Background: an optimization exercise with open tools, aiming at a short achievable clock period and few clock cycles. Do not read the settings as production practice. The RTL was checked by simulation tests, not by an equivalence proof against the original design. Not every run is shown, and edits may drop behaviour that the tests do not exercise. Power and IR drop assume default switching activity.

<file path="config.mk">
export PLATFORM = sky130hd
export DESIGN_NAME = y86_pipe
export DESIGN_NICKNAME = y86_pipe
export VERILOG_FILES = /design/flow/design.v
export SDC_FILE = /design/flow/constraint.sdc
export NUM_CORES = 4
export LEC_CHECK = 0
export CAP_MARGIN = 20
export CORE_MARGIN = 2
export CORE_UTILIZATION = 40
export SLEW_MARGIN = 20
</file>
<file path="design.v">
module y86_pipe (
    input clk,
    input rst,
    output [63:0] imem_addr,
    input  [79:0] imem_data,
    output [63:0] dmem_addr,
    output [63:0] dmem_wdata,
    output dmem_we,
    input  [63:0] dmem_rdata,
    output wb_valid,
    output [3:0] wb_dstE,
    output [63:0] wb_valE,
    output [3:0] wb_dstM,
    output [63:0] wb_valM,
    output [3:0] stat
);
    localparam [3:0] I_HALT = 4'h0, I_NOP = 4'h1, I_RRMOV = 4'h2, I_IRMOV = 4'h3,
                     I_RMMOV = 4'h4, I_MRMOV = 4'h5, I_OPQ = 4'h6, I_JXX = 4'h7,
                     I_CALL = 4'h8, I_RET = 4'h9, I_PUSH = 4'hA, I_POP = 4'hB;
    localparam [3:0] RNONE = 4'hF, RRSP = 4'h4;
    localparam [3:0] S_AOK = 4'h1, S_HLT = 4'h4, S_ADR = 4'h3, S_INS = 4'h2;
    localparam [1:0] F_RUN = 2'd0, F_WRET = 2'd1, F_STOP = 2'd2;
    reg [63:0] FA;
    reg [1:0]  f_mode;
    reg        D_valid;
    reg [3:0]  D_icode, D_ifun, D_rA, D_rB, D_stat;
    reg [63:0] D_valC, D_valP;
    reg        zf, sf, of;
    reg [63:0] rf [0:14];
    reg        halted;
    reg        M_valid, M_we, M_load, M_ret;
    reg [63:0] M_addr, M_wdata, M_valE;
    reg [3:0]  M_dstE, M_dstM;
    reg        W_valid;
    reg [3:0]  W_dstE, W_dstM;
    reg [63:0] W_valE, W_valM;
    reg [3:0]  stat_r;
    assign imem_addr  = FA;
    assign dmem_addr  = M_addr;
    assign dmem_wdata = M_wdata;
    assign dmem_we    = M_we;
    assign wb_valid   = W_valid;
    assign wb_dstE    = W_dstE;
    assign wb_valE    = W_valE;
    assign wb_dstM    = W_dstM;
    assign wb_valM    = W_valM;
    assign stat       = stat_r;
    function automatic cond_eval(input [3:0] fn, input z, input s, input o);
        case (fn)
            4'h0: cond_eval = 1'b1;
            4'h1: cond_eval = (s ^ o) | z;
            4'h2: cond_eval = s ^ o;
            4'h3: cond_eval = z;
            4'h4: cond_eval = ~z;
            4'h5: cond_eval = ~(s ^ o);
            4'h6: cond_eval = ~(s ^ o) & ~z;
            default: cond_eval = 1'b0;
        endcase
    endfunction
    function automatic [63:0] rf_read(input [3:0] r,
        input [63:0] r0, input [63:0] r1, input [63:0] r2, input [63:0] r3,
        input [63:0] r4, input [63:0] r5, input [63:0] r6, input [63:0] r7,
        input [63:0] r8, input [63:0] r9, input [63:0] r10, input [63:0] r11,
        input [63:0] r12, input [63:0] r13, input [63:0] r14);
        case (r)
            4'd0: rf_read = r0;   4'd1: rf_read = r1;   4'd2: rf_read = r2;
            4'd3: rf_read = r3;   4'd4: rf_read = r4;   4'd5: rf_read = r5;
            4'd6: rf_read = r6;   4'd7: rf_read = r7;   4'd8: rf_read = r8;
            4'd9: rf_read = r9;   4'd10: rf_read = r10; 4'd11: rf_read = r11;
            4'd12: rf_read = r12; 4'd13: rf_read = r13; 4'd14: rf_read = r14;
            default: rf_read = 64'd0;
        endcase
    endfunction
    wire D_ok = D_valid && (D_stat == S_AOK);
    wire [63:0] valA = rf_read(D_rA, rf[0], rf[1], rf[2], rf[3], rf[4], rf[5], rf[6], rf[7],
                               rf[8], rf[9], rf[10], rf[11], rf[12], rf[13], rf[14]);
    wire [63:0] valB = rf_read(D_rB, rf[0], rf[1], rf[2], rf[3], rf[4], rf[5], rf[6], rf[7],
                               rf[8], rf[9], rf[10], rf[11], rf[12], rf[13], rf[14]);
    wire [63:0] rsp = rf[4];
    wire [63:0] rsp_m8 = rsp - 64'd8;
    wire [63:0] rsp_p8 = rsp + 64'd8;
    wire [63:0] addr_bc = valB + D_valC;
    wire [63:0] sum  = valB + valA;
    wire [63:0] diff = valB - valA;
    reg  [63:0] alu;
    reg         alu_of;
    always @(*) begin
        case (D_ifun[1:0])
            2'd0: begin alu = sum;  alu_of = (valA[63] == valB[63]) && (sum[63] != valB[63]); end
            2'd1: begin alu = diff; alu_of = (valA[63] != valB[63]) && (diff[63] != valB[63]); end
            2'd2: begin alu = valB & valA; alu_of = 1'b0; end
            default: begin alu = valB ^ valA; alu_of = 1'b0; end
        endcase
    end
    wire alu_zf = (alu == 64'd0);
    wire alu_sf = alu[63];
    wire d_cond = cond_eval(D_ifun, zf, sf, of);
    reg [63:0] e_valE, e_addr, e_wdata;
    reg [3:0]  e_dstE, e_dstM;
    reg        e_read, e_write;
    always @(*) begin
        e_valE = 64'd0; e_addr = addr_bc; e_wdata = valA;
        e_dstE = RNONE; e_dstM = RNONE; e_read = 1'b0; e_write = 1'b0;
        case (D_icode)
            I_RRMOV: begin e_valE = valA; e_dstE = d_cond ? D_rB : RNONE; end
            I_IRMOV: begin e_valE = D_valC; e_dstE = D_rB; end
            I_RMMOV: begin e_valE = addr_bc; e_write = 1'b1; end
            I_MRMOV: begin e_valE = addr_bc; e_read = 1'b1; e_dstM = D_rA; end
            I_OPQ:   begin e_valE = alu; e_dstE = D_rB; end
            I_CALL:  begin e_valE = rsp_m8; e_addr = rsp_m8; e_wdata = D_valP; e_write = 1'b1; e_dstE = RRSP; end
            I_RET:   begin e_valE = rsp_p8; e_addr = rsp; e_read = 1'b1; e_dstE = RRSP; end
            I_PUSH:  begin e_valE = rsp_m8; e_addr = rsp_m8; e_write = 1'b1; e_dstE = RRSP; end
            I_POP:   begin e_valE = rsp_p8; e_addr = rsp; e_read = 1'b1; e_dstE = RRSP; e_dstM = D_rA; end
            default: ;
        endcase
    end
    wire e_adr_err = (e_read || e_write) && (e_addr[63:13] != 51'd0);
    wire de_exc = D_valid && !halted && (D_stat != S_AOK || e_adr_err);
    wire de_go  = D_ok && !halted && !e_adr_err;      
    wire de_setcc = de_go && (D_icode == I_OPQ);
    wire zf_n = de_setcc ? alu_zf : zf;
    wire sf_n = de_setcc ? alu_sf : sf;
    wire of_n = de_setcc ? alu_of : of;
    wire [3:0] f_icode = imem_data[79:76];
    wire [3:0] f_ifun  = imem_data[75:72];
    wire [3:0] f_rA    = imem_data[71:68];
    wire [3:0] f_rB    = imem_data[67:64];
    reg need_reg, need_valc, usesA, usesB, uses_sp;
    always @(*) begin
        need_reg = 1'b0; need_valc = 1'b0; usesA = 1'b0; usesB = 1'b0; uses_sp = 1'b0;
        case (f_icode)
            I_RRMOV: begin need_reg = 1'b1; usesA = 1'b1; end
            I_IRMOV: begin need_reg = 1'b1; need_valc = 1'b1; end
            I_RMMOV: begin need_reg = 1'b1; need_valc = 1'b1; usesA = 1'b1; usesB = 1'b1; end
            I_MRMOV: begin need_reg = 1'b1; need_valc = 1'b1; usesB = 1'b1; end
            I_OPQ:   begin need_reg = 1'b1; usesA = 1'b1; usesB = 1'b1; end
            I_JXX:   begin need_valc = 1'b1; end
            I_CALL:  begin need_valc = 1'b1; uses_sp = 1'b1; end
            I_RET:   begin uses_sp = 1'b1; end
            I_PUSH:  begin need_reg = 1'b1; usesA = 1'b1; uses_sp = 1'b1; end
            I_POP:   begin need_reg = 1'b1; uses_sp = 1'b1; end
            default: ;
        endcase
    end
    wire [63:0] FA1 = FA + 64'd1;
    wire [63:0] FA2 = FA + 64'd2;
    wire [63:0] FA9 = FA + 64'd9;
    wire [63:0] FA10 = FA + 64'd10;
    wire [63:0] f_valP = need_reg ? (need_valc ? FA10 : FA2) : (need_valc ? FA9 : FA1);
    wire [63:0] f_valC = need_reg ? imem_data[63:0] : imem_data[71:8];
    wire f_imem_err = (FA[63:10] != 54'd0);
    wire [3:0] f_stat = f_imem_err ? S_ADR : (f_icode > I_POP) ? S_INS :
                        (f_icode == I_HALT) ? S_HLT : S_AOK;
    wire de_load = D_ok && (D_icode == I_MRMOV || D_icode == I_POP);
    wire f_hazard = de_load && ((usesA && f_rA == D_rA) || (usesB && f_rB == D_rA) ||
                                (uses_sp && D_rA == RRSP));
    wire f_taken = (f_icode == I_CALL) ||
                   (f_icode == I_JXX && cond_eval(f_ifun, zf_n, sf_n, of_n));
    wire f_go = (f_mode == F_RUN) && !f_hazard;
    always @(posedge clk) begin
        if (rst) begin
            FA <= 64'd0;
            f_mode <= F_RUN;
            D_valid <= 1'b0;
        end else begin
            D_valid <= f_go;
            if (M_ret) begin
                FA <= dmem_rdata;
                f_mode <= F_RUN;
            end else if (f_go) begin
                if (f_stat != S_AOK)
                    f_mode <= F_STOP;
                else if (f_icode == I_RET)
                    f_mode <= F_WRET;
                else
                    FA <= f_taken ? f_valC : f_valP;
            end
        end
        D_icode <= f_icode;
        D_ifun  <= f_ifun;
        D_rA    <= need_reg ? f_rA : RNONE;
        D_rB    <= need_reg ? f_rB : RNONE;
        D_valC  <= f_valC;
        D_valP  <= f_valP;
        D_stat  <= f_stat;
    end
    wire m_wr = M_valid && M_load && (M_dstM != RNONE);
    integer i;
    always @(posedge clk) begin
        if (rst) begin
            for (i = 0; i < 15; i = i + 1)
                rf[i] <= 64'd0;
            rf[4] <= 64'd256;
            rf[5] <= 64'd64;
            zf <= 1'b1; sf <= 1'b0; of <= 1'b0;
            halted <= 1'b0;
            stat_r <= S_AOK;
            M_valid <= 1'b0; M_we <= 1'b0; M_load <= 1'b0; M_ret <= 1'b0;
            W_valid <= 1'b0;
        end else begin
            for (i = 0; i < 15; i = i + 1) begin
                if (de_go && e_dstE == i[3:0])
                    rf[i] <= e_valE;
                else if (m_wr && M_dstM == i[3:0])
                    rf[i] <= dmem_rdata;
            end
            if (de_setcc) begin
                zf <= alu_zf; sf <= alu_sf; of <= alu_of;
            end
            if (de_exc) begin
                halted <= 1'b1;
                stat_r <= (D_stat != S_AOK) ? D_stat : S_ADR;
            end
            M_valid <= de_go;
            M_we    <= de_go && e_write;
            M_load  <= de_go && e_read;
            M_ret   <= de_go && (D_icode == I_RET);
            W_valid <= M_valid;
        end
        M_addr  <= e_addr;
        M_wdata <= e_wdata;
        M_valE  <= e_valE;
        M_dstE  <= e_dstE;
        M_dstM  <= e_dstM;
        W_dstE  <= M_dstE;
        W_valE  <= M_valE;
        W_dstM  <= M_dstM;
        W_valM  <= dmem_rdata;
    end
endmodule
</file>
<file path="constraint.sdc">
create_clock -name core_clock -period 28.0 [get_ports {clk}]
set_input_delay 5.6000 -clock core_clock [delete_from_list [all_inputs] [get_ports {clk}]]
set_output_delay 5.6000 -clock core_clock [all_outputs]
set_load 0.01 [all_outputs]
</file>
<file path="run.sh">
#!/bin/bash
# synth_recipe.tcl (not shown) runs the flow's synth.tcl, then flattens the netlist and writes it again
# the make line also repeats each setting of config.mk as NAME=value (left out here)
make -C /OpenROAD-flow-scripts/flow DESIGN_CONFIG=/design/flow/config.mk WORK_HOME=/design/flow/orfs CLKGATE_MAP_FILE= SYNTH_SCRIPT=/design/flow/synth_recipe.tcl finish
</file>
### Routed clock nets over the placement, run 1

Scale: 1 px per um.
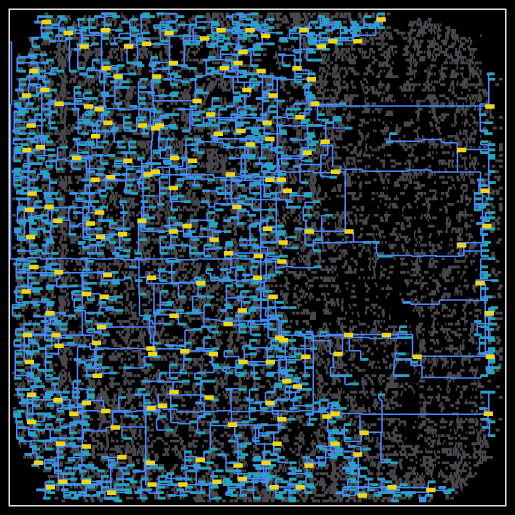
cyan -> flip-flops  # count 1522
blue -> clock wires  # length 22.5 mm
yellow -> clock-net drivers  # count 175
routed clock nets = 176
clock-net power: 2.45 mW
Clock Power Share: 41.8%

### Routed metal, one color a layer, run 1

Scale: 1 px per um. Two of the layers only.
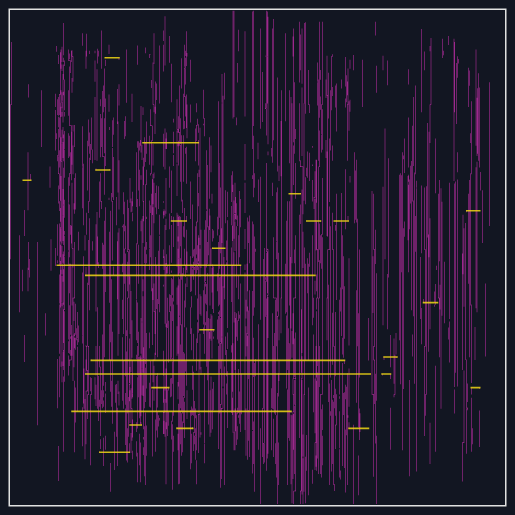
magenta -> M4  # wire length 52.6 mm
yellow -> M5  # wire length 1490 um
total vias in the final route: 109400
DRT Wirelength: 630700 um
post-DR wirelength/cell: 42.02 um

==> out/results.ini, run 1 <==
[setup_path]
cp-start-kind=flip-flop
critPathMostFrequentCell=sky130_fd_sc_hd__buf_4
cp_slowest_stage_delay_ps=980
r2r_start=D_rB[0]
cp.arrival_ps=12630
crit_start=D_rB[0]
worst-path-max-fanout=50
classification_of_the_worst_setup_path=reg2reg
crit_required_ps=28740
endpoint_kind=flip-flop

[power]
power_leakage_nw=41.78
power.share.sequential_pct=39.6
power.net_switching_mw=1.958
total_power_mw=5.857
power_switching_share_pct=33.43
combinationalPowerShare_pct=18.6
pwr.group.combinational_mw=1.09
p_seq_mw=2.32
power.density_cell_area_nw_per_um2=52.75
power_leader=the clock network

[synthesis]
fraction_of_synthesis_flops_using_an_asynchronous_set_or_reset_pin_pct=0
syn_std_cell_area_um2=96400
synthMostInstantiatedCell=sky130_fd_sc_hd__dfxtp_1
synth_compound_area_share_pct=28.09
post_synth_mux_area_share_pct=11.19
synth.top_cell.area_share_pct=31.61
yosysSeqAreaShare_pct=31.61
synth.yosys.warnings=2
synth_largest_area_cell=sky130_fd_sc_hd__dfxtp_1
synth_xor_area_share_pct=2.915
post_synthesis_register_bit_count=1522
yosysUniqueCellTypes=123
syn_inst=11680
largest_family_of_logic_cells_by_synthesized_area=compound AO/OA/AOI/OAI gates
synth_top_flop_cell=sky130_fd_sc_hd__dfxtp_1
yosys.area_share.adder_pct=2.275
synthTopCellsByCount=sky130_fd_sc_hd__dfxtp_1, sky130_fd_sc_hd__a211oi_1, sky130_fd_sc_hd__nor2_1
synth_edf_count=0

[cts]
cts_buffers=175
cts.repair.resized=0
h_tree_lvls=4
cts_root_buffer=sky130_fd_sc_hd__clkbuf_16
clk_latency_ps=920
tritoncts=done
cts_setup_buffers=0
hold_buffers=0
clock_tree.buffer_depth=3

[finish]
fin_nets=11910
areaGrowthSynthToFinish_pct=15.18
most_frequent_cells_in_the_layout=sky130_fd_sc_hd__dfxtp_1, sky130_fd_sc_hd__a211oi_1, sky130_fd_sc_hd__nor2_1
layout-drive-gt1-share_pct=11.55
final_cell_area_um2=111000
utilization_pct=46.25
finalNonFillerCells=15010

[timing]
finalSetupViolations=0
final.hold.worst_slack_ps=323.6
max-slew-margin-rel_pct=6.959
slew_violations=0
grt_setup_unrepaired=no
fmax_mhz=84.09
report.final.hold_viol_count=0
fin_worst_skew_ps=73.55
layout_worst_path_cycle_share_pct=42.47

[placement]
detailed_place.area_um2=104800
dpl.cell_count=14620
hpwl_um=454700
pre_cts_ws_ps=16450

[die]
die_width_um=494.9
initial_core_utilization_pct=40.15
fp.dieH_um=494.9
fp.dieArea_um2=244900
placementRows=180
core_area_um2=240100

[route]
detail_route.drc_violations=0
route.antenna.remaining_nets=0
detail_route.vias_per_cell=7.288
wl_met1_um=235200
drt_pass1_iterations=12
wl_met3_um=98240
met2RoutedLength_um=243200
drt_first_iter_violations=20970

[global_routing]
grt.overflow.total=0
grt_pass1_wl_um=841700
antenna_found_initial=89

[job]
drv.max_cap_violation_count=0

[hold_path]
hold_path.class=reg2reg
min-delay-start=M_valE[20]

[run_status]
status=finished clean

Testbench counts for the RTL of run 1, summed over its fixed seeds: cycles 37,082.
### I/O nets highlighted, run 1

Scale: 1 px per um.
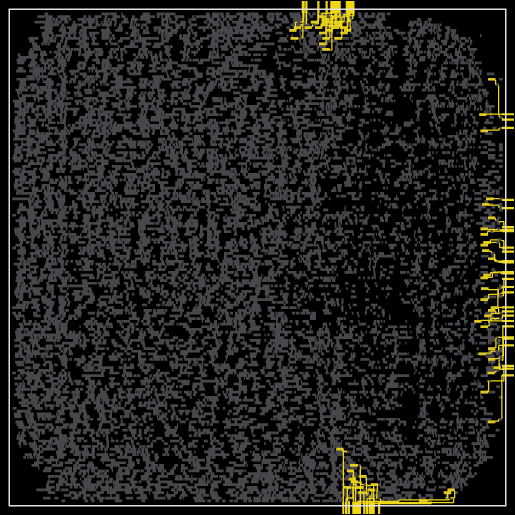
yellow -> dmem_wdata  # direction output, end cells 64, wire 1760 um
input/output buffers: 478
Top-Level Pins: 480

### Track usage over the die, run 1

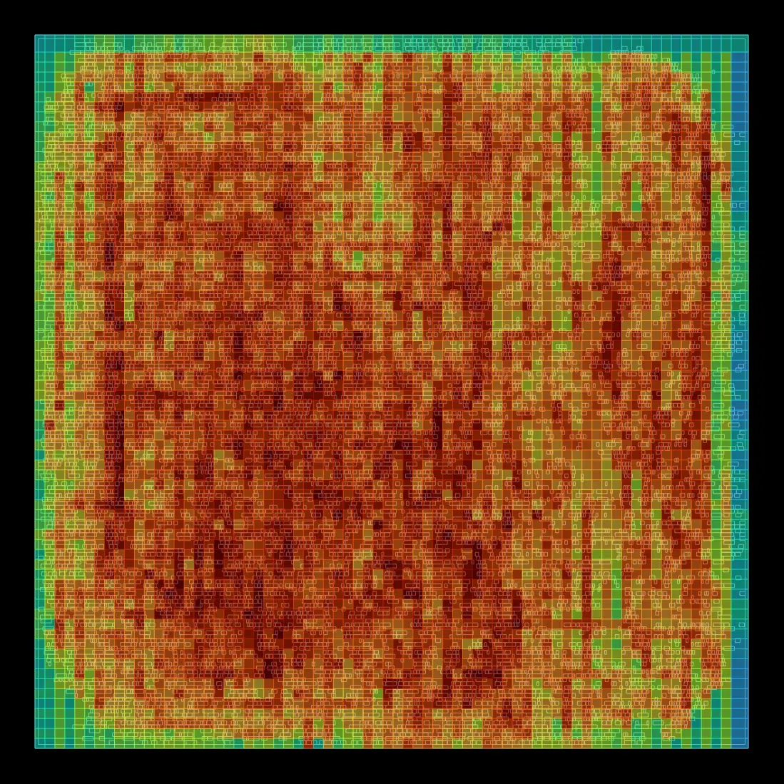
combined global-route utilization of all metal layers: 48.93%
fraction of met1 tracks used by global routing: 61.01%
grt met2 use: 66.37%
global-route met3 utilization: 22.65%
busiest grt layer: met2

## run 1: cell type report
cell class | count | area [um2]
fill | 23520 | 129100
multi-input combinational | 8746 | 61180
sequential | 1522 | 30510
timing repair buffer | 924 | 8240
clock buffer | 242 | 5001
tap | 3185 | 3985
clock inverter | 79 | 1015
inverter | 250 | 938.4
antenna | 64 | 160.2
## run 1: flip-flops by register name, summed over array words and instances, names as in the netlist, 3 cells and up
register / count
D_stat: 3
D_rB: 4
W_valE: 64
M_dstE: 4
FA: 64
M_wdata: 64
M_dstM: 4
D_valP: 64
D_ifun: 4
D_rA: 4
W_dstM: 4
W_dstE: 4
stat_r: 3
W_valM: 64
D_icode: 4
D_valC: 64
rf: 960
M_addr: 64
M_valE: 64
## run 1: critical path: cells and delay by family, from the launching register on
family / cells / cell delay, ps
and+or+nand+nor: 12 / 4030
AOI/OAI and AO/OA: 9 / 3740
buffers and inverters: 5 / 2090
adders and majority gates: 1 / 670
DFF: 1 / 600
muxes: 1 / 330
## run 1: final timing paths
kind,cells past startpoint,end
setup / recovery,28,FA[10]
hold / removal,0,W_valE[20]
setup reg to reg,28,FA[10]
hold reg to reg,0,W_valE[20]
### M3 wires, run 1

Scale: 1 px per um.
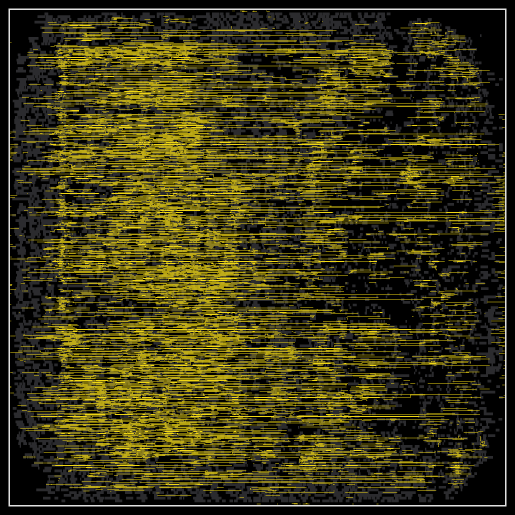

## Run 2: files that changed since run 1, shown whole
removed: run.sh
==> design.v <==
module y86_pipe (
    input clk,
    input rst,
    output [63:0] imem_addr,
    input  [79:0] imem_data,
    output [63:0] dmem_addr,
    output [63:0] dmem_wdata,
    output dmem_we,
    input  [63:0] dmem_rdata,
    output wb_valid,
    output [3:0] wb_dstE,
    output [63:0] wb_valE,
    output [3:0] wb_dstM,
    output [63:0] wb_valM,
    output [3:0] stat
);
    localparam [3:0] I_HALT = 4'h0, I_NOP = 4'h1, I_RRMOV = 4'h2, I_IRMOV = 4'h3,
                     I_RMMOV = 4'h4, I_MRMOV = 4'h5, I_OPQ = 4'h6, I_JXX = 4'h7,
                     I_CALL = 4'h8, I_RET = 4'h9, I_PUSH = 4'hA, I_POP = 4'hB;
    localparam [3:0] RNONE = 4'hF, RRSP = 4'h4;
    localparam [3:0] S_AOK = 4'h1, S_HLT = 4'h4, S_ADR = 4'h3, S_INS = 4'h2;
    localparam [1:0] F_RUN = 2'd0, F_WRET = 2'd1, F_STOP = 2'd2;
    reg [63:0] FA;
    reg [1:0]  f_mode;
    reg        D_valid;
    reg [3:0]  D_icode, D_ifun, D_rA, D_rB, D_stat;
    reg [14:0] D_rAoh, D_rBoh;           
    reg [63:0] D_valC, D_valP;
    reg [1:0]  D_ridx;
    reg        zf, lt;
    reg [63:0] rf [0:14];
    reg        halted;
    reg        M_valid, M_we, M_load, M_ret_slow, M_call;
    reg        M_stnc;
    reg [12:0] M_sa;
    reg [3:0]  M_clr;                   
    reg [63:0] L_val;
    reg [63:0] M_addr, M_wdata, M_valE;
    reg [3:0]  M_dstE, M_dstM;
    reg [14:0] M_dstMoh;
    reg [1:0]  M_ridx;
    reg        M_late, M_lA, M_lB;      
    reg [1:0]  M_fn;
    reg [63:0] M_vA, M_vB;
    reg [14:0] M_dstEoh;
    reg        W_valid;
    reg [3:0]  W_dstE, W_dstM;
    reg [63:0] W_valE, W_valM;
    reg [3:0]  stat_r;
    reg [9:0]  ras_ret [0:3];
    reg [12:0] ras_stk [0:3];
    reg [3:0]  ras_v;
    reg [1:0]  ras_top;
    assign imem_addr  = FA;
    assign dmem_addr  = M_addr;
    assign dmem_wdata = M_wdata;
    assign dmem_we    = M_we;
    assign wb_valid   = W_valid;
    assign wb_dstE    = W_dstE;
    assign wb_valE    = W_valE;
    assign wb_dstM    = W_dstM;
    assign wb_valM    = W_valM;
    assign stat       = stat_r;
    function automatic cond_eval(input [3:0] fn, input z, input l);
        case (fn)
            4'h0: cond_eval = 1'b1;
            4'h1: cond_eval = l | z;
            4'h2: cond_eval = l;
            4'h3: cond_eval = z;
            4'h4: cond_eval = ~z;
            4'h5: cond_eval = ~l;
            4'h6: cond_eval = ~l & ~z;
            default: cond_eval = 1'b0;
        endcase
    endfunction
    function automatic [63:0] inc64(input [63:0] x);
        reg [63:0] p, q;
        integer k, d;
        begin
            p = x;
            for (d = 1; d < 64; d = d * 2) begin
                q = p;
                for (k = d; k < 64; k = k + 1)
                    p[k] = q[k] & q[k - d];
            end
            inc64 = x ^ {p[62:0], 1'b1};
        end
    endfunction
    function automatic [64:0] ks_add(input [63:0] a, input [63:0] b, input cin);
        reg [63:0] g, p, gq, pq, x;
        integer k, d;
        begin
            x = a ^ b;
            g = a & b;
            p = x;
            g[0] = g[0] | (p[0] & cin);
            for (d = 1; d < 64; d = d * 2) begin
                gq = g; pq = p;
                for (k = d; k < 64; k = k + 1) begin
                    g[k] = gq[k] | (pq[k] & gq[k - d]);
                    p[k] = pq[k] & pq[k - d];
                end
            end
            ks_add = {g[63], x ^ {g[62:0], cin}};
        end
    endfunction
    function automatic [14:0] onehot15(input [3:0] r);
        integer k;
        begin
            for (k = 0; k < 15; k = k + 1)
                onehot15[k] = (r == k[3:0]);
        end
    endfunction
    wire D_ok = D_valid && (D_stat == S_AOK);
    reg [63:0] valA, valB;
    integer r;
    always @(*) begin
        valA = 64'd0;
        valB = 64'd0;
        for (r = 0; r < 15; r = r + 1) begin
            valA = valA | ({64{D_rAoh[r]}} & rf[r]);
            valB = valB | ({64{D_rBoh[r]}} & rf[r]);
        end
    end
    wire [63:0] rsp = rf[4];
    wire [63:0] rsp_m8 = rsp - 64'd8;
    wire [63:0] rsp_p8 = rsp + 64'd8;
    wire [64:0] addr_s = ks_add(valB, D_valC, 1'b0);
    wire [63:0] addr_bc = addr_s[63:0];
    wire        is_sub = (D_ifun[1:0] == 2'd1);
    wire [63:0] opA = is_sub ? ~valA : valA;
    wire [64:0] as_s = ks_add(valB, opA, is_sub);
    reg  [63:0] alu;
    always @(*) begin
        case (D_ifun[1:0])
            2'd0, 2'd1: alu = as_s[63:0];
            2'd2: alu = valB & valA;
            default: alu = valB ^ valA;
        endcase
    end
    wire zf_add = ((valB ^ valA) == {valB[62:0] | valA[62:0], 1'b0});
    wire eq_ab  = (valB == valA);
    reg  alu_zf, alu_lt;
    always @(*) begin
        case (D_ifun[1:0])
            2'd0: begin alu_zf = zf_add; alu_lt = valB[63] ^ valA[63] ^ as_s[64]; end
            2'd1: begin alu_zf = eq_ab;  alu_lt = valB[63] ^ ~valA[63] ^ as_s[64]; end
            2'd2: begin alu_zf = ((valB & valA) == 64'd0); alu_lt = valB[63] & valA[63]; end
            default: begin alu_zf = eq_ab; alu_lt = valB[63] ^ valA[63]; end
        endcase
    end
    wire [63:0] lA = M_lA ? L_val : M_vA;
    wire [63:0] lB = M_lB ? L_val : M_vB;
    wire        l_sub = (M_fn == 2'd1);
    wire [64:0] l_as = ks_add(lB, l_sub ? ~lA : lA, l_sub);
    reg  [63:0] l_res;
    reg         l_zf, l_lt;
    always @(*) begin
        case (M_fn)
            2'd0: begin l_res = l_as[63:0]; l_zf = ((lB ^ lA) == {lB[62:0] | lA[62:0], 1'b0});
                        l_lt = lB[63] ^ lA[63] ^ l_as[64]; end
            2'd1: begin l_res = l_as[63:0]; l_zf = (lB == lA); l_lt = lB[63] ^ ~lA[63] ^ l_as[64]; end
            2'd2: begin l_res = lB & lA; l_zf = ((lB & lA) == 64'd0); l_lt = lB[63] & lA[63]; end
            default: begin l_res = lB ^ lA; l_zf = (lB == lA); l_lt = lB[63] ^ lA[63]; end
        endcase
    end
    wire m_late = M_valid && M_late;
    reg [3:0] d_srcA, d_srcB;
    always @(*) begin
        case (D_icode)
            I_RRMOV, I_RMMOV, I_OPQ, I_PUSH: d_srcA = D_rA;
            I_RET, I_POP:                    d_srcA = RRSP;
            default:                         d_srcA = RNONE;
        endcase
        case (D_icode)
            I_RMMOV, I_MRMOV, I_OPQ:          d_srcB = D_rB;
            I_CALL, I_RET, I_PUSH, I_POP:     d_srcB = RRSP;
            default:                          d_srcB = RNONE;
        endcase
    end
    wire m_ld = M_valid && M_load && (M_dstM != RNONE);
    wire ld_a = m_ld && (d_srcA == M_dstM);
    wire ld_b = m_ld && (d_srcB == M_dstM);
    wire ld_hit = ld_a || ld_b;
    wire de_is_late = ld_hit && (D_icode == I_OPQ);
    wire a_data = (D_icode == I_RRMOV || D_icode == I_RMMOV || D_icode == I_PUSH);
    wire fwd_ld = ld_a && !ld_b && a_data;
    wire lt_a = M_valid && M_late && (d_srcA == M_dstE);
    wire lt_b = M_valid && M_late && (d_srcB == M_dstE);
    wire fwd_lt = lt_a && !lt_b && a_data;
    wire lt_hit = (lt_a && !a_data) || lt_b;
    wire de_stall = D_ok && !halted && ((ld_hit && D_icode != I_OPQ && !fwd_ld) || lt_hit);
    wire [63:0] valA_d = fwd_ld ? dmem_rdata : fwd_lt ? l_res : valA;
    wire zf_e = m_late ? l_zf : zf;
    wire lt_e = m_late ? l_lt : lt;
    wire d_cond = cond_eval(D_ifun, zf_e, lt_e);
    reg [63:0] e_valE, e_addr, e_wdata;
    reg [3:0]  e_dstE, e_dstM;
    reg [14:0] e_dstEoh, e_dstMoh;
    reg        e_read, e_write;
    always @(*) begin
        e_valE = 64'd0; e_addr = addr_bc; e_wdata = valA_d;
        e_dstE = RNONE; e_dstM = RNONE; e_read = 1'b0; e_write = 1'b0;
        e_dstEoh = 15'd0; e_dstMoh = 15'd0;
        case (D_icode)
            I_RRMOV: begin e_valE = valA_d; e_dstE = d_cond ? D_rB : RNONE;
                           e_dstEoh = d_cond ? D_rBoh : 15'd0; end
            I_IRMOV: begin e_valE = D_valC; e_dstE = D_rB; e_dstEoh = D_rBoh; end
            I_RMMOV: begin e_valE = addr_bc; e_write = 1'b1; end
            I_MRMOV: begin e_valE = addr_bc; e_read = 1'b1; e_dstM = D_rA; e_dstMoh = D_rAoh; end
            I_OPQ:   begin e_valE = alu; e_dstE = D_rB; e_dstEoh = D_rBoh; end
            I_CALL:  begin e_valE = rsp_m8; e_addr = rsp_m8; e_wdata = D_valP; e_write = 1'b1;
                           e_dstE = RRSP; e_dstEoh = 15'd1 << 4; end
            I_RET:   begin e_valE = rsp_p8; e_addr = rsp; e_read = 1'b1;
                           e_dstE = RRSP; e_dstEoh = 15'd1 << 4; end
            I_PUSH:  begin e_valE = rsp_m8; e_addr = rsp_m8; e_write = 1'b1;
                           e_dstE = RRSP; e_dstEoh = 15'd1 << 4; end
            I_POP:   begin e_valE = rsp_p8; e_addr = rsp; e_read = 1'b1;
                           e_dstE = RRSP; e_dstEoh = 15'd1 << 4; e_dstM = D_rA; e_dstMoh = D_rAoh; end
            default: ;
        endcase
    end
    wire rsp_hi0 = (rsp[63:13] == 51'd0);
    wire rsp_hi1 = (rsp[63:13] == 51'd1);
    wire rsp_lo0 = (rsp[12:3] == 10'd0);
    wire err_sp  = !rsp_hi0;                                         
    wire err_m8  = !((rsp_hi0 && !rsp_lo0) || (rsp_hi1 && rsp_lo0));  
    wire [13:0] lo_s = {1'b0, valB[12:0]} + {1'b0, D_valC[12:0]};
    wire [63:13] bc_x = valB[63:13] ^ D_valC[63:13];
    wire [63:13] bc_o = valB[63:13] | D_valC[63:13];
    wire err_bc = !((bc_x[13] == lo_s[13]) && (bc_x[63:14] == bc_o[62:13]));
    reg e_adr_err;
    always @(*) begin
        case (D_icode)
            I_RMMOV, I_MRMOV: e_adr_err = err_bc;
            I_CALL, I_PUSH:   e_adr_err = err_m8;
            I_RET, I_POP:     e_adr_err = err_sp;
            default:          e_adr_err = 1'b0;
        endcase
    end
    wire de_exc = D_valid && !halted && !de_stall && (D_stat != S_AOK || e_adr_err);
    wire de_we  = D_ok && !halted && !de_stall && !de_is_late;
    wire de_go  = D_ok && !halted && !de_stall && !e_adr_err;      
    wire de_setcc = de_we && (D_icode == I_OPQ);
    wire zf_n = de_setcc ? alu_zf : m_late ? l_zf : zf;
    wire lt_n = de_setcc ? alu_lt : m_late ? l_lt : lt;
    wire ret_ok = ras_v[D_ridx] && rsp_hi0 && (ras_stk[D_ridx] == rsp[12:0]) &&
                  !((M_stnc || (M_call && M_ridx != D_ridx)) && (M_sa == rsp[12:0]));
    wire ret_fail = D_valid && (D_icode == I_RET) && !ret_ok && !de_stall;
    wire [3:0] f_icode = imem_data[79:76];
    wire [3:0] f_ifun  = imem_data[75:72];
    wire [3:0] f_rA    = imem_data[71:68];
    wire [3:0] f_rB    = imem_data[67:64];
    wire [63:0] FA1  = inc64(FA);
    wire [63:0] FA2  = {inc64({1'b0, FA[63:1]}), FA[0]};
    wire [63:0] FA9  = {inc64({3'd0, FA1[63:3]}), FA1[2:0]};
    wire [63:0] FA10 = {inc64({3'd0, FA2[63:3]}), FA2[2:0]};
    wire f_imem_err = (FA[63:10] != 54'd0);
    wire de_late = D_ok && de_is_late;
    wire [63:0] fa_base, fa_next;
    wire [3:0]  f_stat;
    wire        f_go, f_ok, f_call, f_ret, f_jxx;
    Fetch_Sel fsel (
        .imem_data(imem_data), .FA(FA), .FA1(FA1), .FA2(FA2), .FA9(FA9), .FA10(FA10),
        .ras_pred({54'd0, ras_ret[ras_top]}), .dmem_rdata(dmem_rdata),
        .f_imem_err(f_imem_err), .f_run(f_mode == F_RUN && !ret_fail && !de_stall),
        .M_ret_slow(M_ret_slow), .de_late(de_late),
        .fa_base(fa_base), .f_go(f_go), .f_ok(f_ok), .f_call(f_call), .f_ret(f_ret),
        .f_jxx(f_jxx), .f_stat(f_stat));
    Jump_Sel jsel (
        .fa_base(fa_base), .target(imem_data[71:8]), .FA9(FA9), .f_jxx(f_jxx),
        .f_ifun(f_ifun), .zf_n(zf_n), .lt_n(lt_n), .fa_next(fa_next));
    integer j;
    always @(posedge clk) begin
        if (rst) begin
            FA <= 64'd0;
            f_mode <= F_RUN;
            D_valid <= 1'b0;
            ras_top <= 2'd0;
        end else begin
            FA <= fa_next;
            if (!de_stall)
                D_valid <= f_go;
            if (M_ret_slow)
                f_mode <= F_RUN;
            else if (ret_fail)
                f_mode <= F_WRET;
            else if (f_go && f_stat != S_AOK)
                f_mode <= F_STOP;
            if (f_call)
                ras_top <= ras_top + 2'd1;
            else if (f_ret)
                ras_top <= ras_top - 2'd1;
        end
        for (j = 0; j < 4; j = j + 1) begin
            if (rst)
                ras_ret[j] <= 10'd0;
            else if (f_call && ras_top + 2'd1 == j[1:0])
                ras_ret[j] <= FA9[9:0];
        end
        if (!de_stall) begin
            D_icode <= f_icode;
            D_ifun  <= f_ifun;
            D_rA    <= f_rA;
            D_rB    <= f_rB;
            D_rAoh  <= onehot15(f_rA);
            D_rBoh  <= onehot15(f_rB);
            D_valC  <= imem_data[63:0];
            D_valP  <= FA9;
            D_stat  <= f_stat;
            D_ridx  <= f_call ? ras_top + 2'd1 : ras_top;
        end
    end
    always @(posedge clk) begin
        for (j = 0; j < 4; j = j + 1) begin
            if (rst)
                ras_v[j] <= 1'b0;
            else if (de_we && D_icode == I_CALL && D_ridx == j[1:0])
                ras_v[j] <= (D_valP[63:10] == 54'd0);
            else if (f_call && ras_top + 2'd1 == j[1:0])
                ras_v[j] <= 1'b0;
            else if (M_clr[j])
                ras_v[j] <= 1'b0;
            if (rst)
                ras_stk[j] <= 13'd0;
            else if (de_we && D_icode == I_CALL && D_ridx == j[1:0])
                ras_stk[j] <= rsp_m8[12:0];
        end
    end
    wire m_wr = M_valid && M_load;
    integer i;
    always @(posedge clk) begin
        if (rst) begin
            for (i = 0; i < 15; i = i + 1)
                rf[i] <= 64'd0;
            rf[4] <= 64'd256;
            rf[5] <= 64'd64;
            zf <= 1'b1; lt <= 1'b0;
            halted <= 1'b0;
            stat_r <= S_AOK;
            M_valid <= 1'b0; M_we <= 1'b0; M_load <= 1'b0; M_ret_slow <= 1'b0; M_call <= 1'b0;
            M_stnc <= 1'b0; M_clr <= 4'd0;
            M_late <= 1'b0;
            W_valid <= 1'b0;
        end else begin
            for (i = 0; i < 15; i = i + 1) begin
                if (de_we && e_dstEoh[i])
                    rf[i] <= e_valE;
                else if (m_late && M_dstEoh[i])
                    rf[i] <= l_res;
                else if (m_wr && M_dstMoh[i])
                    rf[i] <= dmem_rdata;
            end
            if (de_setcc) begin
                zf <= alu_zf; lt <= alu_lt;
            end else if (m_late) begin
                zf <= l_zf; lt <= l_lt;
            end
            if (de_exc) begin
                halted <= 1'b1;
                stat_r <= (D_stat != S_AOK) ? D_stat : S_ADR;
            end
            M_valid    <= de_go;
            M_we       <= de_go && e_write;
            M_stnc     <= de_go && e_write && (D_icode != I_CALL);
            for (i = 0; i < 4; i = i + 1)
                M_clr[i] <= de_go && e_write && (e_addr[12:0] == ras_stk[i]) &&
                            !(D_icode == I_CALL && D_ridx == i[1:0]);
            M_load     <= de_go && e_read;
            M_ret_slow <= de_go && (D_icode == I_RET) && !ret_ok;
            M_call     <= de_go && (D_icode == I_CALL);
            M_late     <= de_go && de_is_late;
            W_valid    <= M_valid;
        end
        M_addr   <= e_addr;
        M_sa     <= e_addr[12:0];
        if (M_load)
            L_val <= dmem_rdata;
        M_wdata  <= e_wdata;
        M_valE   <= e_valE;
        M_dstE   <= e_dstE;
        M_dstM   <= e_dstM;
        M_dstMoh <= e_dstMoh;
        M_ridx   <= D_ridx;
        M_lA     <= (D_rA == M_dstM);
        M_lB     <= (D_rB == M_dstM);
        M_fn     <= D_ifun[1:0];
        M_vA     <= valA;
        M_vB     <= valB;
        M_dstEoh <= D_rBoh;
        W_dstE   <= M_dstE;
        W_valE   <= m_late ? l_res : M_valE;
        W_dstM   <= M_dstM;
        W_valM   <= dmem_rdata;
    end
endmodule
module Fetch_Sel (
    input  [79:0] imem_data,
    input  [63:0] FA, FA1, FA2, FA9, FA10, ras_pred, dmem_rdata,
    input         f_imem_err, f_run, M_ret_slow,
    input         de_late,
    output reg [63:0] fa_base,
    output        f_go, f_ok, f_call, f_ret, f_jxx,
    output [3:0]  f_stat
);
    localparam [3:0] I_HALT = 4'h0, I_RRMOV = 4'h2, I_IRMOV = 4'h3,
                     I_RMMOV = 4'h4, I_MRMOV = 4'h5, I_OPQ = 4'h6, I_JXX = 4'h7,
                     I_CALL = 4'h8, I_RET = 4'h9, I_PUSH = 4'hA, I_POP = 4'hB;
    localparam [3:0] RRSP = 4'h4;
    localparam [3:0] S_AOK = 4'h1, S_HLT = 4'h4, S_ADR = 4'h3, S_INS = 4'h2;
    wire [3:0] f_icode = imem_data[79:76];
    wire [3:0] f_ifun  = imem_data[75:72];
    reg need_reg, need_valc;
    always @(*) begin
        need_reg = 1'b0; need_valc = 1'b0;
        case (f_icode)
            I_RRMOV, I_OPQ, I_PUSH, I_POP: need_reg = 1'b1;
            I_IRMOV, I_RMMOV, I_MRMOV:     begin need_reg = 1'b1; need_valc = 1'b1; end
            I_JXX, I_CALL:                 need_valc = 1'b1;
            default: ;
        endcase
    end
    assign f_stat = f_imem_err ? S_ADR : (f_icode > I_POP) ? S_INS :
                    (f_icode == I_HALT) ? S_HLT : S_AOK;
    wire f_hold = de_late && (f_icode == I_JXX) && (f_ifun != 4'h0);
    assign f_go = f_run && !f_hold;
    assign f_ok = f_go && (f_stat == S_AOK);
    assign f_call = f_ok && (f_icode == I_CALL);
    assign f_ret  = f_ok && (f_icode == I_RET);
    assign f_jxx  = f_ok && (f_icode == I_JXX);
    always @(*) begin
        if (M_ret_slow)
            fa_base = dmem_rdata;
        else if (!f_ok)
            fa_base = FA;
        else if (f_icode == I_RET)
            fa_base = ras_pred;
        else if (f_icode == I_CALL)
            fa_base = imem_data[71:8];
        else if (need_reg)
            fa_base = need_valc ? FA10 : FA2;
        else
            fa_base = need_valc ? FA9 : FA1;
    end
endmodule
module Jump_Sel (
    input  [63:0] fa_base, target, FA9,
    input         f_jxx,
    input  [3:0]  f_ifun,
    input         zf_n, lt_n,
    output [63:0] fa_next
);
    reg c;
    always @(*) begin
        case (f_ifun)
            4'h0: c = 1'b1;
            4'h1: c = lt_n | zf_n;
            4'h2: c = lt_n;
            4'h3: c = zf_n;
            4'h4: c = ~zf_n;
            4'h5: c = ~lt_n;
            4'h6: c = ~lt_n & ~zf_n;
            default: c = 1'b0;
        endcase
    end
    assign fa_next = f_jxx ? (c ? target : FA9) : fa_base;
endmodule
==> flow/run.sh <==
#!/bin/bash
# Standard ORFS synthesis, then the standard layout with these changes:
#  - sizing may change a cell's footprint,
#  - port buffers start as buf_4 instead of the smallest buffer,
#  - the clock tree's buffers are spaced further apart (fewer levels).
set -euo pipefail
bash standard.sh synth > synth_stage.log 2>&1
bash standard.sh MATCH_CELL_FOOTPRINT=0 SETUP_SLACK_MARGIN=21.0 CTS_BUF_DISTANCE=1000 \
    "BUFFER_PORTS_ARGS=-buffer_cell sky130_fd_sc_hd__buf_4" finish > layout_stages.log 2>&1
==> standard.sh <==
#!/bin/bash
# synth_recipe.tcl (not shown) runs the flow's synth.tcl, then flattens the netlist and writes it again
# the make line also repeats each setting of config.mk as NAME=value (left out here)
make -C /OpenROAD-flow-scripts/flow DESIGN_CONFIG=/design/flow/config.mk WORK_HOME=/design/flow/orfs CLKGATE_MAP_FILE= SYNTH_SCRIPT=/design/flow/synth_recipe.tcl "${@:-finish}"
==> config.mk <==
export PLATFORM = sky130hd
export DESIGN_NAME = y86_pipe
export DESIGN_NICKNAME = y86_pipe
export VERILOG_FILES = /design/flow/design.v
export SDC_FILE = /design/flow/constraint.sdc
export NUM_CORES = 4
export LEC_CHECK = 0
export ABC_CLOCK_PERIOD_IN_PS = 1500
export CAP_MARGIN = 20
export CORE_MARGIN = 2
export CORE_UTILIZATION = 35
export CTS_CLUSTER_DIAMETER = 120
export CTS_CLUSTER_SIZE = 20
export GPL_ROUTABILITY_DRIVEN = 1
export PLACE_DENSITY = 0.5
export SLEW_MARGIN = 20
export SYNTH_HIERARCHICAL = 1
export SYNTH_MINIMUM_KEEP_SIZE = 0
### M3 wires, run 2

Scale: 1 px per um.
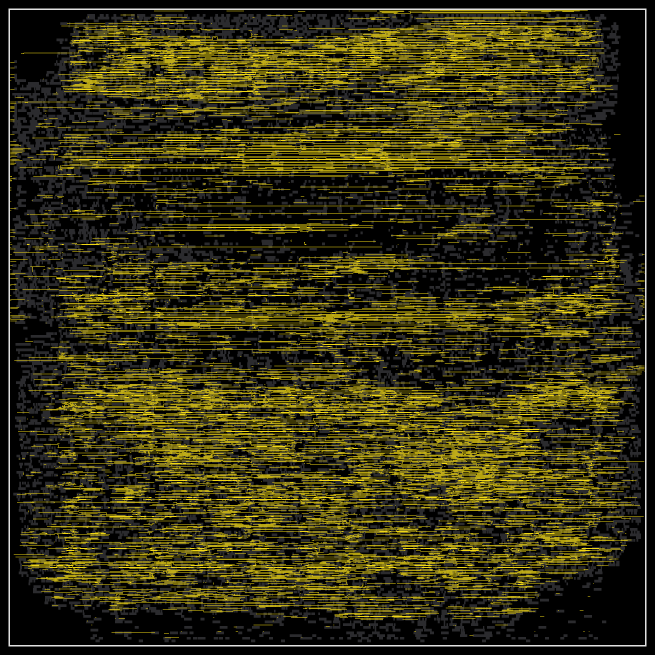
wire length on this layer = 140 mm
longest straight run = 356 um
nets with wire on the layer = 2832
main direction = horizontal
share of all routed wire = 14%
global-route met3 utilization: 15.59%
DRT Wirelength: 1012000 um
total vias in the final route: 162400

==> run 2 against run 1 <==
The layout now fails its checks (max-capacitance violations, max-slew violations). Cell count is 55% higher. Combinational power is 54% higher. First-iteration DRC count is 50% higher.
==> out/results.ini, run 2 <==
[run_status]
status=failed layout checks
failed_checks=max-capacitance violations, max-slew violations

[route]
met2RoutedLength_um=392600  ; +61%
wl_met1_um=385400  ; +64%
detail_route.vias_per_cell=7.000  ; -4.0%
drt_first_iter_violations=31540  ; +50%
route.antenna.remaining_nets=0  ; unchanged
drt_pass1_iterations=13  ; +1
wl_met3_um=139900  ; +42%

[setup_path]
cp-start-kind=flip-flop
ff_to_ff_end=FA[18]
classification_of_the_worst_setup_path=reg2reg
path_delay_family=simple AND/OR/NAND/NOR gates
cp.arrival_ps=8180  ; -4450 ps
endpoint_kind=flip-flop
cp_slowest_stage_delay_ps=640  ; -340 ps
r2r_start=D_rAoh[12]
critPathMostFrequentCell=sky130_fd_sc_hd__buf_4
crit_required_ps=28840  ; +100 ps
crit_buf_inv=6  ; +1
worst-path-max-fanout=53  ; +6.0%

[timing]
final.hold.worst_slack_ps=417.8  ; +94.19 ps
finalSetupViolations=0  ; unchanged
layout_worst_path_cycle_share_pct=26.23  ; -16 points
fin_worst_skew_ps=100.9  ; +27.36 ps
grt_setup_unrepaired=yes
slew_violations=2  ; +2
report.final.hold_viol_count=0  ; unchanged
fmax_mhz=136.1  ; +62%

[hold_path]
min-delay-start=M_valE[11]
hold_path_end=W_valE[11]
timing.hold.worst_path_depth=2  ; +2
hold_path.class=reg2reg

[die]
initial_core_utilization_pct=35.17  ; -5.0 points
fp.dieH_um=635.0  ; +28%
placementRows=231  ; +28%
core_area_um2=396300  ; +65%
die_width_um=635.0  ; +28%

[finish]
regMostFlops=rf
utilization_pct=40.32  ; -5.9 points
layout-drive-gt1-share_pct=15.31  ; +3.8 points
most_frequent_cells_in_the_layout=sky130_fd_sc_hd__a21oi_1, sky130_fd_sc_hd__nor2_1, sky130_fd_sc_hd__o21ai_0
areaGrowthSynthToFinish_pct=14.62
finalNonFillerCells=23210  ; +55%
fin_nets=18470  ; +55%
final_cell_area_um2=159800  ; +44%

[job]
drv.max_cap_violation_count=1  ; +1

[power]
power_leakage_nw=64.88  ; +55%
power.share.sequential_pct=43.8  ; +4.2 points
power_switching_share_pct=37.80  ; +4.4 points
power.net_switching_mw=2.495  ; +27%
share_clk_of_total_power_pct=30.7  ; -11 points
largest_voltage_drop_on_the_vdd_net_uv=72.60
combinationalPowerShare_pct=25.5  ; +6.9 points
total_power_mw=6.601  ; +13%

[cts]
clock_tree.buffer_depth=3  ; unchanged
tritoncts=done
h_tree_lvls=3  ; -1
hold_buffers=0  ; unchanged
cts_root_buffer=sky130_fd_sc_hd__clkbuf_16

[placement]
hpwl_um=680300  ; +50%
detailed_place.area_um2=148100  ; +41%
dpl.cell_count=22670  ; +55%
pre_cts_ws_ps=18090  ; +1640 ps

[global_routing]
grt_pass1_wl_um=1321000  ; +57%
grt-busiest-layer=met2
grt.overflow.total=0  ; unchanged
grtUsageMet2_pct=64.37  ; -2.0 points

[synthesis]
syn_inst=18210  ; +56%
syn_std_cell_area_um2=139400  ; +45%

Testbench counts for the RTL of run 2, summed over its fixed seeds: cycles 34,325.
### Routed metal, one color a layer, run 2

Scale: 1 px per um. Two of the layers only.
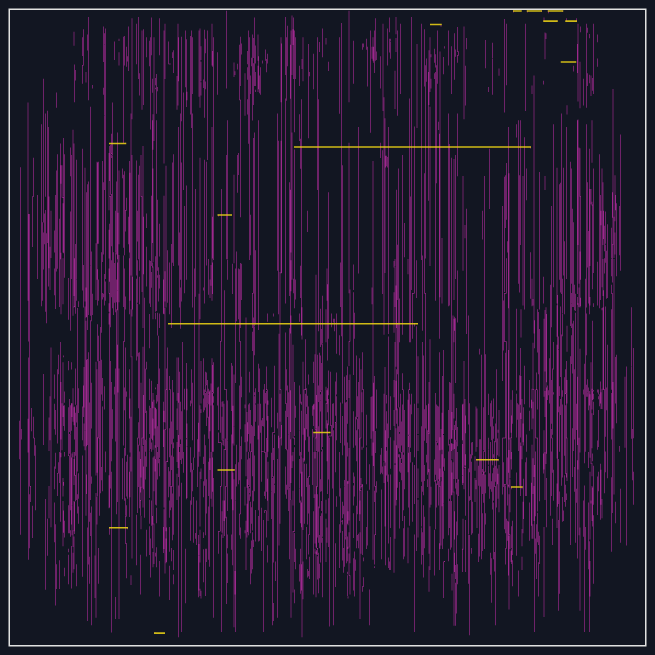
yellow -> M5  # wire length 684 um
magenta -> M4  # wire length 93.2 mm
combined global-route utilization of all metal layers: 47.07%
post-DR wirelength/cell: 43.60 um

run 2: how the worst max path moves through the flow:
stage | to | startpoint | cells after the start | slack (ps)
floorplan | ras_v[1] | imem_data[77] | 8 | 20640
global placement | rf[8][28] | M_lA | 20 | 17930
detailed placement | rf[4][26] | rst | 8 | 18090
CTS | imem_addr[24] | FA[24] | 2 | 20810
global route | FA[40] | imem_data[79] | 10 | 20780
finish | FA[18] | D_rAoh[12] | 20 | 20650
run 2: final cells by class:
cell class                 count  area, um2
tap                         5242       6559
antenna                       90      225.2
sequential                  1888      40900
timing repair buffer        1313      13950
multi-input combinational  13870      92190
clock inverter                33      444.2
fill                       41110     236500
clock buffer                 151       3107
inverter                     618       2381
run 2: power by group through the flow:
stage                     registers (mW)  clock network [mW]  logic [mW]
after detailed placement            2.96                   0        1.35
after CTS                           2.88                2.02        1.51
after global placement              2.96                   0        1.36
after global routing                2.89                2.10        1.68
final                               2.89                2.03        1.68
after floorplan                     2.92                   0       0.723
run 2: repair_timing:
action,4_1_cts,5_1_grt
setup endpoints to repair,1506,1222
cloned,35,26
pin swaps,26,72
resized for setup,1148,298
setup buffers,125,80
### Routed clock nets over the placement, run 2

Scale: 1 px per um.
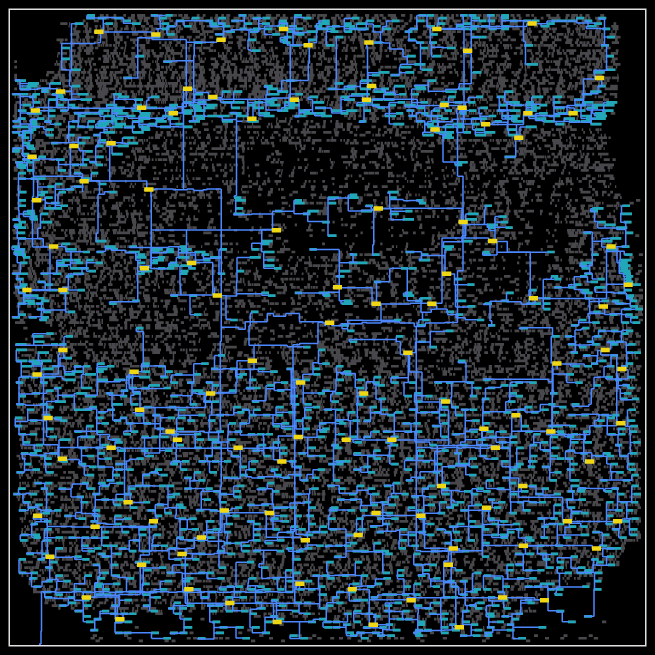

==> run 3: changes to the inputs <==
--- a/config.mk
+++ b/config.mk
@@ -9,9 +9,9 @@
 export CAP_MARGIN = 20
 export CORE_MARGIN = 2
-export CORE_UTILIZATION = 35
+export CORE_UTILIZATION = 30
 export CTS_CLUSTER_DIAMETER = 120
 export CTS_CLUSTER_SIZE = 20
 export GPL_ROUTABILITY_DRIVEN = 1
-export PLACE_DENSITY = 0.5
+export PLACE_DENSITY = 0.45
 export SLEW_MARGIN = 20
 export SYNTH_HIERARCHICAL = 1
### Routed clock nets over the placement, run 3

Scale: 1 px per um.
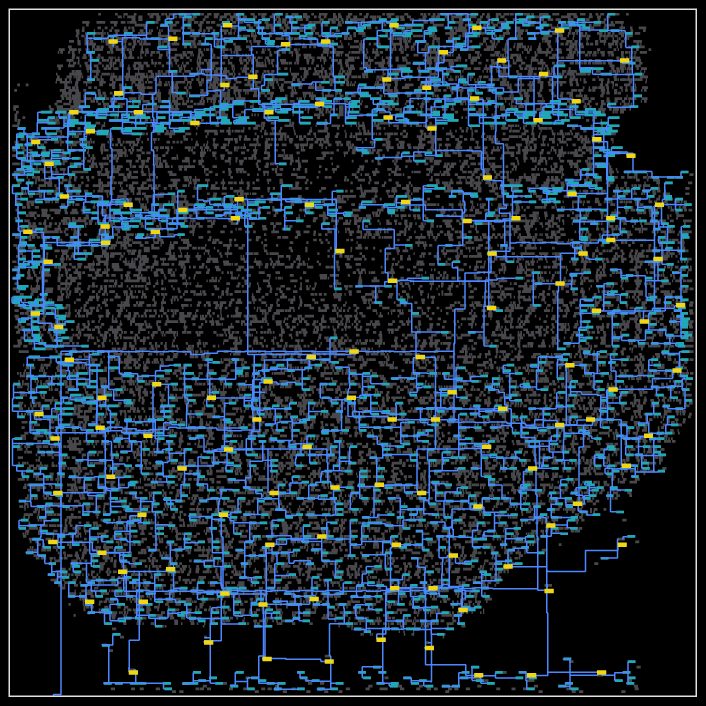
yellow -> clock-net drivers  # count 132
blue -> clock wires  # length 33.5 mm
cyan -> flip-flops  # count 1888
flops lie = spread over the die
Clock Power Share: 32.9%
Clock Skew: 100.8 ps

### M3 wires, run 3

Scale: 1 px per um.
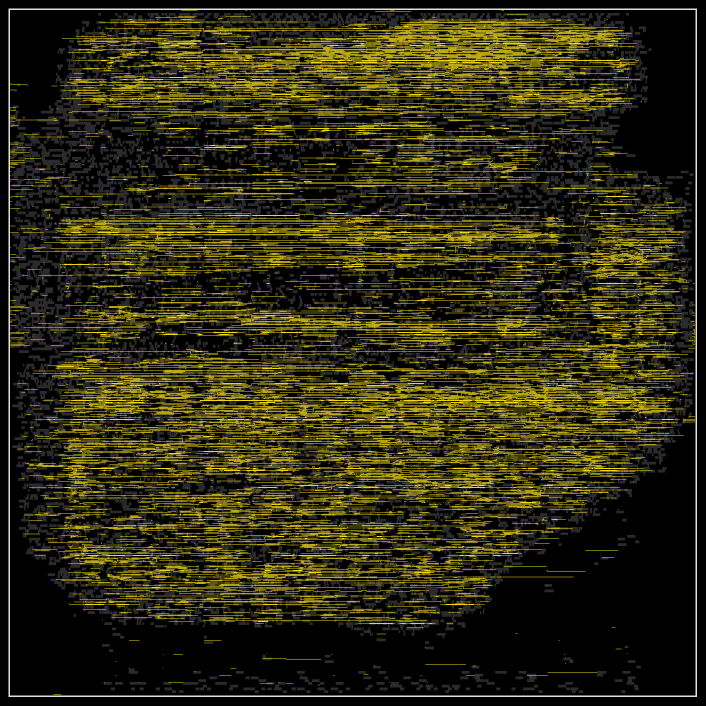
nets with wire on the layer = 2882
main direction = horizontal
longest straight run = 400 um
wire length on this layer = 142 mm
share of all routed wire = 14%
DRT Wirelength: 1030000 um
global-route met3 utilization: 13.30%

==> run 3 against run 2 <==
The run now finishes clean. Via count up 0.70%. Critical path depth down 19. Worst setup slack better by 44 ps. Synthesized cell count unchanged. Combinational power up 3%.
==> out/results.ini, run 3 <==
[setup_path]
ff_to_ff_end=FA[24]
critPathSlowestCell=sky130_fd_sc_hd__dfxtp_4
setup_slack_reg_to_reg_ps=20720
crit_required_ps=22400  ; -6440 ps
endpoint_kind=output pin
worst_path_cell_chain=buf_6
cp.arrival_ps=1700  ; -6480 ps
r2r_start=D_rBoh[12]
worst-path-max-fanout=8  ; -85%
cp-start-kind=flip-flop
crit_buf_inv=1  ; -5
cp_slowest_stage_delay_ps=500  ; -140 ps
crit_start=FA[12]
classification_of_the_worst_setup_path=reg2out
path_delay_family=flip-flops

[timing]
max-slew-margin-rel_pct=7.278
layout_worst_path_cycle_share_pct=26.08  ; -0.16 points
grt_setup_unrepaired=yes
slew_violations=0  ; -2
finalSetupViolations=0  ; unchanged
final.hold.worst_slack_ps=438.8  ; +20.99 ps
fmax_mhz=137.0  ; +0.60%
report.final.hold_viol_count=0  ; unchanged
period_minus_slack_ps=7302

[global_routing]
grt_pass1_wl_um=1319000  ; -0.10%
grt-busiest-layer=met2
largest_net_degree_at_the_start_of_global_routing=194
grtUsageMet2_pct=54.91  ; -9.5 points
groute.usage.overall_pct=40.45  ; -6.6 points
grt_util_met1_pct=52.72
grt.overflow.total=0  ; unchanged
antenna_found_initial=152

[power]
power.share.sequential_pct=42.0  ; -1.8 points
power.net_switching_mw=2.610  ; +4.6%
total_power_mw=6.880  ; +4.2%
power_switching_share_pct=37.94  ; +0.14 points
combinationalPowerShare_pct=25.1  ; -0.4 points
largest_voltage_drop_on_the_vdd_net_uv=100.8  ; +39%
power_leakage_nw=65.26  ; +0.58%

[cts]
clock_tree.buffer_depth=3  ; unchanged
clk_pin_slew_ps=90
cts_root_buffer=sky130_fd_sc_hd__clkbuf_16
clk_latency_ps=1110
tritoncts=done
h_tree_lvls=4  ; +1
hold_buffers=0  ; unchanged
clock-sinks=1888

[synthesis]
post_syn_area_per_cell_um2=7.653
syn_std_cell_area_um2=139400  ; unchanged
synth.yosys.warnings=12
syn_inst=18210  ; unchanged

[finish]
most_frequent_cells_in_the_layout=sky130_fd_sc_hd__a21oi_1, sky130_fd_sc_hd__nor2_1, sky130_fd_sc_hd__o21ai_0
final_cell_area_um2=161900  ; +1.4%
finalNonFillerCells=24350  ; +4.9%
layout-drive-gt1-share_pct=15.20  ; -0.11 points
utilization_pct=34.96  ; -5.4 points
regMostFlops=rf
areaGrowthSynthToFinish_pct=16.19
fin_nets=18520  ; +0.31%

[route]
drt_first_iter_violations=31600  ; +0.21%
detailroute.via_count=163600  ; +0.70%
drt_pass1_iterations=11  ; -2
route.antenna.remaining_nets=0  ; unchanged
wl_per_cell_um=42.28  ; -3.0%
detail_route.drc_violations=0
topRoutingLayerUsed=met5
wl_met3_um=142200  ; +1.7%
met2RoutedLength_um=397800  ; +1.3%
detail_route.vias_per_cell=6.718  ; -4.0%
wl_met1_um=397200  ; +3.0%

[die]
initial_core_utilization_pct=30.09  ; -5.1 points
core_area_um2=463300  ; +17%
die_width_um=685.6  ; +8.0%
placementRows=250  ; +8.2%
fp.dieH_um=685.6  ; +8.0%
floorplan.io_pins=480

[placement]
dpl.cell_count=23620  ; +4.2%
detailed_place.area_um2=149600  ; +0.97%
pre_cts_ws_ps=17660  ; -434.6 ps
hpwl_um=687200  ; +1.0%

[hold_path]
hold_path_end=W_dstE[0]
timing.hold.worst_path_depth=0  ; -2
hold_path.class=reg2reg
min-delay-start=M_dstE[0]

[run_status]
status=finished clean

[job]
drv.max_cap_violation_count=0  ; -1

-- run 3: how the worst max path moves through the flow --
stage	to	slack, ps	cells past startpoint
global route	imem_addr[0]	20700	2
floorplan	ras_v[1]	20640	8
detailed placement	FA[17]	17660	27
finish	imem_addr[12]	20700	1
CTS	imem_addr[0]	20660	2
global placement	FA[18]	17660	27
-- run 3: power by group through the flow --
stage	Sequential [mW]	Clock [mW]	Combinational, mW
floorplan	2.92	0	0.723
finish	2.89	2.26	1.73
global placement	2.97	0	1.38
detailed placement	2.97	0	1.37
CTS	2.89	2.26	1.50
global route	2.89	2.34	1.72
-- run 3: repair_timing --
| action | CTS | global route |
|---|---|---|
| gates resized for setup | 1023 | 345 |
| setup endpoints to repair | 1481 | 1353 |
| cloned | 20 | 46 |
| pin swaps | 25 | 64 |
| setup buffers | 121 | 99 |
-- run 3: area by class of cell --
cell class | count | area, um2
sequential | 1888 | 40870
clock inverter | 43 | 551.8
clock buffer | 170 | 3647
inverter | 618 | 2379
tap | 6174 | 7725
fill | 49060 | 301300
multi-input combinational | 13880 | 91910
antenna | 229 | 573.1
timing repair buffer | 1350 | 14280
### Track usage over the die, run 3

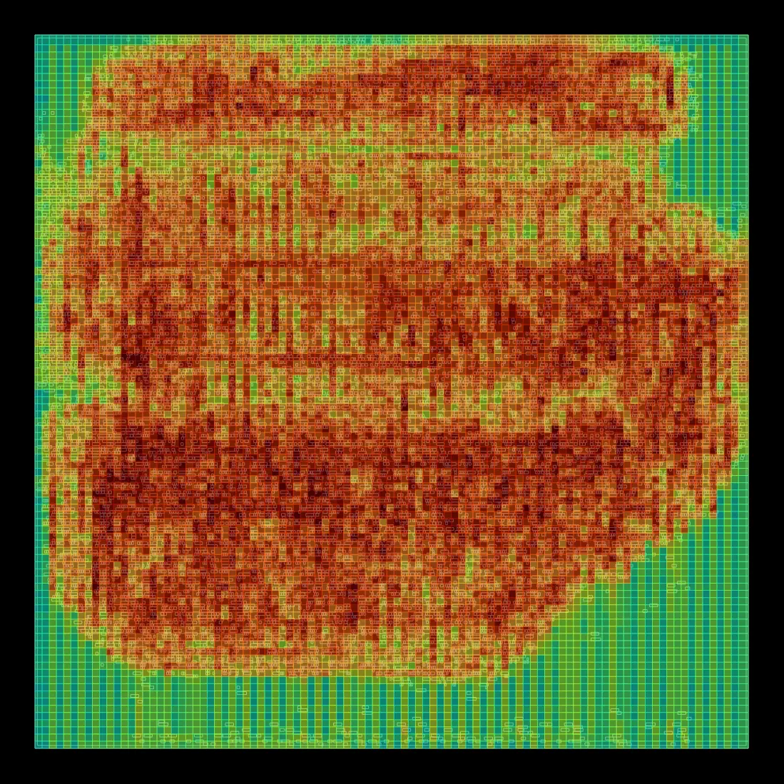

==> run 4: changes to the inputs <==
--- a/config.mk
+++ b/config.mk
@@ -7,5 +7,5 @@
 export LEC_CHECK = 0
 export ABC_CLOCK_PERIOD_IN_PS = 1500
-export CAP_MARGIN = 20
+export CAP_MARGIN = 35
 export CORE_MARGIN = 2
 export CORE_UTILIZATION = 30
@@ -14,5 +14,5 @@
 export GPL_ROUTABILITY_DRIVEN = 1
 export PLACE_DENSITY = 0.45
-export SLEW_MARGIN = 20
+export SLEW_MARGIN = 35
 export SYNTH_HIERARCHICAL = 1
 export SYNTH_MINIMUM_KEEP_SIZE = 0
### Track usage over the die, run 4

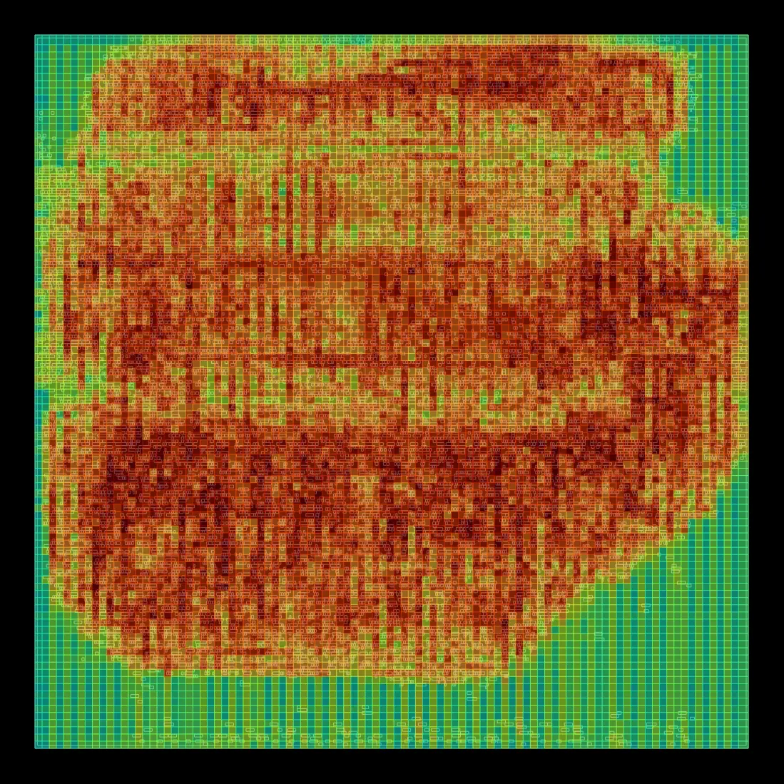
combined global-route utilization of all metal layers: 40.58%
post-DR wirelength/cell: 42.18 um
final standard cell utilization of the core: 35.15%

### Routed clock nets over the placement, run 4

Scale: 1 px per um.
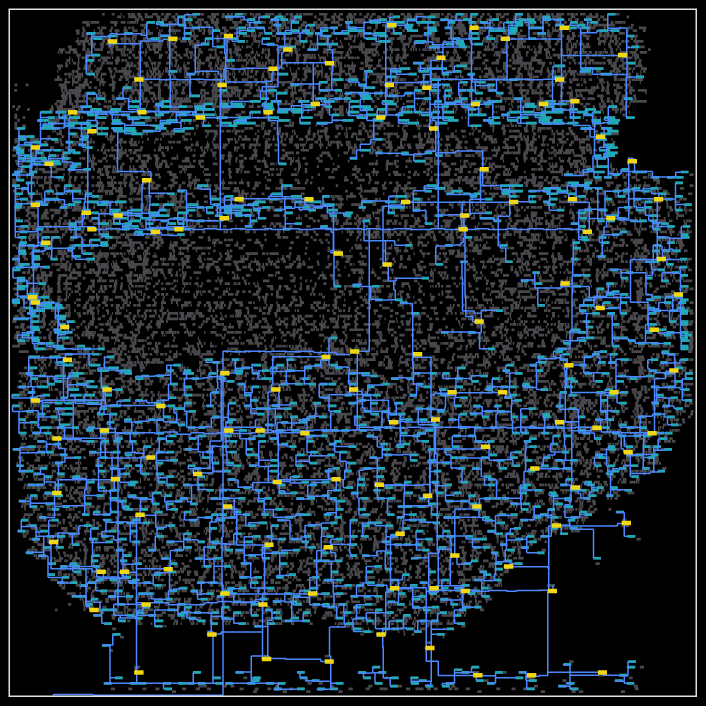
yellow -> clock-net drivers  # count 132
blue -> clock wires  # length 32.8 mm
cyan -> flip-flops  # count 1888
flops lie = spread over the die
Clock Power Share: 32.4%
clock-net power: 2.24 mW
Clock Skew: 73.99 ps
clock latency of the later-clocked register in the worst-skew pair: 1090 ps

==> run 4 against run 3 <==
Still clean. Utilization up 0.19 points. Register-to-register slack worse by 50 ps. Clock skew down 27 ps. Worst setup slack worse by 29 ps. Global-route usage up 0.13 points. Power up 0.58%. Critical path type is now reg2reg. Synthesized cell count unchanged. Sequential power about the same. Sequential share of layout area down 0.13 points. Critical path depth up 19. Die area unchanged.
==> out/results.ini, run 4 <==
[cts]
cts_root_buffer=sky130_fd_sc_hd__clkbuf_16
clock_tree.buffer_depth=3  ; unchanged
h_tree_lvls=4  ; unchanged
tritoncts=done
clk_pin_slew_ps=110  ; +20 ps
clock-sinks=1888  ; unchanged
cts_buffers=132

[timing]
max-slew-margin-rel_pct=21.05  ; +14 points
slew_violations=0  ; unchanged
fmax_mhz=136.4  ; -0.40%
tns_ps=0
layout_worst_path_cycle_share_pct=26.18  ; +0.10 points
final.hold.worst_slack_ps=427.9  ; -10.84 ps
report.final.hold_viol_count=0  ; unchanged
grt_setup_unrepaired=yes
tightest_slew_ps=1176
finalSetupViolations=0  ; unchanged
period_minus_slack_ps=7331  ; +29.20 ps

[setup_path]
cp_slowest_stage_delay_ps=870  ; +370 ps
cp-start-kind=flip-flop
ff2ff_path_depth=20
critPathMostFrequentCell=sky130_fd_sc_hd__buf_6
path_delay_family=buffers and inverters
worst_path_cell_chain=buf_6 -> buf_6 -> buf_6 -> buf_6 -> a22oi_1 -> nand3_1 -> or2_2 -> ha_1 -> xnor2_1 -> nor4_1 -> nand4_1 -> nor4_1 -> a31oi_1 -> mux2i_4 -> nand3b_1 -> buf_4 -> buf_6 -> a311oi_2 -> a311oi_1 -> nor2b_1
classification_of_the_worst_setup_path=reg2reg
critical_path_cell_count=20  ; +19
critPathSlowestCell=sky130_fd_sc_hd__xnor2_1
crit_buf_inv=6  ; +5
crit_required_ps=28970  ; +6570 ps
cp.arrival_ps=8300  ; +6600 ps
worst-path-max-fanout=43  ; +35
endpoint_kind=flip-flop

[finish]
regMostFlops=rf
final.fill_count=48910  ; -0.31%
fin_nets=18560  ; +0.21%
layout-drive-gt1-share_pct=15.58  ; +0.38 points
final_common_cell=sky130_fd_sc_hd__a21oi_1
largest_register_ffs=960
area.sequential_um2=40880  ; about the same
multi_input_comb_area_um2=92190  ; +0.30%
areaGrowthSynthToFinish_pct=16.82
most_frequent_cells_in_the_layout=sky130_fd_sc_hd__a21oi_1, sky130_fd_sc_hd__nor2_1, sky130_fd_sc_hd__o21ai_0
finalNonFillerCells=24410  ; +0.23%

[job]
drv.max_cap_violation_count=0  ; unchanged

[route]
detail_route.drc_violations=0  ; unchanged
drt_first_iter_violations=31420  ; -0.57%
drt_wl_total_um=1030000  ; about the same
detail_route.vias_per_cell=6.710  ; -0.12%
detailroute.via_count=163800  ; +0.12%
route.antenna.remaining_nets=0  ; unchanged
drt_pass1_iterations=10  ; -1

[die]
placementRows=250  ; unchanged
die_width_um=685.6  ; unchanged
core_area_um2=463300  ; unchanged
fp.dieH_um=685.6  ; unchanged
floorplan.io_pins=480  ; unchanged
initial_core_utilization_pct=30.09  ; unchanged
fp.dieArea_um2=470100

[global_routing]
grt_pass1_wl_um=1324000  ; +0.32%
grt.overflow.total=0  ; unchanged
largest_net_degree_at_the_start_of_global_routing=191  ; -1.5%
via_count_of_the_first_global_routing_pass=143500
antenna_found_initial=139  ; -8.6%

[synthesis]
syn_std_cell_area_um2=139400  ; unchanged
synth.yosys.warnings=12  ; unchanged
post_syn_area_per_cell_um2=7.653  ; unchanged
syn_inst=18210  ; unchanged

[power]
power_leader=sequential cells
power.share.sequential_pct=41.8  ; -0.2 points
power.net_switching_mw=2.629  ; +0.72%
p_int_mw=4.291
power.density_cell_area_nw_per_um2=42.51
power_switching_share_pct=37.99  ; +0.052 points
total_power_mw=6.921  ; +0.58%
power_leakage_nw=65.64  ; +0.59%
largest_voltage_drop_on_the_vdd_net_uv=106.2  ; +5.3%
combinationalPowerShare_pct=25.9  ; +0.8 points
p_seq_mw=2.89  ; about the same
pwr.group.combinational_mw=1.79  ; +3%

[run_status]
status=finished clean

[placement]
hpwl_um=687400  ; about the same
buffer_ports.inserted=479
dpl.cell_count=23630  ; +0.047%
place.gp.congestion=1.088

[hold_path]
hold_path.class=reg2reg
timing.hold.worst_path_depth=0  ; unchanged

-- run 4: metal layers --
layer | share of wire [%] | GRT usage [%]
met1 | 39 | 52.74
met2 | 39 | 54.87
met3 | 14 | 13.34
met4 | 9.1 | 31.00
met5 | 0.10 | 0.2245
-- run 4: worst paths after layout --
kind	start	endpoint	slack, ps
hold / removal	M_dstE[0]	W_dstE[0]	430
hold reg to reg	M_dstE[0]	W_dstE[0]	430
setup reg to reg	D_rBoh[12]	FA[6]	20670
setup / recovery	D_rBoh[12]	FA[6]	20670
-- run 4: per-stage QoR --
stage	cell area, um2	setup WS [ps]
floorplan	139800	20640
finish	162800	20670
global placement	149400	17660
CTS	158700	20660
detailed placement	150200	17640
global route	162600	20700
-- run 4: cell type report --
class                   count  area share [%]
multi-input cells       13880           56.62
flip-flops and latches   1888           25.11
repair buffers           1389           9.114
well taps                6174           4.745
clock buffers             167           2.212
inverters                 618           1.467
diodes                    246          0.3781
clock inverters            48          0.3535
-- run 4: what timing repair did --
item,in CTS,in global routing
gates cloned,23,46
pin swaps,25,61
hold endpoints to repair,0,0
hold buffers,0,0
resized for setup,1002,336
setup buffers,125,115
setup endpoints to repair,1469,1338

==> gallery <==
Placement view.
image #1
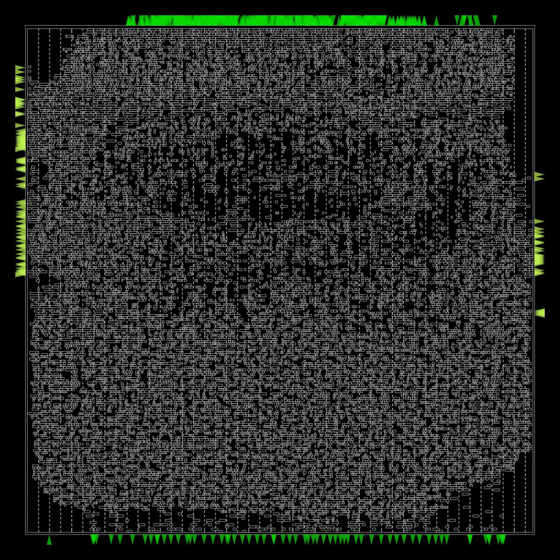
image #2
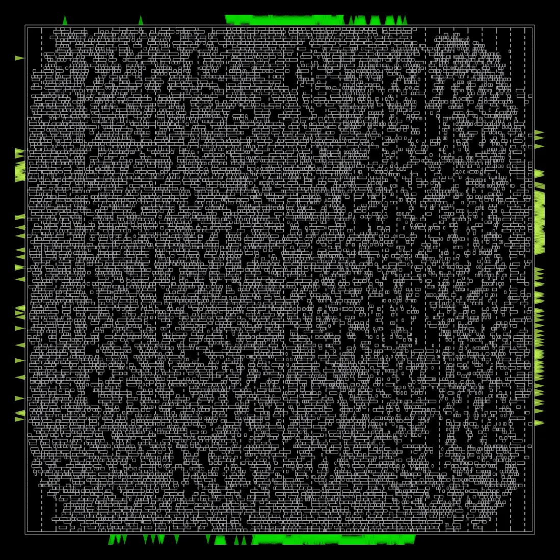
The one with the most cells is image #1.
For run 1, see image #2.
For run 2, see image #1.

afterwards: timing with drivers on the ports:
No port has a modelled driver above. Below, the same layouts with a new extraction and two added sets of constraints. Step 1: set_driving_cell puts a clkbuf_16 on clk and a buf_2 on each other input, an assumption about the parent block. Step 2 moves the port delays by t, midway between the first and last clock arrival at a register: inputs arrive t later, outputs are due t later. That takes back most of the time a late clock gives input paths. Three values: ideal, step 1, step 2; two values: the first two.
run	t, ns	setup WS [ns]	hold slack, ns	slew at the worst register clock pin (ns)
run 1	0.986	16.108 / 16.108 / 16.031	0.324 / 0.324 / 0.324	0.07 / 0.07
run 2	1.115	20.655 / 20.655 / 19.702	0.418 / 0.418 / 0.418	0.11 / 0.11
run 3	1.199	20.698 / 20.559 / 19.741	0.439 / 0.439 / 0.439	0.11 / 0.11
run 4	1.183	20.669 / 20.589 / 19.814	0.428 / 0.428 / 0.428	0.11 / 0.11
For run 3, which loses most, drivers alone change the setup slack by -0.139 ns; drivers and shift together by -0.957 ns.
